From an optimization exercise on the open Yosys and OpenROAD flow, aimed at small area and a short achievable clock period; shortcuts taken in it are not production practice. Where RTL was checked, it was by simulation tests only, not by an equivalence proof against the original. Some runs may be left out. An edit can pass the tests and still lose a function that they never use. Function not checked in runs 2 to 6: the RTL went through the layout flow alone.

Fig. 1: run 1, the metal 1 layer
Supply wires on this layer in grey.
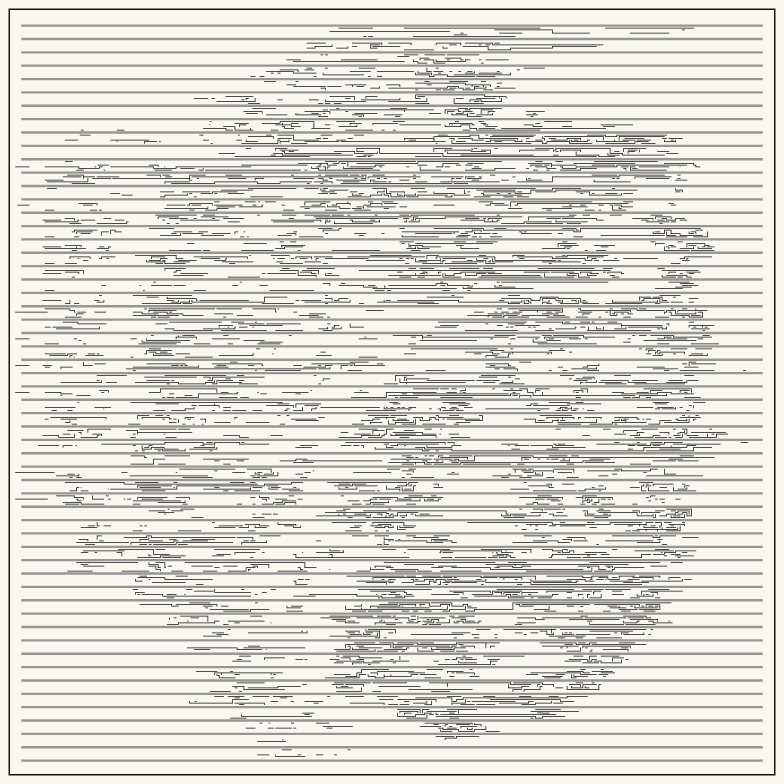
Fig. 2: run 1, met4 routing
Scale bar: 50 um. Supply wires on this layer in grey.
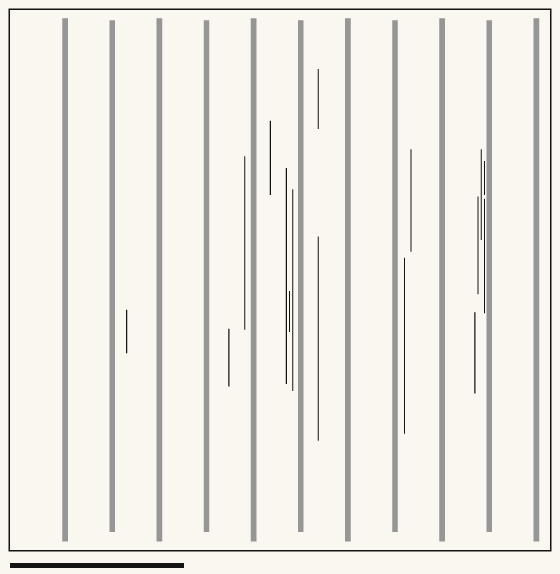
Fig. 3: run 1, track usage over the die
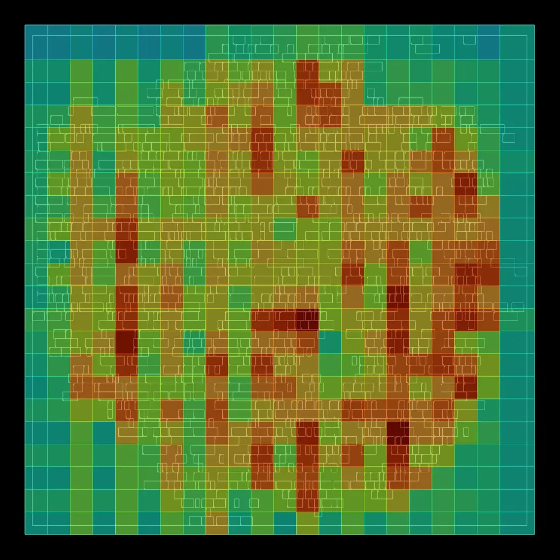
===== config.mk =====
export PLATFORM = sky130hd
export DESIGN_NAME = Pipeline_1
export DESIGN_NICKNAME = Pipeline_1
export VERILOG_FILES = /design/flow/design.v
export SDC_FILE = /design/flow/constraint.sdc
export NUM_CORES = 4
export LEC_CHECK = 0
export CAP_MARGIN = 20
export CORE_MARGIN = 2
export CORE_UTILIZATION = 40
export SLEW_MARGIN = 20

===== constraint.sdc =====
create_clock -name core_clock -period 36.0 [get_ports {clk}]
set_input_delay 7.2000 -clock core_clock [delete_from_list [all_inputs] [get_ports {clk}]]
set_output_delay 7.2000 -clock core_clock [all_outputs]
set_load 0.01 [all_outputs]

===== design.v =====
`timescale 1ns / 1ps
module Pipeline_1(
input clk,rst,
input [7:0]a,b,c,d,
output [7:0]out
    );
    reg [7:0]L12_x1, L12_x2, L12_d1;
    reg [15:0]L23_x3;
    reg  [7:0]L23_d2;
    reg [15:0]L3_result;
    always@(posedge clk)begin
      if(rst)begin 
        L12_x1 <= 0;
        L12_x2 <= 0;
        L12_d1 <= 0;
      end else begin
        L12_x1 <= a + b;
        L12_x2 <= c-d;
        L12_d1 <= d;  
      end    
    end
    always@(posedge clk)begin
      if(rst)begin
        L23_x3 <= 0;
      end else begin
        L23_x3 <= L12_x1 * L12_x2;
        L23_d2 <= L12_d1;
      end
    end 
    always@(posedge clk)begin
      if(rst)begin
        L3_result <= 0;
      end else begin
      if(L23_d2 != 0)
        L3_result <= L23_x3 / L23_d2;
      else 
        L3_result <= 0;
      end   
    end
    assign out = L3_result;
endmodule

===== run.sh =====
#!/bin/bash
# synth_recipe.tcl (not shown) runs the flow's synth.tcl, then flattens the netlist and writes it again
# the make line also repeats each setting of config.mk as NAME=value (left out here)
make -C /OpenROAD-flow-scripts/flow DESIGN_CONFIG=/design/flow/config.mk WORK_HOME=/design/flow/orfs CLKGATE_MAP_FILE= SYNTH_SCRIPT=/design/flow/synth_recipe.tcl finish

==> flow_metrics.py, run 1 <==
metrics = {
    "floorplan": {
        "die_width_um": 155,
        "start_util_pct": 40.7,
        "core_area_mm2": 0.0226,
        "floorplan.rows": 55,
        "dieHeight_um": 155,
    },
    "worst_setup_path": {
        "crit_start": "L23_d2[7]$_DFFE_PN_",
        "worstSetupPathType": "flip-flop to flip-flop",
        "kind_of_capture_point_of_the_worst_setup_path": "flip-flop",
        "max_stage_delay_ps": 760,
    },
    "layout": {
        "number_of_nets_at_the_end_of_the_flow": 1380,
        "nonClkBufAreaFrac_pct": 4.45,
        "inv_count": 89,
        "layout.sequential_cells": 56,
        "seqAreaFraction_pct": 11.9,
        "filler_cell_count_in_the_final_layout": 2266,
        "multiInputGateArea_mm2": 0.00754,
        "n_antenna_cell": 0,
        "clockBufferCount": 7,
    },
    "sta": {
        "fin_ws_ps": 3090,
        "layout_min_cycle_time_ps": 32910,
        "setup-tns-final_ps": 0,
        "hold_violations": 0,
        "worstMarginPinSlew_ps": 874,
        "setup_repair_after_global_routing_missed_its_margin": "no",
        "drv_slew": 0,
    },
    "clock_tree": {
        "cts_resized": 0,
        "clkLatencyLatePin_ps": 310,
        "tritoncts": "built",
        "cts.reportedPaths.clkPinSlew_ps": 90,
        "root_buffer": "sky130_fd_sc_hd__clkbuf_16",
        "cts_buffer_depth": 2,
    },
    "grt": {
        "total_overflow_reported_by_the_global_router": 0,
        "grt_max_degree": 42,
        "grt_pass1_wl_um": 38000,
    },
    "route": {
        "post-route-drc-count": 0,
        "vias_per_cell": 5.60,
    },
    "hold_path": {
        "hold-path-endpoint": "L23_d2[1]$_DFFE_PN_",
        "holdCritPathClass": "flip-flop to flip-flop",
    },
    "placed_design": {
        "buffer_ports.inserted": 41,
        "number_of_cells_in_the_design_after_placement": 1435,
        "placement.cell_area_mm2": 0.00988,
    },
    "status": {
        "status": "timing/DRC/antenna clean",
    },
    "yosys": {
        "synth-compound-area-share_pct": 22.3,
        "synth.distinct_cells": 86,
        "yosys.area_share.xor_xnor_pct": 5.63,
        "synth_warnings": 1,
    },
}
Back to the opening pictures, Fig. 1:
The wires run mostly horizontal. 1,318 nets have wire on it. The layer carries 10,600 um of wire.

Back to the opening pictures, Fig. 2:
The longest straight run is 61.9 um. The layer carries 505 um of wire.
Post-Route WL: 22,500 um
DR vias: 8,075

Back to the opening pictures, Fig. 3:
fraction of met1 tracks used by global routing: 24.9%
total global-route track usage: 19.3%
routed wire length per instance: 15.6 um
end-of-flow core utilization: 44.6%

run 1: cells in the final DEF (no fill, tap or decap), types with 22 or more instances in the layout:
master                            count
sky130_fd_sc_hd__a21o_1              29
sky130_fd_sc_hd__a21oi_1             59
sky130_fd_sc_hd__and2_1              41
sky130_fd_sc_hd__clkdlybuf4s50_1     41
sky130_fd_sc_hd__dfxtp_1             48
sky130_fd_sc_hd__fa_1                38
sky130_fd_sc_hd__ha_1               151
sky130_fd_sc_hd__inv_1               89
sky130_fd_sc_hd__nand2_1             95
sky130_fd_sc_hd__nor2_1              94
sky130_fd_sc_hd__nor3_1              59
sky130_fd_sc_hd__o21a_1              47
sky130_fd_sc_hd__o21ai_0             42
sky130_fd_sc_hd__o31ai_1             22
sky130_fd_sc_hd__xnor2_1             43
run 1: cell usage after synthesis, types with 8 or more instances:
library cell	count
sky130_fd_sc_hd__o31ai_1	22
sky130_fd_sc_hd__edfxtp_1	8
sky130_fd_sc_hd__nand2b_1	18
sky130_fd_sc_hd__o21a_1	47
sky130_fd_sc_hd__nand2_1	95
sky130_fd_sc_hd__nor3_1	59
sky130_fd_sc_hd__mux2i_1	11
sky130_fd_sc_hd__dfxtp_1	48
sky130_fd_sc_hd__o211ai_1	11
sky130_fd_sc_hd__and2_1	41
sky130_fd_sc_hd__nand4_1	10
sky130_fd_sc_hd__a21o_1	29
sky130_fd_sc_hd__ha_1	151
sky130_fd_sc_hd__mux2_2	14
sky130_fd_sc_hd__nand3_1	11
sky130_fd_sc_hd__nor2_1	94
sky130_fd_sc_hd__xnor2_1	43
sky130_fd_sc_hd__a31oi_1	8
sky130_fd_sc_hd__inv_1	89
sky130_fd_sc_hd__fa_1	38
sky130_fd_sc_hd__o21bai_1	9
sky130_fd_sc_hd__nor2b_1	20
sky130_fd_sc_hd__or3_1	9
sky130_fd_sc_hd__xor2_1	16
sky130_fd_sc_hd__clkbuf_1	23
sky130_fd_sc_hd__a21oi_1	59
sky130_fd_sc_hd__o21ai_0	42
run 1: critical path, delay by kind of cell, from the launching register on:
family,cells,cell delay (ps)
flops,1,500
simple gates,37,9250
fa+ha+maj,15,4630
compound gates,72,15930
mux,6,2190
buf+inv,2,300
run 1: layer usage:
layer	vias to the layer above	global-route usage (%)	routed length [um]
li1	4118	-	-
met1	3744	24.9	10600
met2	178	33.7	10700
met3	35	2.09	761
met4	0	5.94	504
met5	-	0	0
Fig. 4: run 1, M3 wires
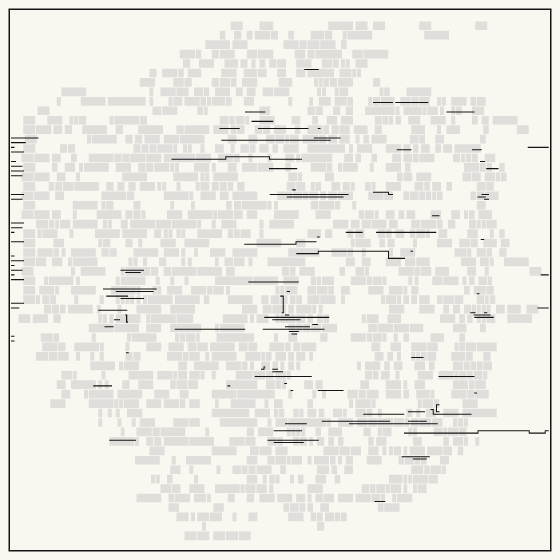

--- run 2 (changed files replaced; the others as in run 1) ---
==> design.v <==
`timescale 1ns / 1ps
module Pipeline_1(
input clk,rst,
input [7:0]a,b,c,d,
output [7:0]out
    );
  wire s1 = a[0] ^ b[0];
  wire c2 = a[0] & b[0];
  wire s3 = a[1] ^ b[1] ^ c2;
  wire c4 = (a[1] & b[1]) | (c2 & (a[1] ^ b[1]));
  wire s5 = a[2] ^ b[2] ^ c4;
  wire c6 = (a[2] & b[2]) | (c4 & (a[2] ^ b[2]));
  wire s7 = a[3] ^ b[3] ^ c6;
  wire c8 = (a[3] & b[3]) | (c6 & (a[3] ^ b[3]));
  wire s9 = a[4] ^ b[4] ^ c8;
  wire c10 = (a[4] & b[4]) | (c8 & (a[4] ^ b[4]));
  wire s11 = a[5] ^ b[5] ^ c10;
  wire c12 = (a[5] & b[5]) | (c10 & (a[5] ^ b[5]));
  wire s13 = a[6] ^ b[6] ^ c12;
  wire c14 = (a[6] & b[6]) | (c12 & (a[6] ^ b[6]));
  wire s15 = a[7] ^ b[7] ^ c14;
  wire s16 = c[0] ^ d[0];
  wire c17 = c[0] | ~d[0];
  wire nd18 = ~d[1];
  wire s19 = c[1] ^ nd18 ^ c17;
  wire c20 = (c[1] & nd18) | (c17 & (c[1] ^ nd18));
  wire nd21 = ~d[2];
  wire s22 = c[2] ^ nd21 ^ c20;
  wire c23 = (c[2] & nd21) | (c20 & (c[2] ^ nd21));
  wire nd24 = ~d[3];
  wire s25 = c[3] ^ nd24 ^ c23;
  wire c26 = (c[3] & nd24) | (c23 & (c[3] ^ nd24));
  wire nd27 = ~d[4];
  wire s28 = c[4] ^ nd27 ^ c26;
  wire c29 = (c[4] & nd27) | (c26 & (c[4] ^ nd27));
  wire nd30 = ~d[5];
  wire s31 = c[5] ^ nd30 ^ c29;
  wire c32 = (c[5] & nd30) | (c29 & (c[5] ^ nd30));
  wire nd33 = ~d[6];
  wire s34 = c[6] ^ nd33 ^ c32;
  wire c35 = (c[6] & nd33) | (c32 & (c[6] ^ nd33));
  wire s36 = ~(c[7] ^ d[7] ^ c35);
  reg [7:0] R1_s, R1_t, R1_d;
  reg R1_v;
  always @(posedge clk) begin
    R1_s <= {s15, s13, s11, s9, s7, s5, s3, s1};
    R1_t <= {s36, s34, s31, s28, s25, s22, s19, s16};
    R1_d <= d;
    R1_v <= ~rst & (|d);
  end
  wire pp37 = R1_s[0] & R1_t[0];
  wire pp38 = R1_s[1] & R1_t[0];
  wire pp39 = R1_s[2] & R1_t[0];
  wire pp40 = R1_s[3] & R1_t[0];
  wire pp41 = R1_s[4] & R1_t[0];
  wire pp42 = R1_s[5] & R1_t[0];
  wire pp43 = R1_s[6] & R1_t[0];
  wire pp44 = R1_s[7] & R1_t[0];
  wire pp45 = R1_s[0] & R1_t[1];
  wire pp46 = R1_s[1] & R1_t[1];
  wire pp47 = R1_s[2] & R1_t[1];
  wire pp48 = R1_s[3] & R1_t[1];
  wire pp49 = R1_s[4] & R1_t[1];
  wire pp50 = R1_s[5] & R1_t[1];
  wire pp51 = R1_s[6] & R1_t[1];
  wire pp52 = R1_s[7] & R1_t[1];
  wire pp53 = R1_s[0] & R1_t[2];
  wire pp54 = R1_s[1] & R1_t[2];
  wire pp55 = R1_s[2] & R1_t[2];
  wire pp56 = R1_s[3] & R1_t[2];
  wire pp57 = R1_s[4] & R1_t[2];
  wire pp58 = R1_s[5] & R1_t[2];
  wire pp59 = R1_s[6] & R1_t[2];
  wire pp60 = R1_s[7] & R1_t[2];
  wire pp61 = R1_s[0] & R1_t[3];
  wire pp62 = R1_s[1] & R1_t[3];
  wire pp63 = R1_s[2] & R1_t[3];
  wire pp64 = R1_s[3] & R1_t[3];
  wire pp65 = R1_s[4] & R1_t[3];
  wire pp66 = R1_s[5] & R1_t[3];
  wire pp67 = R1_s[6] & R1_t[3];
  wire pp68 = R1_s[7] & R1_t[3];
  wire pp69 = R1_s[0] & R1_t[4];
  wire pp70 = R1_s[1] & R1_t[4];
  wire pp71 = R1_s[2] & R1_t[4];
  wire pp72 = R1_s[3] & R1_t[4];
  wire pp73 = R1_s[4] & R1_t[4];
  wire pp74 = R1_s[5] & R1_t[4];
  wire pp75 = R1_s[6] & R1_t[4];
  wire pp76 = R1_s[7] & R1_t[4];
  wire pp77 = R1_s[0] & R1_t[5];
  wire pp78 = R1_s[1] & R1_t[5];
  wire pp79 = R1_s[2] & R1_t[5];
  wire pp80 = R1_s[3] & R1_t[5];
  wire pp81 = R1_s[4] & R1_t[5];
  wire pp82 = R1_s[5] & R1_t[5];
  wire pp83 = R1_s[6] & R1_t[5];
  wire pp84 = R1_s[7] & R1_t[5];
  wire pp85 = R1_s[0] & R1_t[6];
  wire pp86 = R1_s[1] & R1_t[6];
  wire pp87 = R1_s[2] & R1_t[6];
  wire pp88 = R1_s[3] & R1_t[6];
  wire pp89 = R1_s[4] & R1_t[6];
  wire pp90 = R1_s[5] & R1_t[6];
  wire pp91 = R1_s[6] & R1_t[6];
  wire pp92 = R1_s[7] & R1_t[6];
  wire pp93 = R1_s[0] & R1_t[7];
  wire pp94 = R1_s[1] & R1_t[7];
  wire pp95 = R1_s[2] & R1_t[7];
  wire pp96 = R1_s[3] & R1_t[7];
  wire pp97 = R1_s[4] & R1_t[7];
  wire pp98 = R1_s[5] & R1_t[7];
  wire pp99 = R1_s[6] & R1_t[7];
  wire pp100 = R1_s[7] & R1_t[7];
  wire s101 = pp45 ^ pp38;
  wire c102 = pp45 & pp38;
  wire s103 = pp46 ^ pp39;
  wire c104 = pp46 & pp39;
  wire s105 = pp47 ^ pp40;
  wire c106 = pp47 & pp40;
  wire s107 = pp48 ^ pp41;
  wire c108 = pp48 & pp41;
  wire s109 = pp49 ^ pp42;
  wire c110 = pp49 & pp42;
  wire s111 = pp50 ^ pp43;
  wire c112 = pp50 & pp43;
  wire s113 = pp51 ^ pp44;
  wire c114 = pp51 & pp44;
  wire s115 = pp53 ^ s103 ^ c102;
  wire c116 = (pp53 & s103) | (c102 & (pp53 ^ s103));
  wire s117 = pp54 ^ s105 ^ c104;
  wire c118 = (pp54 & s105) | (c104 & (pp54 ^ s105));
  wire s119 = pp55 ^ s107 ^ c106;
  wire c120 = (pp55 & s107) | (c106 & (pp55 ^ s107));
  wire s121 = pp56 ^ s109 ^ c108;
  wire c122 = (pp56 & s109) | (c108 & (pp56 ^ s109));
  wire s123 = pp57 ^ s111 ^ c110;
  wire c124 = (pp57 & s111) | (c110 & (pp57 ^ s111));
  wire s125 = pp58 ^ s113 ^ c112;
  wire c126 = (pp58 & s113) | (c112 & (pp58 ^ s113));
  wire s127 = pp59 ^ pp52 ^ c114;
  wire c128 = (pp59 & pp52) | (c114 & (pp59 ^ pp52));
  wire s129 = pp61 ^ s117 ^ c116;
  wire c130 = (pp61 & s117) | (c116 & (pp61 ^ s117));
  wire s131 = pp62 ^ s119 ^ c118;
  wire c132 = (pp62 & s119) | (c118 & (pp62 ^ s119));
  wire s133 = pp63 ^ s121 ^ c120;
  wire c134 = (pp63 & s121) | (c120 & (pp63 ^ s121));
  wire s135 = pp64 ^ s123 ^ c122;
  wire c136 = (pp64 & s123) | (c122 & (pp64 ^ s123));
  wire s137 = pp65 ^ s125 ^ c124;
  wire c138 = (pp65 & s125) | (c124 & (pp65 ^ s125));
  wire s139 = pp66 ^ s127 ^ c126;
  wire c140 = (pp66 & s127) | (c126 & (pp66 ^ s127));
  wire s141 = pp67 ^ pp60 ^ c128;
  wire c142 = (pp67 & pp60) | (c128 & (pp67 ^ pp60));
  wire s143 = pp69 ^ s131 ^ c130;
  wire c144 = (pp69 & s131) | (c130 & (pp69 ^ s131));
  wire s145 = pp70 ^ s133 ^ c132;
  wire c146 = (pp70 & s133) | (c132 & (pp70 ^ s133));
  wire s147 = pp71 ^ s135 ^ c134;
  wire c148 = (pp71 & s135) | (c134 & (pp71 ^ s135));
  wire s149 = pp72 ^ s137 ^ c136;
  wire c150 = (pp72 & s137) | (c136 & (pp72 ^ s137));
  wire s151 = pp73 ^ s139 ^ c138;
  wire c152 = (pp73 & s139) | (c138 & (pp73 ^ s139));
  wire s153 = pp74 ^ s141 ^ c140;
  wire c154 = (pp74 & s141) | (c140 & (pp74 ^ s141));
  wire s155 = pp75 ^ pp68 ^ c142;
  wire c156 = (pp75 & pp68) | (c142 & (pp75 ^ pp68));
  wire s157 = pp77 ^ s145 ^ c144;
  wire c158 = (pp77 & s145) | (c144 & (pp77 ^ s145));
  wire s159 = pp78 ^ s147 ^ c146;
  wire c160 = (pp78 & s147) | (c146 & (pp78 ^ s147));
  wire s161 = pp79 ^ s149 ^ c148;
  wire c162 = (pp79 & s149) | (c148 & (pp79 ^ s149));
  wire s163 = pp80 ^ s151 ^ c150;
  wire c164 = (pp80 & s151) | (c150 & (pp80 ^ s151));
  wire s165 = pp81 ^ s153 ^ c152;
  wire c166 = (pp81 & s153) | (c152 & (pp81 ^ s153));
  wire s167 = pp82 ^ s155 ^ c154;
  wire c168 = (pp82 & s155) | (c154 & (pp82 ^ s155));
  wire s169 = pp83 ^ pp76 ^ c156;
  wire c170 = (pp83 & pp76) | (c156 & (pp83 ^ pp76));
  wire s171 = pp85 ^ s159 ^ c158;
  wire c172 = (pp85 & s159) | (c158 & (pp85 ^ s159));
  wire s173 = pp86 ^ s161 ^ c160;
  wire c174 = (pp86 & s161) | (c160 & (pp86 ^ s161));
  wire s175 = pp87 ^ s163 ^ c162;
  wire c176 = (pp87 & s163) | (c162 & (pp87 ^ s163));
  wire s177 = pp88 ^ s165 ^ c164;
  wire c178 = (pp88 & s165) | (c164 & (pp88 ^ s165));
  wire s179 = pp89 ^ s167 ^ c166;
  wire c180 = (pp89 & s167) | (c166 & (pp89 ^ s167));
  wire s181 = pp90 ^ s169 ^ c168;
  wire c182 = (pp90 & s169) | (c168 & (pp90 ^ s169));
  wire s183 = pp91 ^ pp84 ^ c170;
  wire c184 = (pp91 & pp84) | (c170 & (pp91 ^ pp84));
  wire s185 = pp93 ^ s173 ^ c172;
  wire c186 = (pp93 & s173) | (c172 & (pp93 ^ s173));
  wire s187 = pp94 ^ s175 ^ c174;
  wire c188 = (pp94 & s175) | (c174 & (pp94 ^ s175));
  wire s189 = pp95 ^ s177 ^ c176;
  wire c190 = (pp95 & s177) | (c176 & (pp95 ^ s177));
  wire s191 = pp96 ^ s179 ^ c178;
  wire c192 = (pp96 & s179) | (c178 & (pp96 ^ s179));
  wire s193 = pp97 ^ s181 ^ c180;
  wire c194 = (pp97 & s181) | (c180 & (pp97 ^ s181));
  wire s195 = pp98 ^ s183 ^ c182;
  wire c196 = (pp98 & s183) | (c182 & (pp98 ^ s183));
  wire s197 = pp99 ^ pp92 ^ c184;
  wire c198 = (pp99 & pp92) | (c184 & (pp99 ^ pp92));
  wire s199 = s187 ^ c186;
  wire c200 = s187 & c186;
  wire s201 = s189 ^ c188 ^ c200;
  wire c202 = (s189 & c188) | (c200 & (s189 ^ c188));
  wire s203 = s191 ^ c190 ^ c202;
  wire c204 = (s191 & c190) | (c202 & (s191 ^ c190));
  wire s205 = s193 ^ c192 ^ c204;
  wire c206 = (s193 & c192) | (c204 & (s193 ^ c192));
  wire s207 = s195 ^ c194 ^ c206;
  wire c208 = (s195 & c194) | (c206 & (s195 ^ c194));
  wire s209 = s197 ^ c196 ^ c208;
  wire c210 = (s197 & c196) | (c208 & (s197 ^ c196));
  wire s211 = pp100 ^ c198 ^ c210;
  wire c212 = (pp100 & c198) | (c210 & (pp100 ^ c198));
  wire nd213 = ~R1_d[0];
  wire nd214 = ~R1_d[1];
  wire nd215 = ~R1_d[2];
  wire nd216 = ~R1_d[3];
  wire nd217 = ~R1_d[4];
  wire nd218 = ~R1_d[5];
  wire nd219 = ~R1_d[6];
  wire nd220 = ~R1_d[7];
  wire hz221 = ~R1_d[7];
  wire hz222 = hz221 & ~R1_d[6];
  wire hz223 = hz222 & ~R1_d[5];
  wire hz224 = hz223 & ~R1_d[4];
  wire hz225 = hz224 & ~R1_d[3];
  wire hz226 = hz225 & ~R1_d[2];
  wire hz227 = hz226 & ~R1_d[1];
  wire b228 = ~c212 & R1_d[0];
  wire ge229 = ~b228 & hz227;
  wire r230 = c212 ^ (ge229 & R1_d[0]);
  wire b231 = ~s211 & R1_d[0];
  wire b232 = (~r230 & R1_d[1]) | (~(r230 ^ R1_d[1]) & b231);
  wire ge233 = ~b232 & hz226;
  wire r234 = s211 ^ (ge233 & R1_d[0]);
  wire r235 = r230 ^ (ge233 & (R1_d[1] ^ b231));
  wire b236 = ~s209 & R1_d[0];
  wire b237 = (~r234 & R1_d[1]) | (~(r234 ^ R1_d[1]) & b236);
  wire b238 = (~r235 & R1_d[2]) | (~(r235 ^ R1_d[2]) & b237);
  wire ge239 = ~b238 & hz225;
  wire r240 = s209 ^ (ge239 & R1_d[0]);
  wire r241 = r234 ^ (ge239 & (R1_d[1] ^ b236));
  wire r242 = r235 ^ (ge239 & (R1_d[2] ^ b237));
  wire b243 = ~s207 & R1_d[0];
  wire b244 = (~r240 & R1_d[1]) | (~(r240 ^ R1_d[1]) & b243);
  wire b245 = (~r241 & R1_d[2]) | (~(r241 ^ R1_d[2]) & b244);
  wire b246 = (~r242 & R1_d[3]) | (~(r242 ^ R1_d[3]) & b245);
  wire ge247 = ~b246 & hz224;
  wire r248 = s207 ^ (ge247 & R1_d[0]);
  wire r249 = r240 ^ (ge247 & (R1_d[1] ^ b243));
  wire r250 = r241 ^ (ge247 & (R1_d[2] ^ b244));
  wire r251 = r242 ^ (ge247 & (R1_d[3] ^ b245));
  wire b252 = ~s205 & R1_d[0];
  wire b253 = (~r248 & R1_d[1]) | (~(r248 ^ R1_d[1]) & b252);
  wire b254 = (~r249 & R1_d[2]) | (~(r249 ^ R1_d[2]) & b253);
  wire b255 = (~r250 & R1_d[3]) | (~(r250 ^ R1_d[3]) & b254);
  wire b256 = (~r251 & R1_d[4]) | (~(r251 ^ R1_d[4]) & b255);
  wire ge257 = ~b256 & hz223;
  wire r258 = s205 ^ (ge257 & R1_d[0]);
  wire r259 = r248 ^ (ge257 & (R1_d[1] ^ b252));
  wire r260 = r249 ^ (ge257 & (R1_d[2] ^ b253));
  wire r261 = r250 ^ (ge257 & (R1_d[3] ^ b254));
  wire r262 = r251 ^ (ge257 & (R1_d[4] ^ b255));
  reg [10:0] R2_p;
  reg [4:0] R2_r;
  reg [7:0] R2_d;
  reg R2_v;
  always @(posedge clk) begin
    R2_p <= {s203, s201, s199, s185, s171, s157, s143, s129, s115, s101, pp37};
    R2_r <= {r262, r261, r260, r259, r258};
    R2_d <= R1_d;
    R2_v <= ~rst & R1_v;
  end
  wire nd263 = ~R2_d[0];
  wire nd264 = ~R2_d[1];
  wire nd265 = ~R2_d[2];
  wire nd266 = ~R2_d[3];
  wire nd267 = ~R2_d[4];
  wire nd268 = ~R2_d[5];
  wire nd269 = ~R2_d[6];
  wire nd270 = ~R2_d[7];
  wire hz271 = ~R2_d[7];
  wire hz272 = hz271 & ~R2_d[6];
  wire hz273 = hz272 & ~R2_d[5];
  wire hz274 = hz273 & ~R2_d[4];
  wire hz275 = hz274 & ~R2_d[3];
  wire hz276 = hz275 & ~R2_d[2];
  wire hz277 = hz276 & ~R2_d[1];
  wire b278 = ~R2_p[10] & R2_d[0];
  wire b279 = (~R2_r[0] & R2_d[1]) | (~(R2_r[0] ^ R2_d[1]) & b278);
  wire b280 = (~R2_r[1] & R2_d[2]) | (~(R2_r[1] ^ R2_d[2]) & b279);
  wire b281 = (~R2_r[2] & R2_d[3]) | (~(R2_r[2] ^ R2_d[3]) & b280);
  wire b282 = (~R2_r[3] & R2_d[4]) | (~(R2_r[3] ^ R2_d[4]) & b281);
  wire b283 = (~R2_r[4] & R2_d[5]) | (~(R2_r[4] ^ R2_d[5]) & b282);
  wire ge284 = ~b283 & hz272;
  wire r285 = R2_p[10] ^ (ge284 & R2_d[0]);
  wire r286 = R2_r[0] ^ (ge284 & (R2_d[1] ^ b278));
  wire r287 = R2_r[1] ^ (ge284 & (R2_d[2] ^ b279));
  wire r288 = R2_r[2] ^ (ge284 & (R2_d[3] ^ b280));
  wire r289 = R2_r[3] ^ (ge284 & (R2_d[4] ^ b281));
  wire r290 = R2_r[4] ^ (ge284 & (R2_d[5] ^ b282));
  wire b291 = ~R2_p[9] & R2_d[0];
  wire b292 = (~r285 & R2_d[1]) | (~(r285 ^ R2_d[1]) & b291);
  wire b293 = (~r286 & R2_d[2]) | (~(r286 ^ R2_d[2]) & b292);
  wire b294 = (~r287 & R2_d[3]) | (~(r287 ^ R2_d[3]) & b293);
  wire b295 = (~r288 & R2_d[4]) | (~(r288 ^ R2_d[4]) & b294);
  wire b296 = (~r289 & R2_d[5]) | (~(r289 ^ R2_d[5]) & b295);
  wire b297 = (~r290 & R2_d[6]) | (~(r290 ^ R2_d[6]) & b296);
  wire ge298 = ~b297 & hz271;
  wire r299 = R2_p[9] ^ (ge298 & R2_d[0]);
  wire r300 = r285 ^ (ge298 & (R2_d[1] ^ b291));
  wire r301 = r286 ^ (ge298 & (R2_d[2] ^ b292));
  wire r302 = r287 ^ (ge298 & (R2_d[3] ^ b293));
  wire r303 = r288 ^ (ge298 & (R2_d[4] ^ b294));
  wire r304 = r289 ^ (ge298 & (R2_d[5] ^ b295));
  wire r305 = r290 ^ (ge298 & (R2_d[6] ^ b296));
  wire b306 = ~R2_p[8] & R2_d[0];
  wire b307 = (~r299 & R2_d[1]) | (~(r299 ^ R2_d[1]) & b306);
  wire b308 = (~r300 & R2_d[2]) | (~(r300 ^ R2_d[2]) & b307);
  wire b309 = (~r301 & R2_d[3]) | (~(r301 ^ R2_d[3]) & b308);
  wire b310 = (~r302 & R2_d[4]) | (~(r302 ^ R2_d[4]) & b309);
  wire b311 = (~r303 & R2_d[5]) | (~(r303 ^ R2_d[5]) & b310);
  wire b312 = (~r304 & R2_d[6]) | (~(r304 ^ R2_d[6]) & b311);
  wire b313 = (~r305 & R2_d[7]) | (~(r305 ^ R2_d[7]) & b312);
  wire ge314 = ~b313;
  wire r315 = R2_p[8] ^ (ge314 & R2_d[0]);
  wire r316 = r299 ^ (ge314 & (R2_d[1] ^ b306));
  wire r317 = r300 ^ (ge314 & (R2_d[2] ^ b307));
  wire r318 = r301 ^ (ge314 & (R2_d[3] ^ b308));
  wire r319 = r302 ^ (ge314 & (R2_d[4] ^ b309));
  wire r320 = r303 ^ (ge314 & (R2_d[5] ^ b310));
  wire r321 = r304 ^ (ge314 & (R2_d[6] ^ b311));
  wire r322 = r305 ^ (ge314 & (R2_d[7] ^ b312));
  wire b323 = ~R2_p[7] & R2_d[0];
  wire b324 = (~r315 & R2_d[1]) | (~(r315 ^ R2_d[1]) & b323);
  wire b325 = (~r316 & R2_d[2]) | (~(r316 ^ R2_d[2]) & b324);
  wire b326 = (~r317 & R2_d[3]) | (~(r317 ^ R2_d[3]) & b325);
  wire b327 = (~r318 & R2_d[4]) | (~(r318 ^ R2_d[4]) & b326);
  wire b328 = (~r319 & R2_d[5]) | (~(r319 ^ R2_d[5]) & b327);
  wire b329 = (~r320 & R2_d[6]) | (~(r320 ^ R2_d[6]) & b328);
  wire b330 = (~r321 & R2_d[7]) | (~(r321 ^ R2_d[7]) & b329);
  wire ge331 = r322 | ~b330;
  wire r332 = R2_p[7] ^ (ge331 & R2_d[0]);
  wire r333 = r315 ^ (ge331 & (R2_d[1] ^ b323));
  wire r334 = r316 ^ (ge331 & (R2_d[2] ^ b324));
  wire r335 = r317 ^ (ge331 & (R2_d[3] ^ b325));
  wire r336 = r318 ^ (ge331 & (R2_d[4] ^ b326));
  wire r337 = r319 ^ (ge331 & (R2_d[5] ^ b327));
  wire r338 = r320 ^ (ge331 & (R2_d[6] ^ b328));
  wire r339 = r321 ^ (ge331 & (R2_d[7] ^ b329));
  wire b340 = ~R2_p[6] & R2_d[0];
  wire b341 = (~r332 & R2_d[1]) | (~(r332 ^ R2_d[1]) & b340);
  wire b342 = (~r333 & R2_d[2]) | (~(r333 ^ R2_d[2]) & b341);
  wire b343 = (~r334 & R2_d[3]) | (~(r334 ^ R2_d[3]) & b342);
  wire b344 = (~r335 & R2_d[4]) | (~(r335 ^ R2_d[4]) & b343);
  wire b345 = (~r336 & R2_d[5]) | (~(r336 ^ R2_d[5]) & b344);
  wire b346 = (~r337 & R2_d[6]) | (~(r337 ^ R2_d[6]) & b345);
  wire b347 = (~r338 & R2_d[7]) | (~(r338 ^ R2_d[7]) & b346);
  wire ge348 = r339 | ~b347;
  wire r349 = R2_p[6] ^ (ge348 & R2_d[0]);
  wire r350 = r332 ^ (ge348 & (R2_d[1] ^ b340));
  wire r351 = r333 ^ (ge348 & (R2_d[2] ^ b341));
  wire r352 = r334 ^ (ge348 & (R2_d[3] ^ b342));
  wire r353 = r335 ^ (ge348 & (R2_d[4] ^ b343));
  wire r354 = r336 ^ (ge348 & (R2_d[5] ^ b344));
  wire r355 = r337 ^ (ge348 & (R2_d[6] ^ b345));
  wire r356 = r338 ^ (ge348 & (R2_d[7] ^ b346));
  wire b357 = ~R2_p[5] & R2_d[0];
  wire b358 = (~r349 & R2_d[1]) | (~(r349 ^ R2_d[1]) & b357);
  wire b359 = (~r350 & R2_d[2]) | (~(r350 ^ R2_d[2]) & b358);
  wire b360 = (~r351 & R2_d[3]) | (~(r351 ^ R2_d[3]) & b359);
  wire b361 = (~r352 & R2_d[4]) | (~(r352 ^ R2_d[4]) & b360);
  wire b362 = (~r353 & R2_d[5]) | (~(r353 ^ R2_d[5]) & b361);
  wire b363 = (~r354 & R2_d[6]) | (~(r354 ^ R2_d[6]) & b362);
  wire b364 = (~r355 & R2_d[7]) | (~(r355 ^ R2_d[7]) & b363);
  wire ge365 = r356 | ~b364;
  wire r366 = R2_p[5] ^ (ge365 & R2_d[0]);
  wire r367 = r349 ^ (ge365 & (R2_d[1] ^ b357));
  wire r368 = r350 ^ (ge365 & (R2_d[2] ^ b358));
  wire r369 = r351 ^ (ge365 & (R2_d[3] ^ b359));
  wire r370 = r352 ^ (ge365 & (R2_d[4] ^ b360));
  wire r371 = r353 ^ (ge365 & (R2_d[5] ^ b361));
  wire r372 = r354 ^ (ge365 & (R2_d[6] ^ b362));
  wire r373 = r355 ^ (ge365 & (R2_d[7] ^ b363));
  wire b374 = ~R2_p[4] & R2_d[0];
  wire b375 = (~r366 & R2_d[1]) | (~(r366 ^ R2_d[1]) & b374);
  wire b376 = (~r367 & R2_d[2]) | (~(r367 ^ R2_d[2]) & b375);
  wire b377 = (~r368 & R2_d[3]) | (~(r368 ^ R2_d[3]) & b376);
  wire b378 = (~r369 & R2_d[4]) | (~(r369 ^ R2_d[4]) & b377);
  wire b379 = (~r370 & R2_d[5]) | (~(r370 ^ R2_d[5]) & b378);
  wire b380 = (~r371 & R2_d[6]) | (~(r371 ^ R2_d[6]) & b379);
  wire b381 = (~r372 & R2_d[7]) | (~(r372 ^ R2_d[7]) & b380);
  wire ge382 = r373 | ~b381;
  wire r383 = R2_p[4] ^ (ge382 & R2_d[0]);
  wire r384 = r366 ^ (ge382 & (R2_d[1] ^ b374));
  wire r385 = r367 ^ (ge382 & (R2_d[2] ^ b375));
  wire r386 = r368 ^ (ge382 & (R2_d[3] ^ b376));
  wire r387 = r369 ^ (ge382 & (R2_d[4] ^ b377));
  wire r388 = r370 ^ (ge382 & (R2_d[5] ^ b378));
  wire r389 = r371 ^ (ge382 & (R2_d[6] ^ b379));
  wire r390 = r372 ^ (ge382 & (R2_d[7] ^ b380));
  reg [3:0] R3_p;
  reg [7:0] R3_r;
  reg [3:0] R3_q;
  reg [7:0] R3_d;
  reg R3_v;
  always @(posedge clk) begin
    R3_p <= {R2_p[3], R2_p[2], R2_p[1], R2_p[0]};
    R3_r <= {r390, r389, r388, r387, r386, r385, r384, r383};
    R3_q <= {ge331, ge348, ge365, ge382};
    R3_d <= R2_d;
    R3_v <= ~rst & R2_v;
  end
  wire nd391 = ~R3_d[0];
  wire nd392 = ~R3_d[1];
  wire nd393 = ~R3_d[2];
  wire nd394 = ~R3_d[3];
  wire nd395 = ~R3_d[4];
  wire nd396 = ~R3_d[5];
  wire nd397 = ~R3_d[6];
  wire nd398 = ~R3_d[7];
  wire hz399 = ~R3_d[7];
  wire hz400 = hz399 & ~R3_d[6];
  wire hz401 = hz400 & ~R3_d[5];
  wire hz402 = hz401 & ~R3_d[4];
  wire hz403 = hz402 & ~R3_d[3];
  wire hz404 = hz403 & ~R3_d[2];
  wire hz405 = hz404 & ~R3_d[1];
  wire b406 = ~R3_p[3] & R3_d[0];
  wire b407 = (~R3_r[0] & R3_d[1]) | (~(R3_r[0] ^ R3_d[1]) & b406);
  wire b408 = (~R3_r[1] & R3_d[2]) | (~(R3_r[1] ^ R3_d[2]) & b407);
  wire b409 = (~R3_r[2] & R3_d[3]) | (~(R3_r[2] ^ R3_d[3]) & b408);
  wire b410 = (~R3_r[3] & R3_d[4]) | (~(R3_r[3] ^ R3_d[4]) & b409);
  wire b411 = (~R3_r[4] & R3_d[5]) | (~(R3_r[4] ^ R3_d[5]) & b410);
  wire b412 = (~R3_r[5] & R3_d[6]) | (~(R3_r[5] ^ R3_d[6]) & b411);
  wire b413 = (~R3_r[6] & R3_d[7]) | (~(R3_r[6] ^ R3_d[7]) & b412);
  wire ge414 = R3_r[7] | ~b413;
  wire r415 = R3_p[3] ^ (ge414 & R3_d[0]);
  wire r416 = R3_r[0] ^ (ge414 & (R3_d[1] ^ b406));
  wire r417 = R3_r[1] ^ (ge414 & (R3_d[2] ^ b407));
  wire r418 = R3_r[2] ^ (ge414 & (R3_d[3] ^ b408));
  wire r419 = R3_r[3] ^ (ge414 & (R3_d[4] ^ b409));
  wire r420 = R3_r[4] ^ (ge414 & (R3_d[5] ^ b410));
  wire r421 = R3_r[5] ^ (ge414 & (R3_d[6] ^ b411));
  wire r422 = R3_r[6] ^ (ge414 & (R3_d[7] ^ b412));
  wire b423 = ~R3_p[2] & R3_d[0];
  wire b424 = (~r415 & R3_d[1]) | (~(r415 ^ R3_d[1]) & b423);
  wire b425 = (~r416 & R3_d[2]) | (~(r416 ^ R3_d[2]) & b424);
  wire b426 = (~r417 & R3_d[3]) | (~(r417 ^ R3_d[3]) & b425);
  wire b427 = (~r418 & R3_d[4]) | (~(r418 ^ R3_d[4]) & b426);
  wire b428 = (~r419 & R3_d[5]) | (~(r419 ^ R3_d[5]) & b427);
  wire b429 = (~r420 & R3_d[6]) | (~(r420 ^ R3_d[6]) & b428);
  wire b430 = (~r421 & R3_d[7]) | (~(r421 ^ R3_d[7]) & b429);
  wire ge431 = r422 | ~b430;
  wire r432 = R3_p[2] ^ (ge431 & R3_d[0]);
  wire r433 = r415 ^ (ge431 & (R3_d[1] ^ b423));
  wire r434 = r416 ^ (ge431 & (R3_d[2] ^ b424));
  wire r435 = r417 ^ (ge431 & (R3_d[3] ^ b425));
  wire r436 = r418 ^ (ge431 & (R3_d[4] ^ b426));
  wire r437 = r419 ^ (ge431 & (R3_d[5] ^ b427));
  wire r438 = r420 ^ (ge431 & (R3_d[6] ^ b428));
  wire r439 = r421 ^ (ge431 & (R3_d[7] ^ b429));
  wire b440 = ~R3_p[1] & R3_d[0];
  wire b441 = (~r432 & R3_d[1]) | (~(r432 ^ R3_d[1]) & b440);
  wire b442 = (~r433 & R3_d[2]) | (~(r433 ^ R3_d[2]) & b441);
  wire b443 = (~r434 & R3_d[3]) | (~(r434 ^ R3_d[3]) & b442);
  wire b444 = (~r435 & R3_d[4]) | (~(r435 ^ R3_d[4]) & b443);
  wire b445 = (~r436 & R3_d[5]) | (~(r436 ^ R3_d[5]) & b444);
  wire b446 = (~r437 & R3_d[6]) | (~(r437 ^ R3_d[6]) & b445);
  wire b447 = (~r438 & R3_d[7]) | (~(r438 ^ R3_d[7]) & b446);
  wire ge448 = r439 | ~b447;
  wire r449 = R3_p[1] ^ (ge448 & R3_d[0]);
  wire r450 = r432 ^ (ge448 & (R3_d[1] ^ b440));
  wire r451 = r433 ^ (ge448 & (R3_d[2] ^ b441));
  wire r452 = r434 ^ (ge448 & (R3_d[3] ^ b442));
  wire r453 = r435 ^ (ge448 & (R3_d[4] ^ b443));
  wire r454 = r436 ^ (ge448 & (R3_d[5] ^ b444));
  wire r455 = r437 ^ (ge448 & (R3_d[6] ^ b445));
  wire r456 = r438 ^ (ge448 & (R3_d[7] ^ b446));
  wire b457 = ~R3_p[0] & R3_d[0];
  wire b458 = (~r449 & R3_d[1]) | (~(r449 ^ R3_d[1]) & b457);
  wire b459 = (~r450 & R3_d[2]) | (~(r450 ^ R3_d[2]) & b458);
  wire b460 = (~r451 & R3_d[3]) | (~(r451 ^ R3_d[3]) & b459);
  wire b461 = (~r452 & R3_d[4]) | (~(r452 ^ R3_d[4]) & b460);
  wire b462 = (~r453 & R3_d[5]) | (~(r453 ^ R3_d[5]) & b461);
  wire b463 = (~r454 & R3_d[6]) | (~(r454 ^ R3_d[6]) & b462);
  wire b464 = (~r455 & R3_d[7]) | (~(r455 ^ R3_d[7]) & b463);
  wire ge465 = r456 | ~b464;
  assign out = {R3_q[3], R3_q[2], R3_q[1], R3_q[0], ge414, ge431, ge448, ge465} & {8{R3_v}};
endmodule
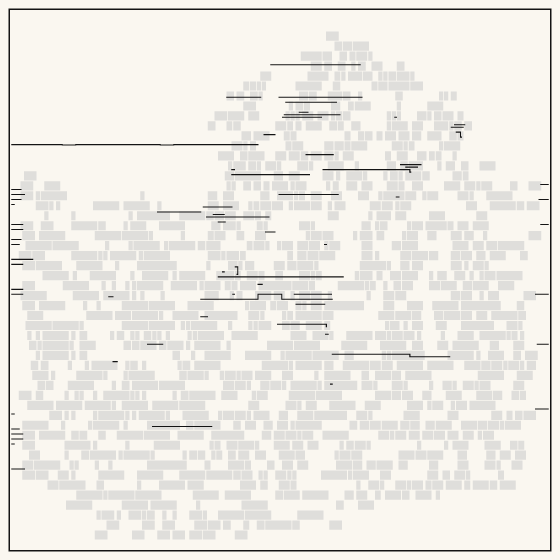
Fig. 5. M3 wires (run 2).
The longest straight run is 34.0 um. 56 nets have wire on it. The wires run mostly horizontal. The layer carries 532 um of wire.

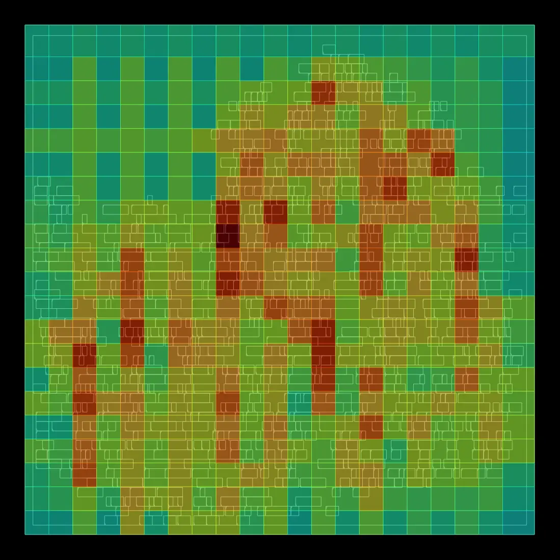
Fig. 6. Track usage over the die (run 2).
fraction of met1 tracks used by global routing: 20.7%
busiest grt layer: met2

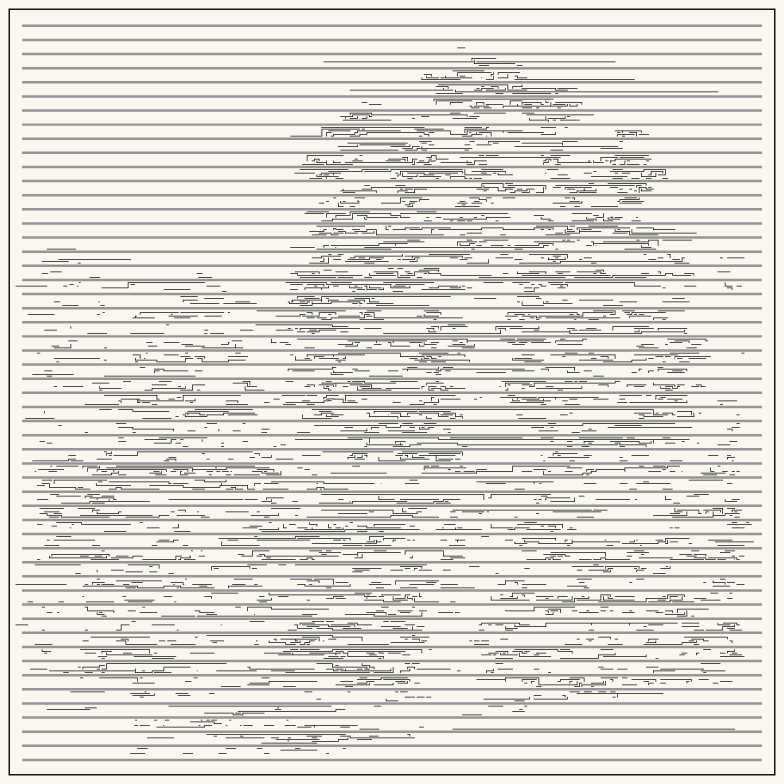
Fig. 7. The metal 1 layer (run 2).
Supply wires on this layer in grey.
The wires run mostly horizontal. 1,062 nets have wire on it. The layer carries 7,830 um of wire.
DR vias: 6,165
Post-Route WL: 17,300 um

==> run 2 against run 1 <==
Highest routed layer unchanged. Critical path type is now flip-flop to primary output. Utilization grew 1.1 points. Critical endpoint is now out[0]. Clock-buffer cell count rose by 2. Maximum frequency rose by 98%.
==> flow_metrics.py, run 2 <==
metrics = {
    "status": {
        "status": "timing/DRC/antenna clean",
    },
    "worst_setup_path": {
        "timing.critical_path.max_delay_family": "compound AO/OA/AOI/OAI gates",
        "critical_path_buf_inv_count": 1,
        "max_stage_delay_ps": 530,
        "worstSetupPathType": "flip-flop to primary output",
        "cp.required_ps": 28800,
        "kind_of_capture_point_of_the_worst_setup_path": "primary output",
    },
    "layout": {
        "n_antenna_cell": 0,
        "most_common_cell_after_layout_fill_and_taps_aside": "sky130_fd_sc_hd__nand2_1",
        "number_of_nets_at_the_end_of_the_flow": 1147,
    },
    "floorplan": {
        "start_util_pct": 40.7,
        "floorplan.rows": 52,
        "die_width_um": 147,
        "core_area_mm2": 0.0202,
        "dieHeight_um": 147,
    },
    "route": {
        "detail_route.wirelength.met1_um": 7830,
        "wl_met3_um": 532,
        "met2_wirelength_um": 8720,
        "vias_per_cell": 4.98,
        "post-route-drc-count": 0,
        "avgRoutedWirePerCell_um": 14.0,
    },
    "placed_design": {
        "placement.cell_area_mm2": 0.00884,
        "buffer_ports.inserted": 41,
        "gp_congestion": 0.833,
        "number_of_cells_in_the_design_after_placement": 1223,
    },
    "sta": {
        "setup_repair_after_global_routing_missed_its_margin": "no",
        "worstMarginPinSlew_ps": 974,
        "hold_violations": 0,
        "layout_min_cycle_time_ps": 16660,
        "setup-tns-final_ps": 0,
        "drv_slew": 0,
        "finalCritPeriodShare_pct": 46.3,
    },
    "yosys": {
        "most_frequent_cell_after_synthesis": "sky130_fd_sc_hd__nand2_1",
        "synth_area_mm2": 0.00820,
        "synthesis.instances": 939,
        "synth_warnings": 1,
        "synth.distinct_cells": 74,
        "synthTopCellsByCount": "sky130_fd_sc_hd__nand2_1 (141), sky130_fd_sc_hd__ha_1 (89), sky130_fd_sc_hd__inv_1 (88), sky130_fd_sc_hd__xnor2_1 (84), sky130_fd_sc_hd__dfxtp_1 (75)",
        "ys_async_sr_fraction_pct": 0,
    },
    "clock_tree": {
        "cts_resized": 0,
        "clkLatencyLatePin_ps": 340,
        "cts_htree_levels": 3,
        "cts-buffers-inserted": 9,
        "tritoncts": "built",
    },
    "hold_path": {
        "holdCritPathClass": "flip-flop to flip-flop",
    },
    "grt": {
        "grt_max_degree": 23,
        "grt_pass1_wl_um": 29700,
        "total_overflow_reported_by_the_global_router": 0,
        "grt_util_all_layers_pct": 16.7,
    },
}
run 2: cells by family after synthesis:
| logic type | count (synthesis) | share of synthesized area [%] |
|---|---|---|
| and+or+nand+nor | 279 | 16.3 |
| DFF | 75 | 18.3 |
| buffers and inverters | 120 | 5.86 |
| muxes | 8 | 1.02 |
| adders and majority gates | 150 | 28.4 |
| AOI/OAI and AO/OA | 158 | 14.2 |
| xor gates and xnor gates | 149 | 15.9 |
run 2: final timing paths:
check,from,end,slack (ps),cells after the start
setup reg to reg,R2_d[2]$_DFF_P_,R3_r[1]$_DFF_P_,19740,80
setup / recovery,R3_d[1]$_DFF_P_,out[0],19340,46
hold reg to reg,R2_p[2]$_DFF_P_,R3_p[2]$_DFF_P_,330,0
hold / removal,R2_p[2]$_DFF_P_,R3_p[2]$_DFF_P_,330,0
run 2: layer usage:
metal / track usage [%] / vias to the layer above
li1: - / 3165
met5: 0 / -
met3: 2.30 / 22
met1: 20.7 / 2878
met2: 30.3 / 100
met4: 4.76 / 0
run 2: area by class of cell:
class / count / area (um2)
Fill cell: 2000 / 11000
Clock inverter: 7 / 149
Sequential cell: 75 / 1500
Tap cell: 270 / 338
Timing Repair Buffer: 45 / 440
Inverter: 89 / 339
Clock buffer: 9 / 225
Multi-Input combinational cell: 744 / 6220
run 2: per-stage QoR:
stage	util, %	setup slack [ps]	hold slack [ps]
6_report	45.7	19340	326
5_1_grt	45.7	18230	331
4_1_cts	45.7	19200	329
3_5_place_dp	43.8	19660	316
3_3_place_gp	43.8	19630	311
2_1_floorplan	-	20770	310
Fig. 8: run 2, metal 2
Scale bar: 50 um.
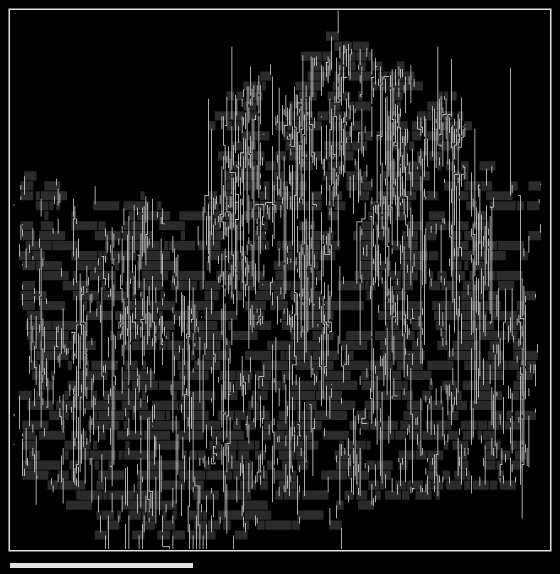

## Run 3: what changed since run 2
--- a/design.v
+++ b/design.v
@@ -275,57 +275,57 @@
   wire r261 = r250 ^ (ge257 & (R1_d[3] ^ b254));
   wire r262 = r251 ^ (ge257 & (R1_d[4] ^ b255));
-  reg [10:0] R2_p;
-  reg [4:0] R2_r;
+  wire b263 = ~s203 & R1_d[0];
+  wire b264 = (~r258 & R1_d[1]) | (~(r258 ^ R1_d[1]) & b263);
+  wire b265 = (~r259 & R1_d[2]) | (~(r259 ^ R1_d[2]) & b264);
+  wire b266 = (~r260 & R1_d[3]) | (~(r260 ^ R1_d[3]) & b265);
+  wire b267 = (~r261 & R1_d[4]) | (~(r261 ^ R1_d[4]) & b266);
+  wire b268 = (~r262 & R1_d[5]) | (~(r262 ^ R1_d[5]) & b267);
+  wire ge269 = ~b268 & hz222;
+  wire r270 = s203 ^ (ge269 & R1_d[0]);
+  wire r271 = r258 ^ (ge269 & (R1_d[1] ^ b263));
+  wire r272 = r259 ^ (ge269 & (R1_d[2] ^ b264));
+  wire r273 = r260 ^ (ge269 & (R1_d[3] ^ b265));
+  wire r274 = r261 ^ (ge269 & (R1_d[4] ^ b266));
+  wire r275 = r262 ^ (ge269 & (R1_d[5] ^ b267));
+  reg [9:0] R2_p;
+  reg [5:0] R2_r;
   reg [7:0] R2_d;
   reg R2_v;
   always @(posedge clk) begin
-    R2_p <= {s203, s201, s199, s185, s171, s157, s143, s129, s115, s101, pp37};
-    R2_r <= {r262, r261, r260, r259, r258};
+    R2_p <= {s201, s199, s185, s171, s157, s143, s129, s115, s101, pp37};
+    R2_r <= {r275, r274, r273, r272, r271, r270};
     R2_d <= R1_d;
     R2_v <= ~rst & R1_v;
   end
-  wire nd263 = ~R2_d[0];
-  wire nd264 = ~R2_d[1];
-  wire nd265 = ~R2_d[2];
-  wire nd266 = ~R2_d[3];
-  wire nd267 = ~R2_d[4];
-  wire nd268 = ~R2_d[5];
-  wire nd269 = ~R2_d[6];
-  wire nd270 = ~R2_d[7];
-  wire hz271 = ~R2_d[7];
-  wire hz272 = hz271 & ~R2_d[6];
-  wire hz273 = hz272 & ~R2_d[5];
-  wire hz274 = hz273 & ~R2_d[4];
-  wire hz275 = hz274 & ~R2_d[3];
-  wire hz276 = hz275 & ~R2_d[2];
-  wire hz277 = hz276 & ~R2_d[1];
-  wire b278 = ~R2_p[10] & R2_d[0];
-  wire b279 = (~R2_r[0] & R2_d[1]) | (~(R2_r[0] ^ R2_d[1]) & b278);
-  wire b280 = (~R2_r[1] & R2_d[2]) | (~(R2_r[1] ^ R2_d[2]) & b279);
-  wire b281 = (~R2_r[2] & R2_d[3]) | (~(R2_r[2] ^ R2_d[3]) & b280);
-  wire b282 = (~R2_r[3] & R2_d[4]) | (~(R2_r[3] ^ R2_d[4]) & b281);
-  wire b283 = (~R2_r[4] & R2_d[5]) | (~(R2_r[4] ^ R2_d[5]) & b282);
-  wire ge284 = ~b283 & hz272;
-  wire r285 = R2_p[10] ^ (ge284 & R2_d[0]);
-  wire r286 = R2_r[0] ^ (ge284 & (R2_d[1] ^ b278));
-  wire r287 = R2_r[1] ^ (ge284 & (R2_d[2] ^ b279));
-  wire r288 = R2_r[2] ^ (ge284 & (R2_d[3] ^ b280));
-  wire r289 = R2_r[3] ^ (ge284 & (R2_d[4] ^ b281));
-  wire r290 = R2_r[4] ^ (ge284 & (R2_d[5] ^ b282));
+  wire nd276 = ~R2_d[0];
+  wire nd277 = ~R2_d[1];
+  wire nd278 = ~R2_d[2];
+  wire nd279 = ~R2_d[3];
+  wire nd280 = ~R2_d[4];
+  wire nd281 = ~R2_d[5];
+  wire nd282 = ~R2_d[6];
+  wire nd283 = ~R2_d[7];
+  wire hz284 = ~R2_d[7];
+  wire hz285 = hz284 & ~R2_d[6];
+  wire hz286 = hz285 & ~R2_d[5];
+  wire hz287 = hz286 & ~R2_d[4];
+  wire hz288 = hz287 & ~R2_d[3];
+  wire hz289 = hz288 & ~R2_d[2];
+  wire hz290 = hz289 & ~R2_d[1];
   wire b291 = ~R2_p[9] & R2_d[0];
-  wire b292 = (~r285 & R2_d[1]) | (~(r285 ^ R2_d[1]) & b291);
-  wire b293 = (~r286 & R2_d[2]) | (~(r286 ^ R2_d[2]) & b292);
-  wire b294 = (~r287 & R2_d[3]) | (~(r287 ^ R2_d[3]) & b293);
-  wire b295 = (~r288 & R2_d[4]) | (~(r288 ^ R2_d[4]) & b294);
-  wire b296 = (~r289 & R2_d[5]) | (~(r289 ^ R2_d[5]) & b295);
-  wire b297 = (~r290 & R2_d[6]) | (~(r290 ^ R2_d[6]) & b296);
-  wire ge298 = ~b297 & hz271;
+  wire b292 = (~R2_r[0] & R2_d[1]) | (~(R2_r[0] ^ R2_d[1]) & b291);
+  wire b293 = (~R2_r[1] & R2_d[2]) | (~(R2_r[1] ^ R2_d[2]) & b292);
+  wire b294 = (~R2_r[2] & R2_d[3]) | (~(R2_r[2] ^ R2_d[3]) & b293);
+  wire b295 = (~R2_r[3] & R2_d[4]) | (~(R2_r[3] ^ R2_d[4]) & b294);
+  wire b296 = (~R2_r[4] & R2_d[5]) | (~(R2_r[4] ^ R2_d[5]) & b295);
+  wire b297 = (~R2_r[5] & R2_d[6]) | (~(R2_r[5] ^ R2_d[6]) & b296);
+  wire ge298 = ~b297 & hz284;
   wire r299 = R2_p[9] ^ (ge298 & R2_d[0]);
-  wire r300 = r285 ^ (ge298 & (R2_d[1] ^ b291));
-  wire r301 = r286 ^ (ge298 & (R2_d[2] ^ b292));
-  wire r302 = r287 ^ (ge298 & (R2_d[3] ^ b293));
-  wire r303 = r288 ^ (ge298 & (R2_d[4] ^ b294));
-  wire r304 = r289 ^ (ge298 & (R2_d[5] ^ b295));
-  wire r305 = r290 ^ (ge298 & (R2_d[6] ^ b296));
+  wire r300 = R2_r[0] ^ (ge298 & (R2_d[1] ^ b291));
+  wire r301 = R2_r[1] ^ (ge298 & (R2_d[2] ^ b292));
+  wire r302 = R2_r[2] ^ (ge298 & (R2_d[3] ^ b293));
+  wire r303 = R2_r[3] ^ (ge298 & (R2_d[4] ^ b294));
+  wire r304 = R2_r[4] ^ (ge298 & (R2_d[5] ^ b295));
+  wire r305 = R2_r[5] ^ (ge298 & (R2_d[6] ^ b296));
   wire b306 = ~R2_p[8] & R2_d[0];
   wire b307 = (~r299 & R2_d[1]) | (~(r299 ^ R2_d[1]) & b306);
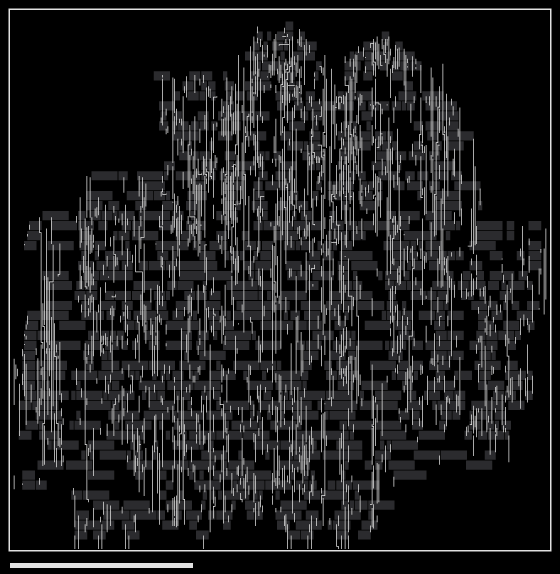
Fig. 9. Metal 2 (run 3).
Scale bar: 50 um.
The wires run mostly vertical. The layer holds 49% of the routed length. The layer carries 7,610 um of wire.

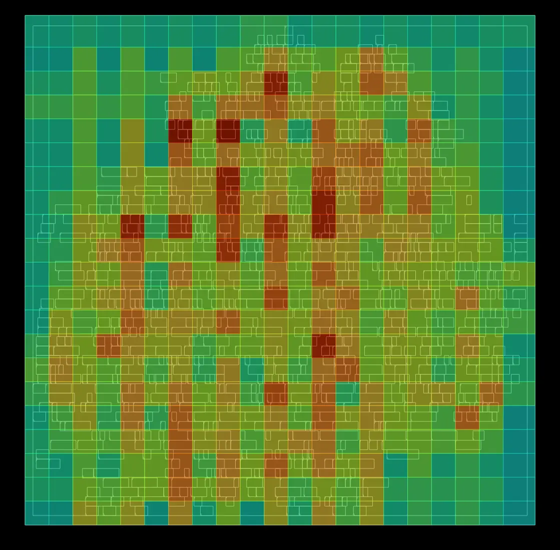
Fig. 10. Track usage over the die (run 3).
met2 usage: 28.5%
fraction of met3 tracks used by global routing: 2.58%
end-of-flow core utilization: 45.6%

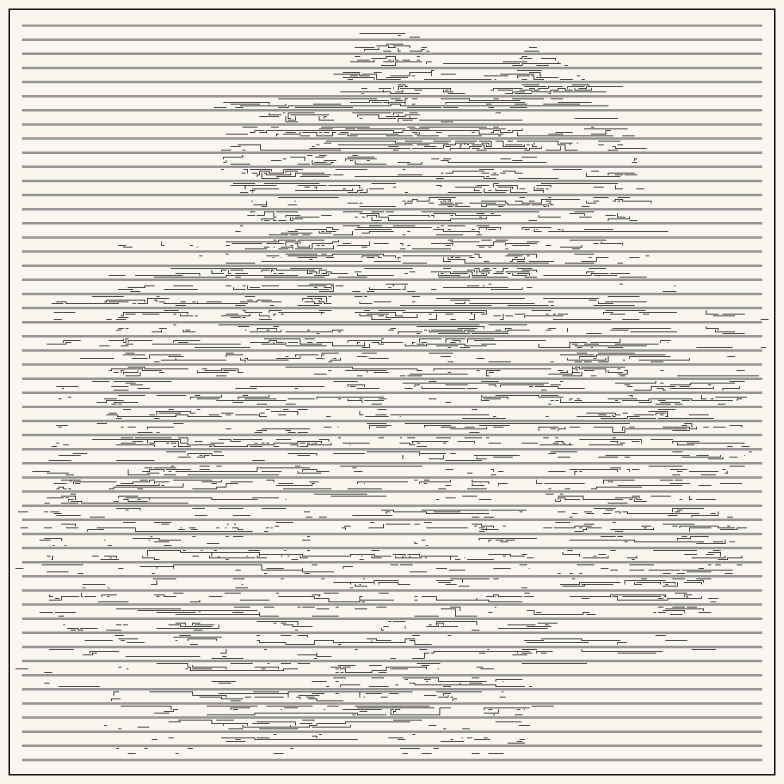
Fig. 11. The metal 1 layer (run 3).
Supply wires on this layer in grey.
1,029 nets have wire on it. The longest straight run is 50.1 um. The wires run mostly horizontal. The layer carries 7,340 um of wire.

==> run 3 against run 2 <==
Synthesized cell count decreased by 1.6%. First-iteration DRC count shrank 0.58%. Sequential share of layout area about the same. Highest routed layer unchanged. Hold slack barely moved. Die area about the same. Largest cell class unchanged. Sequential cell count did not move. Routed wire length is 9.6% lower. Final cell count shrank 0.65%. Critical path depth did not move.
==> flow_metrics.py, run 3 <==
metrics = {
    "grt": {
        "antenna_found_initial": 0,
        "total_overflow_reported_by_the_global_router": 0,
        "grt_max_degree": 24,
        "grt_pass1_wl_um": 28900,
        "number_of_global_route_vias_before_repair": 6364,
        "grt_util_all_layers_pct": 16.0,
    },
    "yosys": {
        "most_frequent_cell_after_synthesis": "sky130_fd_sc_hd__nand2_1",
        "synthTopCellsByCount": "sky130_fd_sc_hd__nand2_1 (113), sky130_fd_sc_hd__inv_1 (91), sky130_fd_sc_hd__ha_1 (90), sky130_fd_sc_hd__xnor2_1 (87), sky130_fd_sc_hd__dfxtp_1 (75)",
        "synthesis.instances": 924,
        "synth_area_mm2": 0.00820,
        "main_combinational_cell_family_by_area_after_synthesis": "adder cells",
        "synth-seq-cells": 75,
        "synth-adder-area-share_pct": 28.6,
        "synthMuxAreaShare_pct": 0.549,
        "synth_warnings": 1,
        "synth.distinct_cells": 66,
        "post_synth_and_or_nand_nor_area_fraction_pct": 16.7,
        "syn-mean-instance-area_um2": 8.87,
        "synth_top_cell_area_share_pct": 18.3,
        "synth_largest_area_cell": "sky130_fd_sc_hd__dfxtp_1",
        "synth_flop_cell": "sky130_fd_sc_hd__dfxtp_1",
        "synth-compound-area-share_pct": 13.2,
        "mappedNetlistNets": 1108,
        "ys_async_sr_fraction_pct": 0,
        "synth_area_leaders": "sky130_fd_sc_hd__dfxtp_1 (18%), sky130_fd_sc_hd__fa_1 (15%), sky130_fd_sc_hd__ha_1 (14%)",
        "yosys.area_share.xor_xnor_pct": 17.1,
    },
    "sta": {
        "layout_min_cycle_time_ps": 16530,
        "slew_headroom_pct": 38.2,
        "worstMarginPinSlew_ps": 925,
        "setup_repair_after_global_routing_missed_its_margin": "no",
        "skew_ps": 6.45,
        "finalCritPeriodShare_pct": 45.9,
        "setup-tns-final_ps": 0,
        "drv_slew": 0,
        "hold_violations": 0,
        "setup_viol": 0,
    },
    "layout": {
        "syn2layout_area_growth_pct": 12.2,
        "largest-register": "R2_p",
        "top_library_cells_by_usage_in_the_layout_fill_and_taps_aside": "sky130_fd_sc_hd__nand2_1 (113), sky130_fd_sc_hd__inv_1 (91), sky130_fd_sc_hd__ha_1 (90)",
        "most_common_cell_after_layout_fill_and_taps_aside": "sky130_fd_sc_hd__nand2_1",
        "filler_cell_count_in_the_final_layout": 1970,
        "final_layout_size_suffix_gt1_share_pct": 5.52,
        "number_of_nets_at_the_end_of_the_flow": 1140,
        "n_antenna_cell": 0,
    },
    "worst_setup_path": {
        "worst-path-max-fanout": 10,
        "kind_of_capture_point_of_the_worst_setup_path": "primary output",
        "cp.required_ps": 28800,
        "wp_data_arrival_ps": 9330,
        "worstSetupPathType": "flip-flop to primary output",
        "worst_path_most_repeated_cell": "sky130_fd_sc_hd__a21o_1",
        "critical_path_buf_inv_count": 1,
        "max_stage_delay_ps": 660,
        "start_kind": "flip-flop",
        "timing.critical_path.max_delay_family": "compound AO/OA/AOI/OAI gates",
    },
    "placed_design": {
        "hpwlAfterDp_um": 12900,
        "gp_congestion": 0.787,
        "buffer_ports.inserted": 41,
    },
    "floorplan": {
        "core_area_mm2": 0.0202,
        "floorplan.rows": 52,
        "dieHeight_um": 147,
        "start_util_pct": 40.7,
        "die_width_um": 147,
    },
    "status": {
        "status": "timing/DRC/antenna clean",
    },
    "route": {
        "vias_per_cell": 4.96,
        "route.final.wire_length_um": 15700,
        "drt-initial-drc-count": 172,
        "avgRoutedWirePerCell_um": 12.7,
        "drtPass1Iterations": 4,
        "post-route-drc-count": 0,
        "dr_vias": 6104,
    },
    "clock_tree": {
        "root_buffer": "sky130_fd_sc_hd__clkbuf_16",
        "cts-buffers-inserted": 9,
        "clkLatencyLatePin_ps": 340,
        "cts_resized": 0,
        "cts_htree_levels": 3,
        "tritoncts": "built",
    },
    "hold_path": {
        "holdCritPathClass": "flip-flop to flip-flop",
    },
    "run": {
        "timing.max_cap.violations": 0,
    },
}
-- run 3: path summary, 6_finish.rpt --
path                                       from               to  slack, ps  cells past startpoint
worst max-delay path            R3_d[1]$_DFF_P_           out[0]      19470                     46
worst min-delay path            R2_p[1]$_DFF_P_  R3_p[1]$_DFF_P_        330                      0
worst max register to register  R2_d[4]$_DFF_P_  R3_r[4]$_DFF_P_      20420                     63
worst min register to register  R2_p[1]$_DFF_P_  R3_p[1]$_DFF_P_        330                      0
-- run 3: final cells by class --
cell class | count | area, um2 | share of cell area, %
tap | 270 | 338 | 3.67
clock inverter | 6 | 87.6 | 0.952
inverter | 93 | 349 | 3.79
timing repair buffer | 44 | 433 | 4.70
sequential | 75 | 1500 | 16.3
clock buffer | 10 | 239 | 2.60
multi-input combinational | 733 | 6250 | 68.0
-- run 3: per-layer routing --
layer | up-vias | GRT usage (%) | routed length [um]
li1 | 3119 | - | -
met1 | 2897 | 19.9 | 7340
met2 | 70 | 28.5 | 7610
met3 | 18 | 2.58 | 444
met4 | 0 | 5.05 | 266
met5 | - | 0 | 0
-- run 3: logic make-up after synthesis --
group | Yosys count
multiplexers | 4
XOR/XNOR | 155
flip-flops | 75
AND/OR/NAND/NOR | 270
adder cells (fa/ha/maj) | 152
buffers and inverters | 116
AO/OA/AOI/OAI | 152
-- run 3: through the flow --
stage	hold WS [ps]	instance area (um2)	std cells	setup slack (ps)
CTS	326	9200	1231	19310
finish	326	9200	1231	19470
global placement	313	8870	1215	19880
global route	336	9200	1231	18550
floorplan	310	8200	924	20860
detailed placement	312	8870	1215	19700
-- run 3: worst reg2reg max path, delay by kind of cell, from the launching register on --
kind / cells / cell delay (ps)
simple gates: 18 / 3410
buf+inv: 3 / 610
mux: 2 / 750
compound gates: 28 / 6360
xor+xnor: 6 / 1510
fa+ha+maj: 6 / 2000
flops: 1 / 810
Fig. 12: run 3, met4 routing
Scale bar: 50 um. Supply wires on this layer in grey.
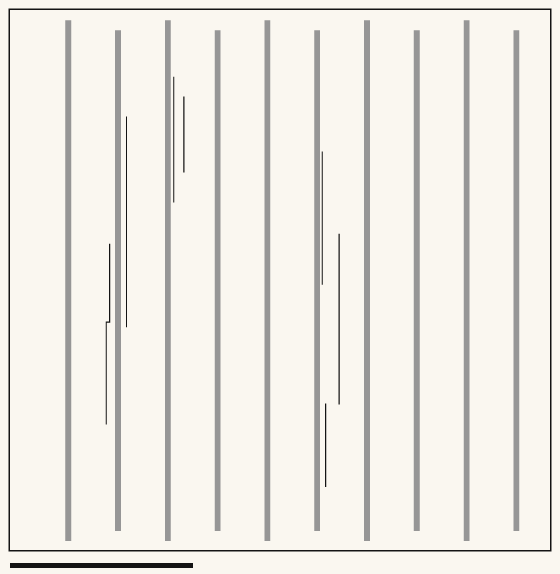

## Run 4: large edit since run 3, in outline
design.v: 503 -> 473 lines; modules unchanged: 0
  Pipeline_1: edited, 502 -> 472 lines
--- a/config.mk
+++ b/config.mk
@@ -6,4 +6,5 @@
 export NUM_CORES = 4
 export LEC_CHECK = 0
+export ABC_AREA = 1
 export CAP_MARGIN = 20
 export CORE_MARGIN = 2
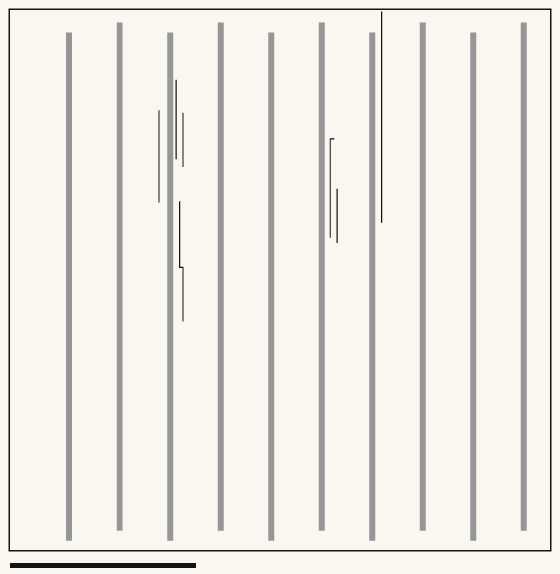
Fig. 13. Met4 routing (run 4).
Scale bar: 50 um. Supply wires on this layer in grey.
5 nets have wire on it. The wires run mostly vertical. The layer holds 1.4% of the routed length. The longest straight run is 56.4 um.
Post-Route WL: 14,000 um
DR vias: 5,972

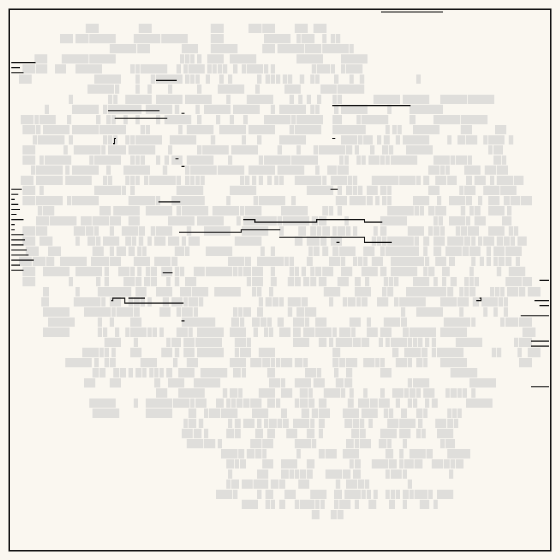
Fig. 14. M3 wires (run 4).
The layer carries 291 um of wire. 37 nets have wire on it. The layer holds 2.1% of the routed length. The longest straight run is 22.8 um. The wires run mostly horizontal.

==> run 4 against run 3 <==
Sequential share of layout area rose by 0.62 points. Critical path depth is 1 lower. Hold slack lost 1.2 ps. Critical endpoint unchanged. Largest cell class unchanged.
==> flow_metrics.py, run 4 <==
metrics = {
    "sta": {
        "drv_slew": 0,
        "finalCritPeriodShare_pct": 39.4,
        "fin_worst_hold_slack_ps": 325,
        "skew_ps": 4.38,
        "setup-tns-final_ps": 0,
        "layout_min_cycle_time_ps": 14170,
    },
    "layout": {
        "largest-register": "R2_p",
        "number_of_nets_at_the_end_of_the_flow": 1251,
        "multiInputGateArea_mm2": 0.00545,
        "top_library_cells_by_usage_in_the_layout_fill_and_taps_aside": "sky130_fd_sc_hd__inv_1 (227), sky130_fd_sc_hd__nand2_1 (207), sky130_fd_sc_hd__ha_1 (89)",
        "sequential_cell_area_mm2": 0.00150,
    },
    "yosys": {
        "synth_area_leaders": "sky130_fd_sc_hd__dfxtp_1 (19%), sky130_fd_sc_hd__fa_1 (15%), sky130_fd_sc_hd__ha_1 (14%)",
        "synth_top_cell_area_share_pct": 18.9,
        "mappedNetlistNets": 1225,
        "synth-seq-cells": 75,
        "synth_area_mm2": 0.00796,
        "most_frequent_cell_after_synthesis": "sky130_fd_sc_hd__inv_1",
        "synth_largest_area_cell": "sky130_fd_sc_hd__dfxtp_1",
    },
    "floorplan": {
        "floorplan.rows": 51,
        "dieHeight_um": 145,
    },
    "worst_setup_path": {
        "timing.critical_path.max_delay_family": "compound AO/OA/AOI/OAI gates",
        "worstSetupPathType": "flip-flop to primary output",
        "max_stage_delay_ps": 560,
        "cp.required_ps": 28800,
        "worst_path_most_repeated_cell": "sky130_fd_sc_hd__a21oi_1",
        "wp_data_arrival_ps": 6970,
    },
    "grt": {
        "grt_pass1_wl_um": 24700,
        "antenna_found_initial": 0,
        "grt_util_all_layers_pct": 13.9,
        "number_of_global_route_vias_before_repair": 5674,
        "grt_max_degree": 22,
        "grt_use_met3_pct": 2.36,
    },
    "clock_tree": {
        "cts_htree_levels": 3,
        "clkLatencyLatePin_ps": 340,
        "tritoncts": "built",
    },
    "route": {
        "vias_per_cell": 4.46,
        "post-route-drc-count": 0,
        "drt-initial-drc-count": 130,
        "drtPass1Iterations": 4,
    },
    "placed_design": {
        "gp_congestion": 0.794,
        "hpwlAfterDp_um": 11900,
    },
    "hold_path": {
        "holdCritPathClass": "flip-flop to flip-flop",
    },
    "status": {
        "status": "timing/DRC/antenna clean",
    },
}
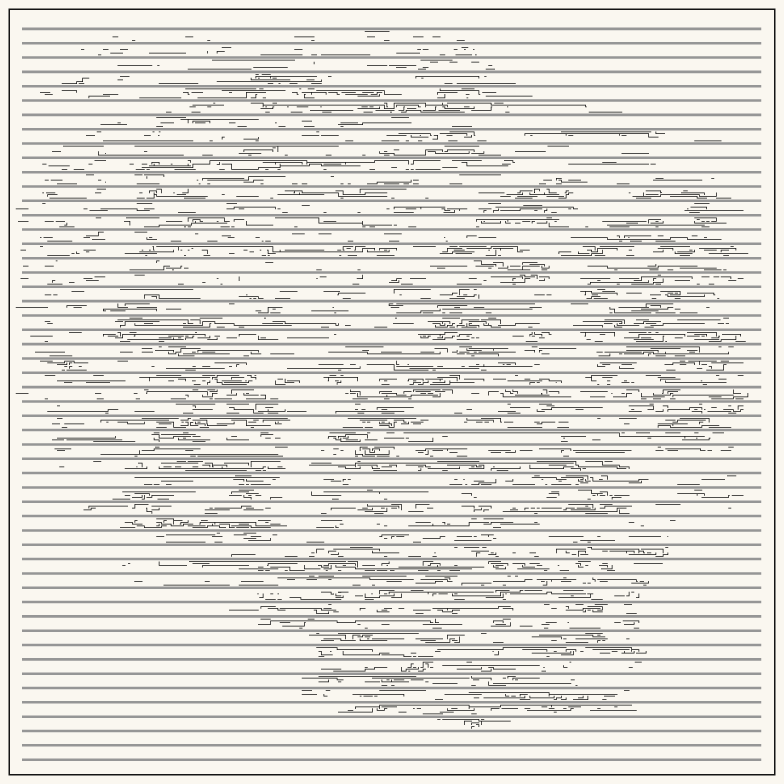
Fig. 15. The metal 1 layer (run 4).
Supply wires on this layer in grey.
The layer carries 6,530 um of wire. The longest straight run is 41.4 um. The layer holds 47% of the routed length. 1,165 nets have wire on it. The wires run mostly horizontal.
fraction of met1 tracks used by global routing: 16.7%

## run 4: cell types whose count changed in the layout (fill, tap and decap cells not counted), moves of 48 or more
cell	change
sky130_fd_sc_hd__inv_1	+136
sky130_fd_sc_hd__nand2_1	+94
sky130_fd_sc_hd__nand2_2	+56
sky130_fd_sc_hd__nand3_1	+53
sky130_fd_sc_hd__xnor2_1	-48
## run 4: cells by family after synthesis
family	synth area share [%]
AOI/OAI and AO/OA	4.95
xor gates and xnor gates	12.9
adders and majority gates	29.1
buffers and inverters	12.7
DFF	18.9
and+or+nand+nor	21.5
## run 4: path summary, 6_finish.rpt
path / startpoint / endpoint / slack [ps] / cells past startpoint
setup / recovery: R3_r[0]$_DFF_P_ / out[0] / 21830 / 45
setup reg to reg: R1_t[1]$_DFF_P_ / R2_r[4]$_DFF_P_ / 22640 / 66
hold / removal: R2_p[0]$_DFF_P_ / R3_p[0]$_DFF_P_ / 320 / 0
hold reg to reg: R2_p[0]$_DFF_P_ / R3_p[0]$_DFF_P_ / 320 / 0
## run 4: worst register-to-register path: cells and delay by family, from the launching register on
kind	cells	cell delay, ps
fa+ha+maj	19	6910
compound gates	16	2280
simple gates	12	1460
xor+xnor	5	1140
buf+inv	14	890
flops	1	500
## run 4: stage by stage
stage | worst slack, ps | utilization [%] | cell area [um2]
3_5_place_dp | 22250 | 43.9 | 8550
3_3_place_gp | 22320 | 43.9 | 8550
4_1_cts | 21850 | 45.5 | 8860
2_1_floorplan | 23390 | - | 7960
5_1_grt | 21140 | 45.5 | 8860
6_report | 21830 | 45.5 | 8860
## run 4: metal layers
layer	vias to the layer above	wire length [um]
met4	0	190
li1	3181	-
met3	16	290
met1	2720	6530
met5	-	0
met2	55	6990
## run 4: area by class of cell
| type | count | area share [%] |
|---|---|---|
| clock buffers | 11 | 2.85 |
| clock inverters | 5 | 0.677 |
| inverters | 230 | 9.74 |
| multi-input cells | 711 | 61.4 |
| flip-flops and latches | 75 | 16.9 |
| well taps | 265 | 3.74 |
| repair buffers | 41 | 4.63 |
Fig. 16: run 4, metal 2
Scale bar: 50 um.
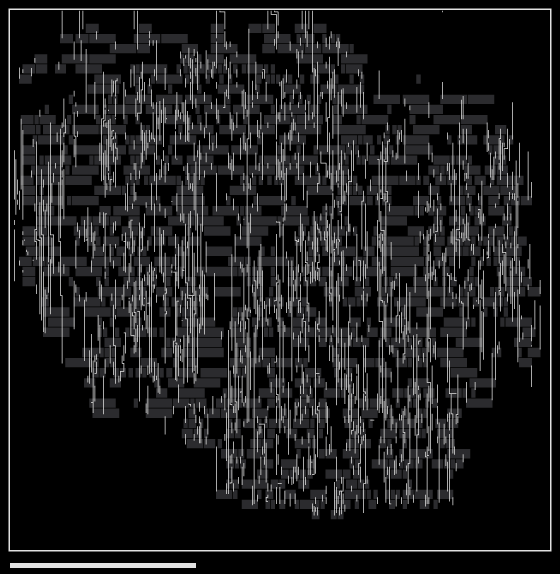

## Run 5: what changed since run 4
--- a/config.mk
+++ b/config.mk
@@ -9,4 +9,5 @@
 export CAP_MARGIN = 20
 export CORE_MARGIN = 2
-export CORE_UTILIZATION = 40
+export CORE_UTILIZATION = 60
+export CTS_BUF_LIST = sky130_fd_sc_hd__clkbuf_8
 export SLEW_MARGIN = 20
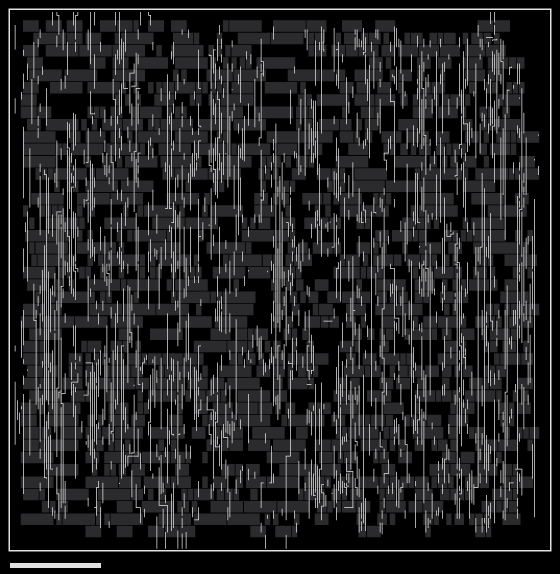
Fig. 17. Metal 2 (run 5).
Scale bar: 20 um.
933 nets have wire on it. The layer holds 51% of the routed length.

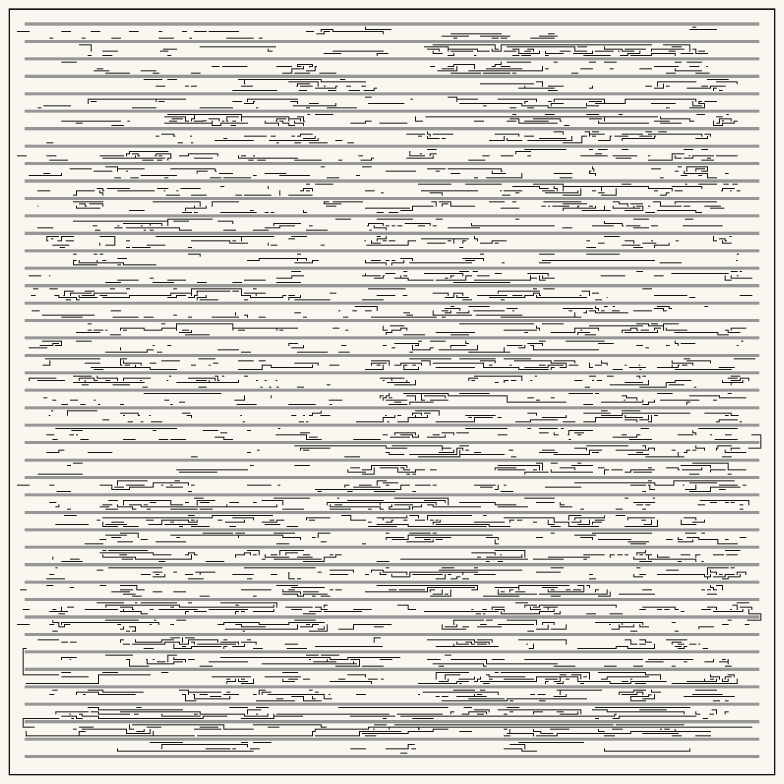
Fig. 18. The metal 1 layer (run 5).
Supply wires on this layer in grey.
The longest straight run is 59.8 um. 1,171 nets have wire on it. The layer holds 47% of the routed length. The layer carries 6,160 um of wire.

==> run 5 against run 4 <==
Synthesized cell count unchanged. Non-clock buffer count up 1. Sequential share of layout area up 0.47 points. Synthesized area unchanged. Maximum frequency up 0.34%.
==> flow_metrics.py, run 5 <==
metrics = {
    "sta": {
        "setup_viol": 0,
        "layout_min_cycle_time_ps": 14120,
        "fin_ws_ps": 21880,
        "fmax_ghz": 0.0708,
        "slew_headroom_pct": 52.1,
        "hold_violations": 0,
        "drv_slew": 0,
        "setup_repair_after_global_routing_missed_its_margin": "no",
        "skew_ps": 11.2,
        "worstMarginPinSlew_ps": 718,
        "setup-tns-final_ps": 0,
        "finalCritPeriodShare_pct": 39.2,
    },
    "floorplan": {
        "die_width_um": 119,
        "start_util_pct": 60.8,
        "overall_die_area_mm2": 0.0142,
        "dieHeight_um": 119,
        "num_io_pins": 42,
        "floorplan.rows": 42,
        "core_area_mm2": 0.0131,
    },
    "yosys": {
        "synth_area_leaders": "sky130_fd_sc_hd__dfxtp_1 (19%), sky130_fd_sc_hd__fa_1 (15%), sky130_fd_sc_hd__ha_1 (14%)",
        "synth_warnings": 1,
        "synth_seq_area_share_pct": 18.9,
        "synth_flop_cell": "sky130_fd_sc_hd__dfxtp_1",
        "synthesis.instances": 1042,
        "ys_async_sr_fraction_pct": 0,
        "synth_area_mm2": 0.00796,
        "synthTopCellsByCount": "sky130_fd_sc_hd__inv_1 (227), sky130_fd_sc_hd__nand2_1 (207), sky130_fd_sc_hd__ha_1 (89), sky130_fd_sc_hd__xor2_1 (78), sky130_fd_sc_hd__dfxtp_1 (75)",
        "synth-seq-cells": 75,
        "synth.distinct_cells": 32,
        "most_frequent_cell_after_synthesis": "sky130_fd_sc_hd__inv_1",
        "post_synth_edffs": 0,
        "syn-mean-instance-area_um2": 7.63,
        "mappedNetlistNets": 1225,
        "synth_top_cell_area_share_pct": 18.9,
        "synth_largest_area_cell": "sky130_fd_sc_hd__dfxtp_1",
    },
    "worst_setup_path": {
        "start_kind": "flip-flop",
        "kind_of_capture_point_of_the_worst_setup_path": "primary output",
        "cp.required_ps": 28800,
        "max_stage_delay_ps": 540,
        "worst_path_most_repeated_cell": "sky130_fd_sc_hd__a21oi_1",
        "worst-path-max-fanout": 4,
        "wp_data_arrival_ps": 6920,
        "critical-path-slowest-cell": "sky130_fd_sc_hd__clkdlybuf4s50_1",
        "worstSetupPathType": "flip-flop to primary output",
    },
    "clock_tree": {
        "cts_htree_levels": 3,
        "cts_setup_buffers": 0,
        "root_buffer": "sky130_fd_sc_hd__clkbuf_8",
        "clkLatencyLatePin_ps": 370,
        "cts.reportedPaths.clkPinSlew_ps": 80,
        "postCtsHoldBufs": 0,
        "tritoncts": "built",
        "cts_resized": 0,
        "clkSinkCount": 75,
        "cts-buffers-inserted": 9,
        "cts_buffer_depth": 2,
    },
    "route": {
        "drt-initial-drc-count": 167,
        "avgRoutedWirePerCell_um": 10.6,
        "drtPass1Iterations": 4,
        "post-route-drc-count": 0,
        "route.final.wire_length_um": 13300,
        "vias_per_cell": 4.71,
        "dr_vias": 5891,
        "remaining_number_of_nets_flagged_by_the_antenna_check_after_routing": 0,
    },
    "grt": {
        "grt_max_degree": 22,
        "grt_busiest_layer": "met2",
        "number_of_global_route_vias_before_repair": 5860,
        "total_overflow_reported_by_the_global_router": 0,
        "grt_use_met3_pct": 3.54,
        "grt_util_all_layers_pct": 21.0,
        "antenna_found_initial": 0,
        "global_route.usage.met2_pct": 38.7,
        "grt.met1_usage_pct": 25.3,
        "grt_pass1_wl_um": 24800,
    },
    "hold_path": {
        "holdCritPathClass": "flip-flop to flip-flop",
    },
    "placed_design": {
        "buffer_ports.inserted": 41,
        "hpwlAfterDp_um": 11300,
        "dp_worst_setup_slack_ps": 22300,
        "gp_congestion": 0.786,
    },
    "layout": {
        "number_of_nets_at_the_end_of_the_flow": 1252,
        "most_common_cell_after_layout_fill_and_taps_aside": "sky130_fd_sc_hd__inv_1",
        "syn2layout_area_growth_pct": 8.43,
        "final_layout_size_suffix_gt1_share_pct": 8.01,
        "n_antenna_cell": 0,
        "final_core_util_pct": 65.9,
        "largest_register_ffs": 10,
        "largest-register": "R2_p",
        "top_library_cells_by_usage_in_the_layout_fill_and_taps_aside": "sky130_fd_sc_hd__inv_1 (227), sky130_fd_sc_hd__nand2_1 (207), sky130_fd_sc_hd__ha_1 (89)",
    },
    "status": {
        "status": "timing/DRC/antenna clean",
    },
    "run": {
        "timing.max_cap.violations": 0,
    },
}
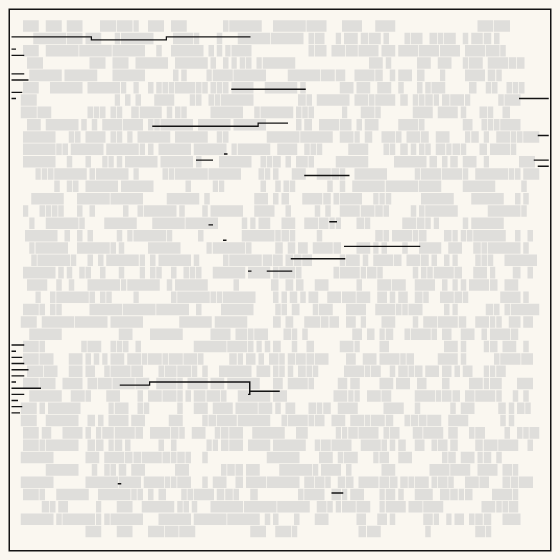
Fig. 19. M3 wires (run 5).
The wires run mostly horizontal. 28 nets have wire on it.

run 5: cell count changes in the layout (fill, tap and decap cells not counted):
cell and change:
sky130_fd_sc_hd__clkinv_2 +2, sky130_fd_sc_hd__clkbuf_8 +8, sky130_fd_sc_hd__bufinv_16 -1, sky130_fd_sc_hd__buf_4 +1, sky130_fd_sc_hd__clkbuf_16 -9
run 5: final timing paths:
path | startpoint | endpoint | slack, ps | cells past startpoint
worst max-delay path | R3_d[1]$_DFF_P_ | out[0] | 21880 | 44
worst min-delay path | R2_p[2]$_DFF_P_ | R3_p[2]$_DFF_P_ | 330 | 0
worst max register to register | R1_s[6]$_DFF_P_ | R2_r[4]$_DFF_P_ | 22420 | 64
worst min register to register | R2_p[2]$_DFF_P_ | R3_p[2]$_DFF_P_ | 330 | 0
run 5: metrics by stage:
stage                     hold slack [ps]  area (um2)  instances
after floorplan                       310        7960       1042
after global placement                312        8450       1234
after detailed placement              312        8450       1234
after CTS                             332        8630       1250
after global routing                  338        8630       1250
final                                 330        8630       1250
run 5: final cells by class:
type | instances | area, um2
Multi-Input combinational cell | 711 | 5450
Fill cell | 1213 | 4460
Sequential cell | 75 | 1500
Inverter | 230 | 863
Timing Repair Buffer | 42 | 418
Tap cell | 176 | 220
Clock buffer | 10 | 138
Clock inverter | 6 | 40.0
run 5: layer usage:
| metal | vias to the layer above | share of wire, % |
|---|---|---|
| met5 | - | 0 |
| met2 | 43 | 51 |
| met3 | 14 | 1.8 |
| li1 | 3179 | - |
| met1 | 2655 | 47 |
| met4 | 0 | 1.1 |
run 5: cells by family after synthesis:
kind of cell | after synthesis | share of synthesized area, %
buffers and inverters | 256 | 12.7
flip-flops | 75 | 18.9
adder cells (fa/ha/maj) | 149 | 29.1
XOR/XNOR | 117 | 12.9
AND/OR/NAND/NOR | 376 | 21.5
AO/OA/AOI/OAI | 69 | 4.95
run 5: critical path, delay by kind of cell (launching register included):
kind,cells,cell delay [ps]
buf+inv,13,1310
xor+xnor,2,340
fa+ha+maj,3,800
simple gates,4,500
compound gates,22,3150
flops,1,410
Fig. 20: run 5, track usage over the die
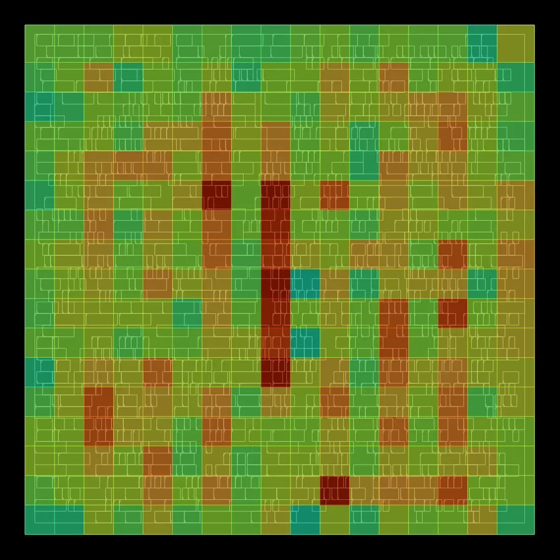

## Run 6: large edit since run 5, in outline
design.v: 473 -> 500 lines; modules unchanged: 0
  Pipeline_1: edited, 472 -> 447 lines
  Pipeline_1_seg3: new, 52 lines
==> module Pipeline_1_seg3 as of run 6 <==
module Pipeline_1_seg3(
  input [1:0] p,
  input [7:0] r,
  input [5:0] q,
  input [7:0] d,
  input [0:0] v,
  output [7:0] o_out
);
  wire b1 = ~p[1] & d[0];
  wire b2 = (r[0] ^ d[1]) ? ~r[0] : b1;
  wire b3 = (r[1] ^ d[2]) ? ~r[1] : b2;
  wire b4 = (r[2] ^ d[3]) ? ~r[2] : b3;
  wire b5 = (r[3] ^ d[4]) ? ~r[3] : b4;
  wire b6 = (r[4] ^ d[5]) ? ~r[4] : b5;
  wire b7 = (r[5] ^ d[6]) ? ~r[5] : b6;
  wire b8 = (r[6] ^ d[7]) ? ~r[6] : b7;
  wire ge9 = r[7] | ~b8;
  wire r10 = p[1] ^ (ge9 & d[0]);
  wire r11 = r[0] ^ (ge9 & (d[1] ^ b1));
  wire r12 = r[1] ^ (ge9 & (d[2] ^ b2));
  wire r13 = r[2] ^ (ge9 & (d[3] ^ b3));
  wire r14 = r[3] ^ (ge9 & (d[4] ^ b4));
  wire r15 = r[4] ^ (ge9 & (d[5] ^ b5));
  wire r16 = r[5] ^ (ge9 & (d[6] ^ b6));
  wire r17 = r[6] ^ (ge9 & (d[7] ^ b7));
  wire b18 = ~p[0] & d[0];
  wire b19 = (r10 ^ d[1]) ? ~r10 : b18;
  wire b20 = (r11 ^ d[2]) ? ~r11 : b19;
  wire b21 = (r12 ^ d[3]) ? ~r12 : b20;
  wire b22 = (r13 ^ d[4]) ? ~r13 : b21;
  wire b23 = (r14 ^ d[5]) ? ~r14 : b22;
  wire b24 = (r15 ^ d[6]) ? ~r15 : b23;
  wire b25 = (r16 ^ d[7]) ? ~r16 : b24;
  wire ge26 = r17 | ~b25;
  wire r27 = p[0] ^ (ge26 & d[0]);
  wire r28 = r10 ^ (ge26 & (d[1] ^ b18));
  wire r29 = r11 ^ (ge26 & (d[2] ^ b19));
  wire r30 = r12 ^ (ge26 & (d[3] ^ b20));
  wire r31 = r13 ^ (ge26 & (d[4] ^ b21));
  wire r32 = r14 ^ (ge26 & (d[5] ^ b22));
  wire r33 = r15 ^ (ge26 & (d[6] ^ b23));
  wire r34 = r16 ^ (ge26 & (d[7] ^ b24));
  wire o35 = ge26 & v[0];
  wire o36 = ge9 & v[0];
  wire o37 = q[0] & v[0];
  wire o38 = q[1] & v[0];
  wire o39 = q[2] & v[0];
  wire o40 = q[3] & v[0];
  wire o41 = q[4] & v[0];
  wire o42 = q[5] & v[0];
  assign o_out = {o42, o41, o40, o39, o38, o37, o36, o35};
endmodule
--- a/config.mk
+++ b/config.mk
@@ -12,2 +12,4 @@
 export CTS_BUF_LIST = sky130_fd_sc_hd__clkbuf_8
 export SLEW_MARGIN = 20
+export SYNTH_HIERARCHICAL = 1
+export SYNTH_MINIMUM_KEEP_SIZE = 0
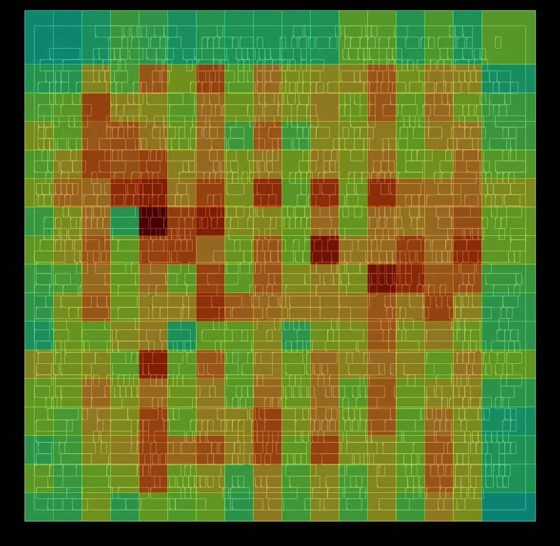
Fig. 21. Track usage over the die (run 6).
end-of-flow core utilization: 64.8%
fraction of met1 tracks used by global routing: 30.4%

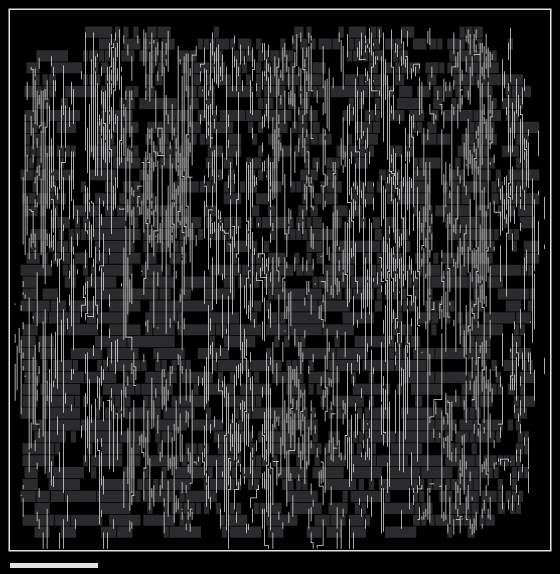
Fig. 22. Metal 2 (run 6).
Scale bar: 20 um.
The layer holds 52% of the routed length. The longest straight run is 65.3 um. The wires run mostly vertical. 1,035 nets have wire on it.

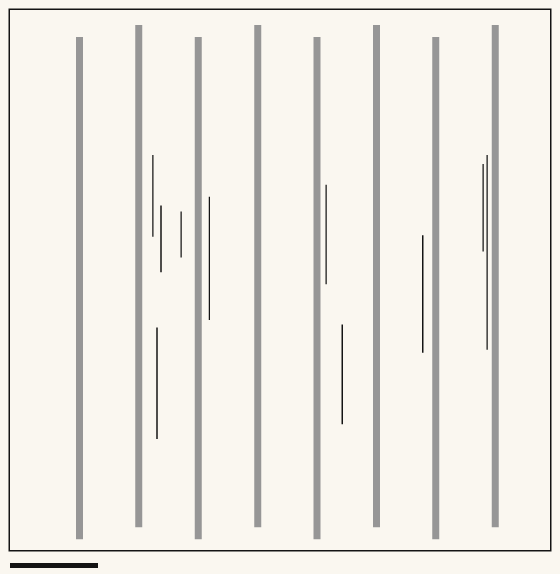
Fig. 23. Met4 routing (run 6).
Scale bar: 20 um. Supply wires on this layer in grey.
7 nets have wire on it. The wires run mostly vertical. The longest straight run is 44.2 um. The layer holds 1.3% of the routed length.

==> run 6 against run 5 <==
Register-to-register slack improved by 2600 ps. Global-route usage grew 4.0 points. Critical path type is now flip-flop to flip-flop. Design area rose by 4.3%. Via count increased by 16%. Routed wire length rose by 30%. Clock skew is 2.1 ps lower. Non-clock buffer count up 3. Die area grew 7.2%. Final cell count grew 12%.
==> flow_metrics.py, run 6 <==
metrics = {
    "status": {
        "status": "timing/DRC/antenna clean",
    },
    "sta": {
        "setup_viol": 0,
        "hold_violations": 0,
        "setup_repair_after_global_routing_missed_its_margin": "no",
        "setup-tns-final_ps": 0,
        "finalCritPeriodShare_pct": 30.5,
        "fmax_ghz": 0.0910,
        "drv_slew": 0,
        "skew_ps": 9.14,
        "layout_min_cycle_time_ps": 10980,
    },
    "clock_tree": {
        "clkSinkCount": 75,
        "postCtsHoldBufs": 0,
        "cts.reportedPaths.clkPinSlew_ps": 80,
        "cts_buffer_depth": 2,
        "root_buffer": "sky130_fd_sc_hd__clkbuf_8",
        "cts_htree_levels": 3,
        "cts_setup_buffers": 0,
        "tritoncts": "built",
    },
    "grt": {
        "grt_util_all_layers_pct": 25.0,
        "antenna_found_initial": 0,
        "grt_pass1_wl_um": 30200,
        "grt_max_degree": 25,
        "total_overflow_reported_by_the_global_router": 0,
        "number_of_global_route_vias_before_repair": 6631,
    },
    "worst_setup_path": {
        "wp_data_arrival_ps": 11230,
        "kind_of_capture_point_of_the_worst_setup_path": "flip-flop",
        "worst-path-max-fanout": 24,
        "worst_path_most_repeated_cell": "sky130_fd_sc_hd__nand2_2",
        "worstSetupPathType": "flip-flop to flip-flop",
        "critical-path-slowest-cell": "sky130_fd_sc_hd__dfxtp_1",
        "start_kind": "flip-flop",
        "crit_start": "R2_d[0]$_DFF_P_",
        "cp.required_ps": 36250,
        "r2r-start": "R2_d[0]$_DFF_P_",
        "reg2reg_slack_ps": 25020,
        "timing.rr.end": "R3_r[3]$_DFF_P_",
    },
    "layout": {
        "sequential_cell_area_mm2": 0.00150,
        "top_library_cells_by_usage_in_the_layout_fill_and_taps_aside": "sky130_fd_sc_hd__nand2_1 (351), sky130_fd_sc_hd__inv_1 (235), sky130_fd_sc_hd__nand3_1 (113)",
        "number_of_nets_at_the_end_of_the_flow": 1321,
        "syn2layout_area_growth_pct": 5.24,
        "final_cell_area_mm2": 0.00900,
        "largest-register": "R2_p",
        "multiInputGateArea_mm2": 0.00568,
        "most_common_cell_after_layout_fill_and_taps_aside": "sky130_fd_sc_hd__nand2_1",
        "filler_cell_count_in_the_final_layout": 1359,
        "largest_register_ffs": 11,
        "n_antenna_cell": 0,
        "final_layout_size_suffix_gt1_share_pct": 13.7,
    },
    "yosys": {
        "post_synth_edffs": 0,
        "synth_area_leaders": "sky130_fd_sc_hd__dfxtp_1 (18%), sky130_fd_sc_hd__nand2_1 (15%), sky130_fd_sc_hd__fa_1 (14%)",
        "synth_top_cell_area_share_pct": 17.6,
        "ys_async_sr_fraction_pct": 0,
        "most_frequent_cell_after_synthesis": "sky130_fd_sc_hd__nand2_1",
        "synth_warnings": 7,
        "synthesis.instances": 1209,
        "syn-mean-instance-area_um2": 7.07,
        "synth_area_mm2": 0.00855,
        "synth_largest_area_cell": "sky130_fd_sc_hd__dfxtp_1",
        "synth-seq-cells": 75,
        "synth_seq_area_share_pct": 17.6,
        "synth_flop_cell": "sky130_fd_sc_hd__dfxtp_1",
        "mappedNetlistNets": 1313,
        "synth.distinct_cells": 49,
        "synthTopCellsByCount": "sky130_fd_sc_hd__nand2_1 (351), sky130_fd_sc_hd__inv_1 (234), sky130_fd_sc_hd__nand3_1 (113), sky130_fd_sc_hd__dfxtp_1 (75), sky130_fd_sc_hd__xor2_1 (62)",
    },
    "route": {
        "drt-initial-drc-count": 316,
        "post-route-drc-count": 0,
        "vias_per_cell": 4.90,
        "route.final.wire_length_um": 17300,
        "drtPass1Iterations": 5,
        "dr_vias": 6862,
        "remaining_number_of_nets_flagged_by_the_antenna_check_after_routing": 0,
    },
    "floorplan": {
        "die_width_um": 123,
        "core_area_mm2": 0.0139,
        "floorplan.rows": 43,
        "start_util_pct": 61.6,
        "dieHeight_um": 123,
        "num_io_pins": 42,
        "overall_die_area_mm2": 0.0152,
    },
    "hold_path": {
        "hold_start": "R2_p[1]$_DFF_P_",
        "holdCritPathClass": "flip-flop to flip-flop",
    },
    "placed_design": {
        "placement.cell_area_mm2": 0.00879,
        "buffer_ports.inserted": 41,
        "hpwlAfterDp_um": 14000,
    },
}
run 6: per-module statistics from Yosys, one instance, submodules excluded:
module           cells inside  flip-flops and latches
Pipeline_1               1068                      75
Pipeline_1_seg3           141                       0
run 6: critical path, delay by kind of cell, from the launching register on:
kind / cells / cell delay [ps]
buffers and inverters: 2 / 220
flip-flops: 1 / 960
XOR/XNOR: 1 / 190
AND/OR/NAND/NOR: 107 / 9460
run 6: logic make-up (layout without fill, tap and decap cells):
kind of cell             count (synthesis)  count (layout)  synth area share [%]
AO/OA/AOI/OAI                           43              43                  3.04
buffers and inverters                  292             304                  16.0
adder cells (fa/ha/maj)                 70              70                  15.5
XOR/XNOR                                91              91                  10.9
flip-flops                              75              75                  17.6
AND/OR/NAND/NOR                        638             638                  37.0
run 6: routing by layer:
metal	up-vias	share of wire (%)	track usage [%]
met4	0	1.3	6.11
met5	-	0	0
met2	96	52	46.6
li1	3605	-	-
met3	21	2.8	3.18
met1	3140	43	30.4
run 6: worst min path at each step:
stage                                 end  slack (ps)  cells past startpoint
after CTS                 R3_p[1]$_DFF_P_         330                      0
after floorplan           R3_p[0]$_DFF_P_         310                      0
after global routing      R3_p[1]$_DFF_P_         340                      0
final                     R3_p[1]$_DFF_P_         330                      0
after global placement    R3_p[0]$_DFF_P_         310                      0
after detailed placement  R3_p[1]$_DFF_P_         320                      0
run 6: layout make-up:
type	instances	area share (%)
Clock buffer	9	1.38
Multi-Input combinational cell	842	63.1
Sequential cell	75	16.7
Inverter	244	10.5
Tap cell	180	2.50
Timing Repair Buffer	45	4.90
Clock inverter	6	0.918
run 6: through the flow:
stage          setup WS, ps  utilization [%]  cells  hold slack (ps)
2_1_floorplan         26080                -   1209              310
3_3_place_gp          25340             63.3   1386              313
3_5_place_dp          25060             63.3   1386              315
4_1_cts               25020             64.8   1401              334
5_1_grt               23560             64.8   1401              338
6_report              25020             64.8   1401              331
Fig. 24: run 6, the metal 1 layer
Supply wires on this layer in grey.
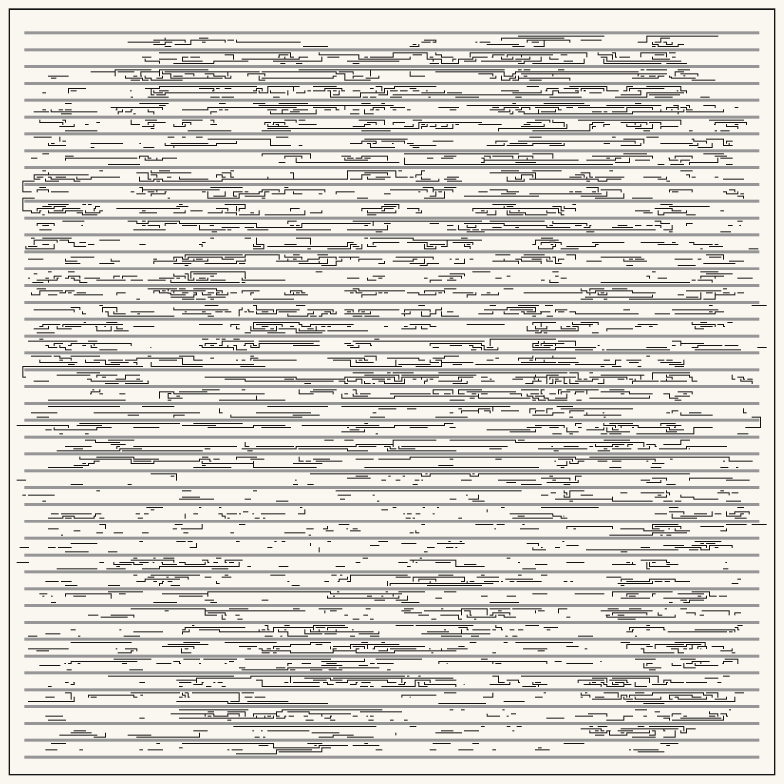

## Run 7: what changed since run 6
--- a/design.v
+++ b/design.v
@@ -265,44 +265,44 @@
   wire r251 = r239 ^ (ge247 & (R1_d[3] ^ b244));
   wire r252 = r240 ^ (ge247 & (R1_d[4] ^ b245));
-  reg [10:0] R2_p;
-  reg [4:0] R2_r;
+  wire hz253 = ~(R1_d[6] | R1_d[7]);
+  wire b254 = ~s203 & R1_d[0];
+  wire b255 = (r248 ^ R1_d[1]) ? ~r248 : b254;
+  wire b256 = (r249 ^ R1_d[2]) ? ~r249 : b255;
+  wire b257 = (r250 ^ R1_d[3]) ? ~r250 : b256;
+  wire b258 = (r251 ^ R1_d[4]) ? ~r251 : b257;
+  wire b259 = (r252 ^ R1_d[5]) ? ~r252 : b258;
+  wire ge260 = ~b259 & hz253;
+  wire r261 = s203 ^ (ge260 & R1_d[0]);
+  wire r262 = r248 ^ (ge260 & (R1_d[1] ^ b254));
+  wire r263 = r249 ^ (ge260 & (R1_d[2] ^ b255));
+  wire r264 = r250 ^ (ge260 & (R1_d[3] ^ b256));
+  wire r265 = r251 ^ (ge260 & (R1_d[4] ^ b257));
+  wire r266 = r252 ^ (ge260 & (R1_d[5] ^ b258));
+  reg [9:0] R2_p;
+  reg [5:0] R2_r;
   reg [7:0] R2_d;
   reg R2_v;
   always @(posedge clk) begin
-    R2_p <= {s203, s201, s199, s197, s195, s193, s191, s189, s187, s185, pp37};
-    R2_r <= {r252, r251, r250, r249, r248};
+    R2_p <= {s201, s199, s197, s195, s193, s191, s189, s187, s185, pp37};
+    R2_r <= {r266, r265, r264, r263, r262, r261};
     R2_d <= {R1_d[7], R1_d[6], R1_d[5], R1_d[4], R1_d[3], R1_d[2], R1_d[1], R1_d[0]};
     R2_v <= ~rst & R1_v;
   end
-  wire hz253 = ~(R2_d[6] | R2_d[7]);
-  wire b254 = ~R2_p[10] & R2_d[0];
-  wire b255 = (R2_r[0] ^ R2_d[1]) ? ~R2_r[0] : b254;
-  wire b256 = (R2_r[1] ^ R2_d[2]) ? ~R2_r[1] : b255;
-  wire b257 = (R2_r[2] ^ R2_d[3]) ? ~R2_r[2] : b256;
-  wire b258 = (R2_r[3] ^ R2_d[4]) ? ~R2_r[3] : b257;
-  wire b259 = (R2_r[4] ^ R2_d[5]) ? ~R2_r[4] : b258;
-  wire ge260 = ~b259 & hz253;
-  wire r261 = R2_p[10] ^ (ge260 & R2_d[0]);
-  wire r262 = R2_r[0] ^ (ge260 & (R2_d[1] ^ b254));
-  wire r263 = R2_r[1] ^ (ge260 & (R2_d[2] ^ b255));
-  wire r264 = R2_r[2] ^ (ge260 & (R2_d[3] ^ b256));
-  wire r265 = R2_r[3] ^ (ge260 & (R2_d[4] ^ b257));
-  wire r266 = R2_r[4] ^ (ge260 & (R2_d[5] ^ b258));
   wire hz267 = ~(R2_d[7]);
   wire b268 = ~R2_p[9] & R2_d[0];
-  wire b269 = (r261 ^ R2_d[1]) ? ~r261 : b268;
-  wire b270 = (r262 ^ R2_d[2]) ? ~r262 : b269;
-  wire b271 = (r263 ^ R2_d[3]) ? ~r263 : b270;
-  wire b272 = (r264 ^ R2_d[4]) ? ~r264 : b271;
-  wire b273 = (r265 ^ R2_d[5]) ? ~r265 : b272;
-  wire b274 = (r266 ^ R2_d[6]) ? ~r266 : b273;
+  wire b269 = (R2_r[0] ^ R2_d[1]) ? ~R2_r[0] : b268;
+  wire b270 = (R2_r[1] ^ R2_d[2]) ? ~R2_r[1] : b269;
+  wire b271 = (R2_r[2] ^ R2_d[3]) ? ~R2_r[2] : b270;
+  wire b272 = (R2_r[3] ^ R2_d[4]) ? ~R2_r[3] : b271;
+  wire b273 = (R2_r[4] ^ R2_d[5]) ? ~R2_r[4] : b272;
+  wire b274 = (R2_r[5] ^ R2_d[6]) ? ~R2_r[5] : b273;
   wire ge275 = ~b274 & hz267;
   wire r276 = R2_p[9] ^ (ge275 & R2_d[0]);
-  wire r277 = r261 ^ (ge275 & (R2_d[1] ^ b268));
-  wire r278 = r262 ^ (ge275 & (R2_d[2] ^ b269));
-  wire r279 = r263 ^ (ge275 & (R2_d[3] ^ b270));
-  wire r280 = r264 ^ (ge275 & (R2_d[4] ^ b271));
-  wire r281 = r265 ^ (ge275 & (R2_d[5] ^ b272));
-  wire r282 = r266 ^ (ge275 & (R2_d[6] ^ b273));
+  wire r277 = R2_r[0] ^ (ge275 & (R2_d[1] ^ b268));
+  wire r278 = R2_r[1] ^ (ge275 & (R2_d[2] ^ b269));
+  wire r279 = R2_r[2] ^ (ge275 & (R2_d[3] ^ b270));
+  wire r280 = R2_r[3] ^ (ge275 & (R2_d[4] ^ b271));
+  wire r281 = R2_r[4] ^ (ge275 & (R2_d[5] ^ b272));
+  wire r282 = R2_r[5] ^ (ge275 & (R2_d[6] ^ b273));
   wire b283 = ~R2_p[8] & R2_d[0];
   wire b284 = (r276 ^ R2_d[1]) ? ~r276 : b283;
@@ -407,30 +407,13 @@
   wire r383 = r365 ^ (ge376 & (R2_d[6] ^ b373));
   wire r384 = r366 ^ (ge376 & (R2_d[7] ^ b374));
-  wire b385 = ~R2_p[2] & R2_d[0];
-  wire b386 = (r377 ^ R2_d[1]) ? ~r377 : b385;
-  wire b387 = (r378 ^ R2_d[2]) ? ~r378 : b386;
-  wire b388 = (r379 ^ R2_d[3]) ? ~r379 : b387;
-  wire b389 = (r380 ^ R2_d[4]) ? ~r380 : b388;
-  wire b390 = (r381 ^ R2_d[5]) ? ~r381 : b389;
-  wire b391 = (r382 ^ R2_d[6]) ? ~r382 : b390;
-  wire b392 = (r383 ^ R2_d[7]) ? ~r383 : b391;
-  wire ge393 = r384 | ~b392;
-  wire r394 = R2_p[2] ^ (ge393 & R2_d[0]);
-  wire r395 = r377 ^ (ge393 & (R2_d[1] ^ b385));
-  wire r396 = r378 ^ (ge393 & (R2_d[2] ^ b386));
-  wire r397 = r379 ^ (ge393 & (R2_d[3] ^ b387));
-  wire r398 = r380 ^ (ge393 & (R2_d[4] ^ b388));
-  wire r399 = r381 ^ (ge393 & (R2_d[5] ^ b389));
-  wire r400 = r382 ^ (ge393 & (R2_d[6] ^ b390));
-  wire r401 = r383 ^ (ge393 & (R2_d[7] ^ b391));
-  reg [1:0] R3_p;
+  reg [2:0] R3_p;
   reg [7:0] R3_r;
-  reg [5:0] R3_q;
+  reg [4:0] R3_q;
   reg [7:0] R3_d;
   reg R3_v;
   always @(posedge clk) begin
-    R3_p <= {R2_p[1], R2_p[0]};
-    R3_r <= {r401, r400, r399, r398, r397, r396, r395, r394};
-    R3_q <= {ge308, ge325, ge342, ge359, ge376, ge393};
+    R3_p <= {R2_p[2], R2_p[1], R2_p[0]};
+    R3_r <= {r384, r383, r382, r381, r380, r379, r378, r377};
+    R3_q <= {ge308, ge325, ge342, ge359, ge376};
     R3_d <= {R2_d[7], R2_d[6], R2_d[5], R2_d[4], R2_d[3], R2_d[2], R2_d[1], R2_d[0]};
     R3_v <= ~rst & R2_v;
@@ -438,7 +421,7 @@
   wire [7:0] seg3_out;
   Pipeline_1_seg3 u_seg3 (
-    .p({R3_p[1], R3_p[0]}),
+    .p({R3_p[2], R3_p[1], R3_p[0]}),
     .r({R3_r[7], R3_r[6], R3_r[5], R3_r[4], R3_r[3], R3_r[2], R3_r[1], R3_r[0]}),
-    .q({R3_q[5], R3_q[4], R3_q[3], R3_q[2], R3_q[1], R3_q[0]}),
+    .q({R3_q[4], R3_q[3], R3_q[2], R3_q[1], R3_q[0]}),
     .d({R3_d[7], R3_d[6], R3_d[5], R3_d[4], R3_d[3], R3_d[2], R3_d[1], R3_d[0]}),
     .v({R3_v}),
@@ -448,12 +431,12 @@
 endmodule
 module Pipeline_1_seg3(
-  input [1:0] p,
+  input [2:0] p,
   input [7:0] r,
-  input [5:0] q,
+  input [4:0] q,
   input [7:0] d,
   input [0:0] v,
   output [7:0] o_out
 );
-  wire b1 = ~p[1] & d[0];
+  wire b1 = ~p[2] & d[0];
   wire b2 = (r[0] ^ d[1]) ? ~r[0] : b1;
   wire b3 = (r[1] ^ d[2]) ? ~r[1] : b2;
@@ -464,5 +447,5 @@
   wire b8 = (r[6] ^ d[7]) ? ~r[6] : b7;
   wire ge9 = r[7] | ~b8;
-  wire r10 = p[1] ^ (ge9 & d[0]);
+  wire r10 = p[2] ^ (ge9 & d[0]);
   wire r11 = r[0] ^ (ge9 & (d[1] ^ b1));
   wire r12 = r[1] ^ (ge9 & (d[2] ^ b2));
@@ -472,5 +455,5 @@
   wire r16 = r[5] ^ (ge9 & (d[6] ^ b6));
   wire r17 = r[6] ^ (ge9 & (d[7] ^ b7));
-  wire b18 = ~p[0] & d[0];
+  wire b18 = ~p[1] & d[0];
   wire b19 = (r10 ^ d[1]) ? ~r10 : b18;
   wire b20 = (r11 ^ d[2]) ? ~r11 : b19;
@@ -481,5 +464,5 @@
   wire b25 = (r16 ^ d[7]) ? ~r16 : b24;
   wire ge26 = r17 | ~b25;
-  wire r27 = p[0] ^ (ge26 & d[0]);
+  wire r27 = p[1] ^ (ge26 & d[0]);
   wire r28 = r10 ^ (ge26 & (d[1] ^ b18));
   wire r29 = r11 ^ (ge26 & (d[2] ^ b19));
@@ -489,12 +472,29 @@
   wire r33 = r15 ^ (ge26 & (d[6] ^ b23));
   wire r34 = r16 ^ (ge26 & (d[7] ^ b24));
-  wire o35 = ge26 & v[0];
-  wire o36 = ge9 & v[0];
-  wire o37 = q[0] & v[0];
-  wire o38 = q[1] & v[0];
-  wire o39 = q[2] & v[0];
-  wire o40 = q[3] & v[0];
-  wire o41 = q[4] & v[0];
-  wire o42 = q[5] & v[0];
-  assign o_out = {o42, o41, o40, o39, o38, o37, o36, o35};
+  wire b35 = ~p[0] & d[0];
+  wire b36 = (r27 ^ d[1]) ? ~r27 : b35;
+  wire b37 = (r28 ^ d[2]) ? ~r28 : b36;
+  wire b38 = (r29 ^ d[3]) ? ~r29 : b37;
+  wire b39 = (r30 ^ d[4]) ? ~r30 : b38;
+  wire b40 = (r31 ^ d[5]) ? ~r31 : b39;
+  wire b41 = (r32 ^ d[6]) ? ~r32 : b40;
+  wire b42 = (r33 ^ d[7]) ? ~r33 : b41;
+  wire ge43 = r34 | ~b42;
+  wire r44 = p[0] ^ (ge43 & d[0]);
+  wire r45 = r27 ^ (ge43 & (d[1] ^ b35));
+  wire r46 = r28 ^ (ge43 & (d[2] ^ b36));
+  wire r47 = r29 ^ (ge43 & (d[3] ^ b37));
+  wire r48 = r30 ^ (ge43 & (d[4] ^ b38));
+  wire r49 = r31 ^ (ge43 & (d[5] ^ b39));
+  wire r50 = r32 ^ (ge43 & (d[6] ^ b40));
+  wire r51 = r33 ^ (ge43 & (d[7] ^ b41));
+  wire o52 = ge43 & v[0];
+  wire o53 = ge26 & v[0];
+  wire o54 = ge9 & v[0];
+  wire o55 = q[0] & v[0];
+  wire o56 = q[1] & v[0];
+  wire o57 = q[2] & v[0];
+  wire o58 = q[3] & v[0];
+  wire o59 = q[4] & v[0];
+  assign o_out = {o59, o58, o57, o56, o55, o54, o53, o52};
 endmodule
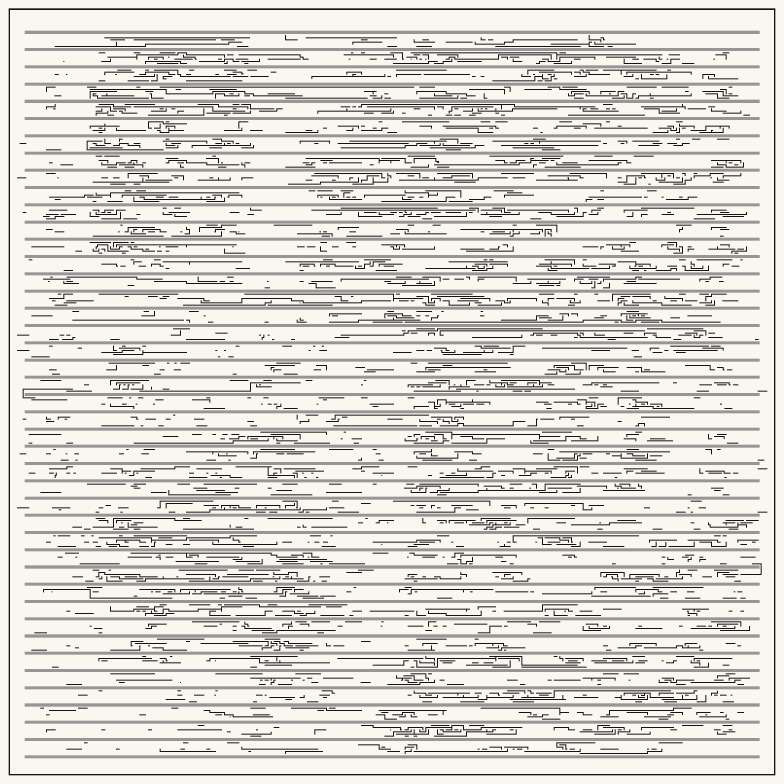
Fig. 25. The metal 1 layer (run 7).
Supply wires on this layer in grey.
The layer holds 45% of the routed length. The layer carries 6,640 um of wire.

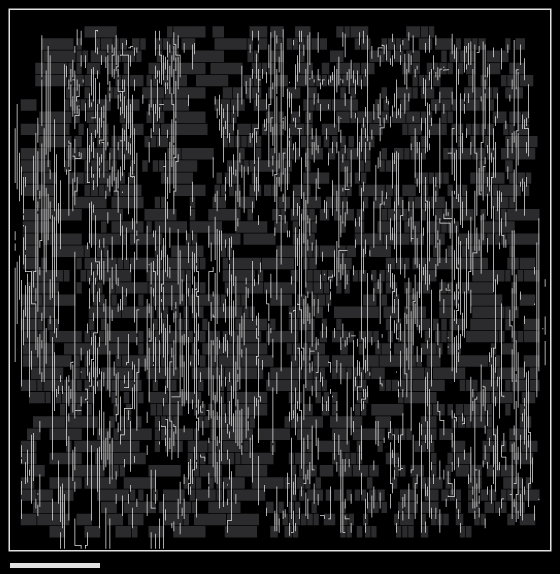
Fig. 26. Metal 2 (run 7).
Scale bar: 20 um.
The longest straight run is 56.4 um. The wires run mostly vertical.
Post-Route WL: 14,900 um
DR vias: 6,614
met2 usage: 41.9%

==> run 7 against run 6 <==
Die area fell by 4.6%. Synthesized area fell by 4.8%. Critical path depth fell by 79. Worst setup slack got worse by 150 ps. First-iteration DRC count fell by 25%. Hold slack got worse by 2.4 ps. Largest cell class unchanged.
==> flow_metrics.py, run 7 <==
metrics = {
    "worst_setup_path": {
        "worst_path_most_repeated_cell": "sky130_fd_sc_hd__nand3_2",
        "worstSetupPathType": "flip-flop to primary output",
        "critical-path-slowest-cell": "sky130_fd_sc_hd__clkdlybuf4s50_1",
    },
    "yosys": {
        "synth_top_cell_area_share_pct": 18.4,
        "synthTopCellsByCount": "sky130_fd_sc_hd__nand2_1 (355), sky130_fd_sc_hd__inv_1 (235), sky130_fd_sc_hd__nand3_1 (106), sky130_fd_sc_hd__dfxtp_1 (75), sky130_fd_sc_hd__xor2_1 (68)",
        "synth_flop_cell": "sky130_fd_sc_hd__dfxtp_1",
    },
    "placed_design": {
        "placement.cell_area_mm2": 0.00850,
    },
    "layout": {
        "number_of_nets_at_the_end_of_the_flow": 1301,
        "final_cell_area_mm2": 0.00867,
    },
    "status": {
        "status": "timing/DRC/antenna clean",
    },
    "sta": {
        "layout_min_cycle_time_ps": 11130,
        "skew_ps": 7.00,
    },
    "hold_path": {
        "holdCritPathClass": "flip-flop to flip-flop",
    },
    "clock_tree": {
        "cts_htree_levels": 3,
    },
}
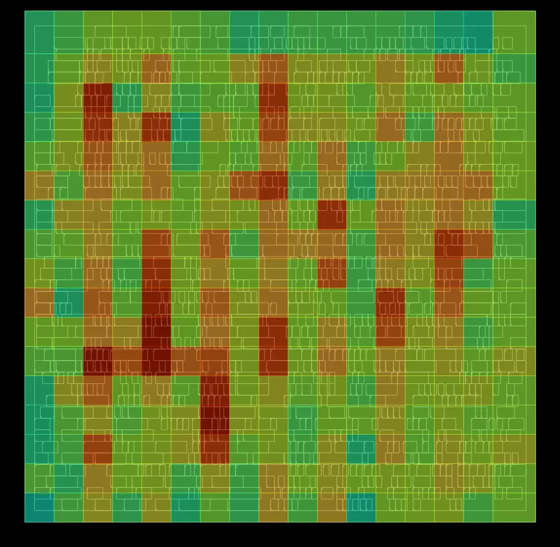
Fig. 27. Track usage over the die (run 7).
total global-route track usage: 22.5%
end-of-flow core utilization: 65.5%

-- run 7: cells by family (layout without fill, tap and decap cells) --
kind of cell,after synthesis,in the layout
simple gates,612,612
flops,75,75
buf+inv,287,300
xor+xnor,89,89
compound gates,55,55
fa+ha+maj,71,71
-- run 7: critical path, delay by kind of cell, from the launching register on --
| kind | cells | cell delay, ps |
|---|---|---|
| xor+xnor | 1 | 230 |
| flops | 1 | 390 |
| buf+inv | 4 | 760 |
| compound gates | 1 | 100 |
| simple gates | 25 | 2080 |
-- run 7: cell type report --
| type | count | area, um2 |
|---|---|---|
| Multi-Input combinational cell | 827 | 5450 |
| Fill cell | 1212 | 4570 |
| Sequential cell | 75 | 1500 |
| Inverter | 242 | 913 |
| Timing Repair Buffer | 42 | 418 |
| Tap cell | 176 | 220 |
| Clock buffer | 10 | 138 |
| Clock inverter | 6 | 32.5 |
-- run 7: routing by layer --
metal / up-vias / part of all wire, % / global-route usage (%) / wire (um)
met5: - / 0 / 0 / 0
met4: 0 / 1.7 / 5.96 / 247
met3: 21 / 2.6 / 3.54 / 395
met2: 86 / 51 / 41.9 / 7630
met1: 2957 / 45 / 26.7 / 6640
li1: 3550 / - / - / -
-- run 7: worst paths after layout --
path,from,to,slack (ps)
max,R3_d[1]$_DFF_P_,out[0],24870
min,R2_p[1]$_DFF_P_,R3_p[1]$_DFF_P_,330
max reg2reg,R1_s[4]$_DFF_P_,R2_r[3]$_DFF_P_,25020
min reg2reg,R2_p[1]$_DFF_P_,R3_p[1]$_DFF_P_,330

==> gallery <==
M3 wires.
image #1
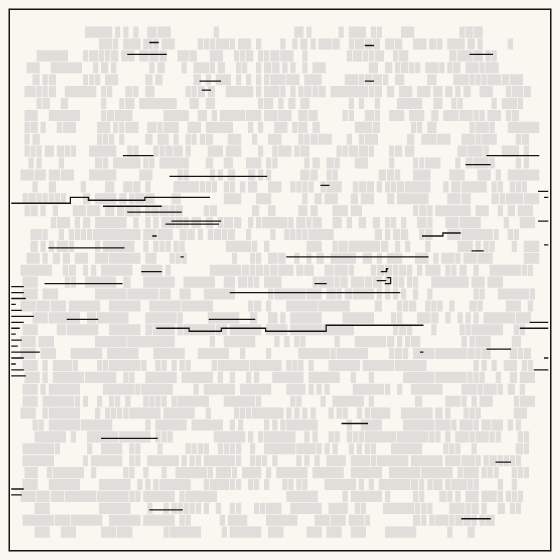
image #2
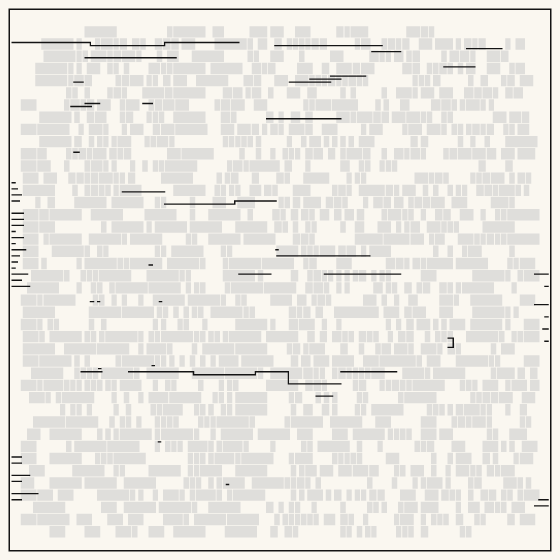
image #3
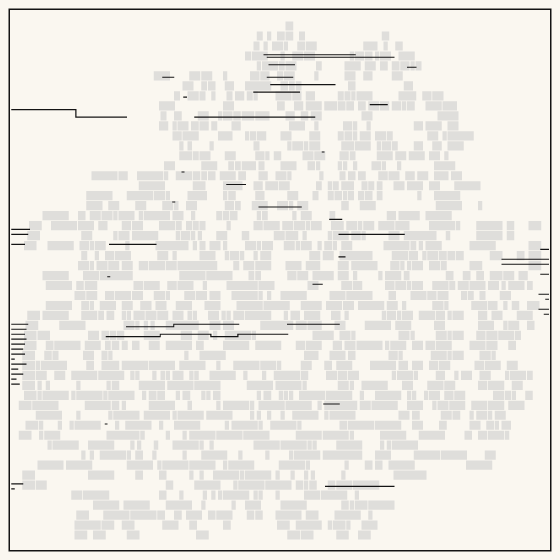
run 6 -> image #1
run 7 -> image #2
run 3 -> image #3

Key to image #3:
The longest straight run is 34.5 um. The wires run mostly horizontal.

[static timing again, ports no longer ideal]
The results above use ideal ports. As a check the final layouts listed here were re-extracted and re-timed, cells and wires unchanged.
Step 1 (the two cells are an assumption about what drives the block):
set clk [get_ports {clk}]
set_driving_cell -lib_cell sky130_fd_sc_hd__clkbuf_16 $clk
set_driving_cell -lib_cell sky130_fd_sc_hd__buf_2 [delete_from_list [all_inputs] $clk]
Step 2 times the ports against the registers' clock, not the clock port: input delays grow and output delays shrink by t, the midpoint of the rising clock arrivals with the driver on.
Slacks: no drivers / after step 1 / after step 2; pairs: no drivers / after step 1.
| run | t, ns | setup slack, ns | worst hold slack (ns) | cell pins on the clock port's net |
|---|---|---|---|---|
| run 1 | 0.352 | 3.093 / 3.093 / 3.093 | 0.401 / 0.401 / 0.401 | 1 |
| run 2 | 0.376 | 19.339 / 19.300 / 19.676 | 0.326 / 0.326 / 0.326 | 1 |
| run 3 | 0.384 | 19.474 / 19.431 / 19.815 | 0.326 / 0.326 / 0.326 | 1 |
| run 4 | 0.380 | 21.828 / 21.787 / 22.167 | 0.325 / 0.325 / 0.325 | 1 |
| run 5 | 0.395 | 21.875 / 21.842 / 22.237 | 0.330 / 0.330 / 0.330 | 1 |
| run 6 | 0.392 | 25.015 / 25.015 / 25.015 | 0.331 / 0.331 / 0.331 | 1 |
| run 7 | 0.402 | 24.869 / 24.832 / 25.024 | 0.329 / 0.329 / 0.329 | 1 |
After both steps setup and hold are still met in every run listed.
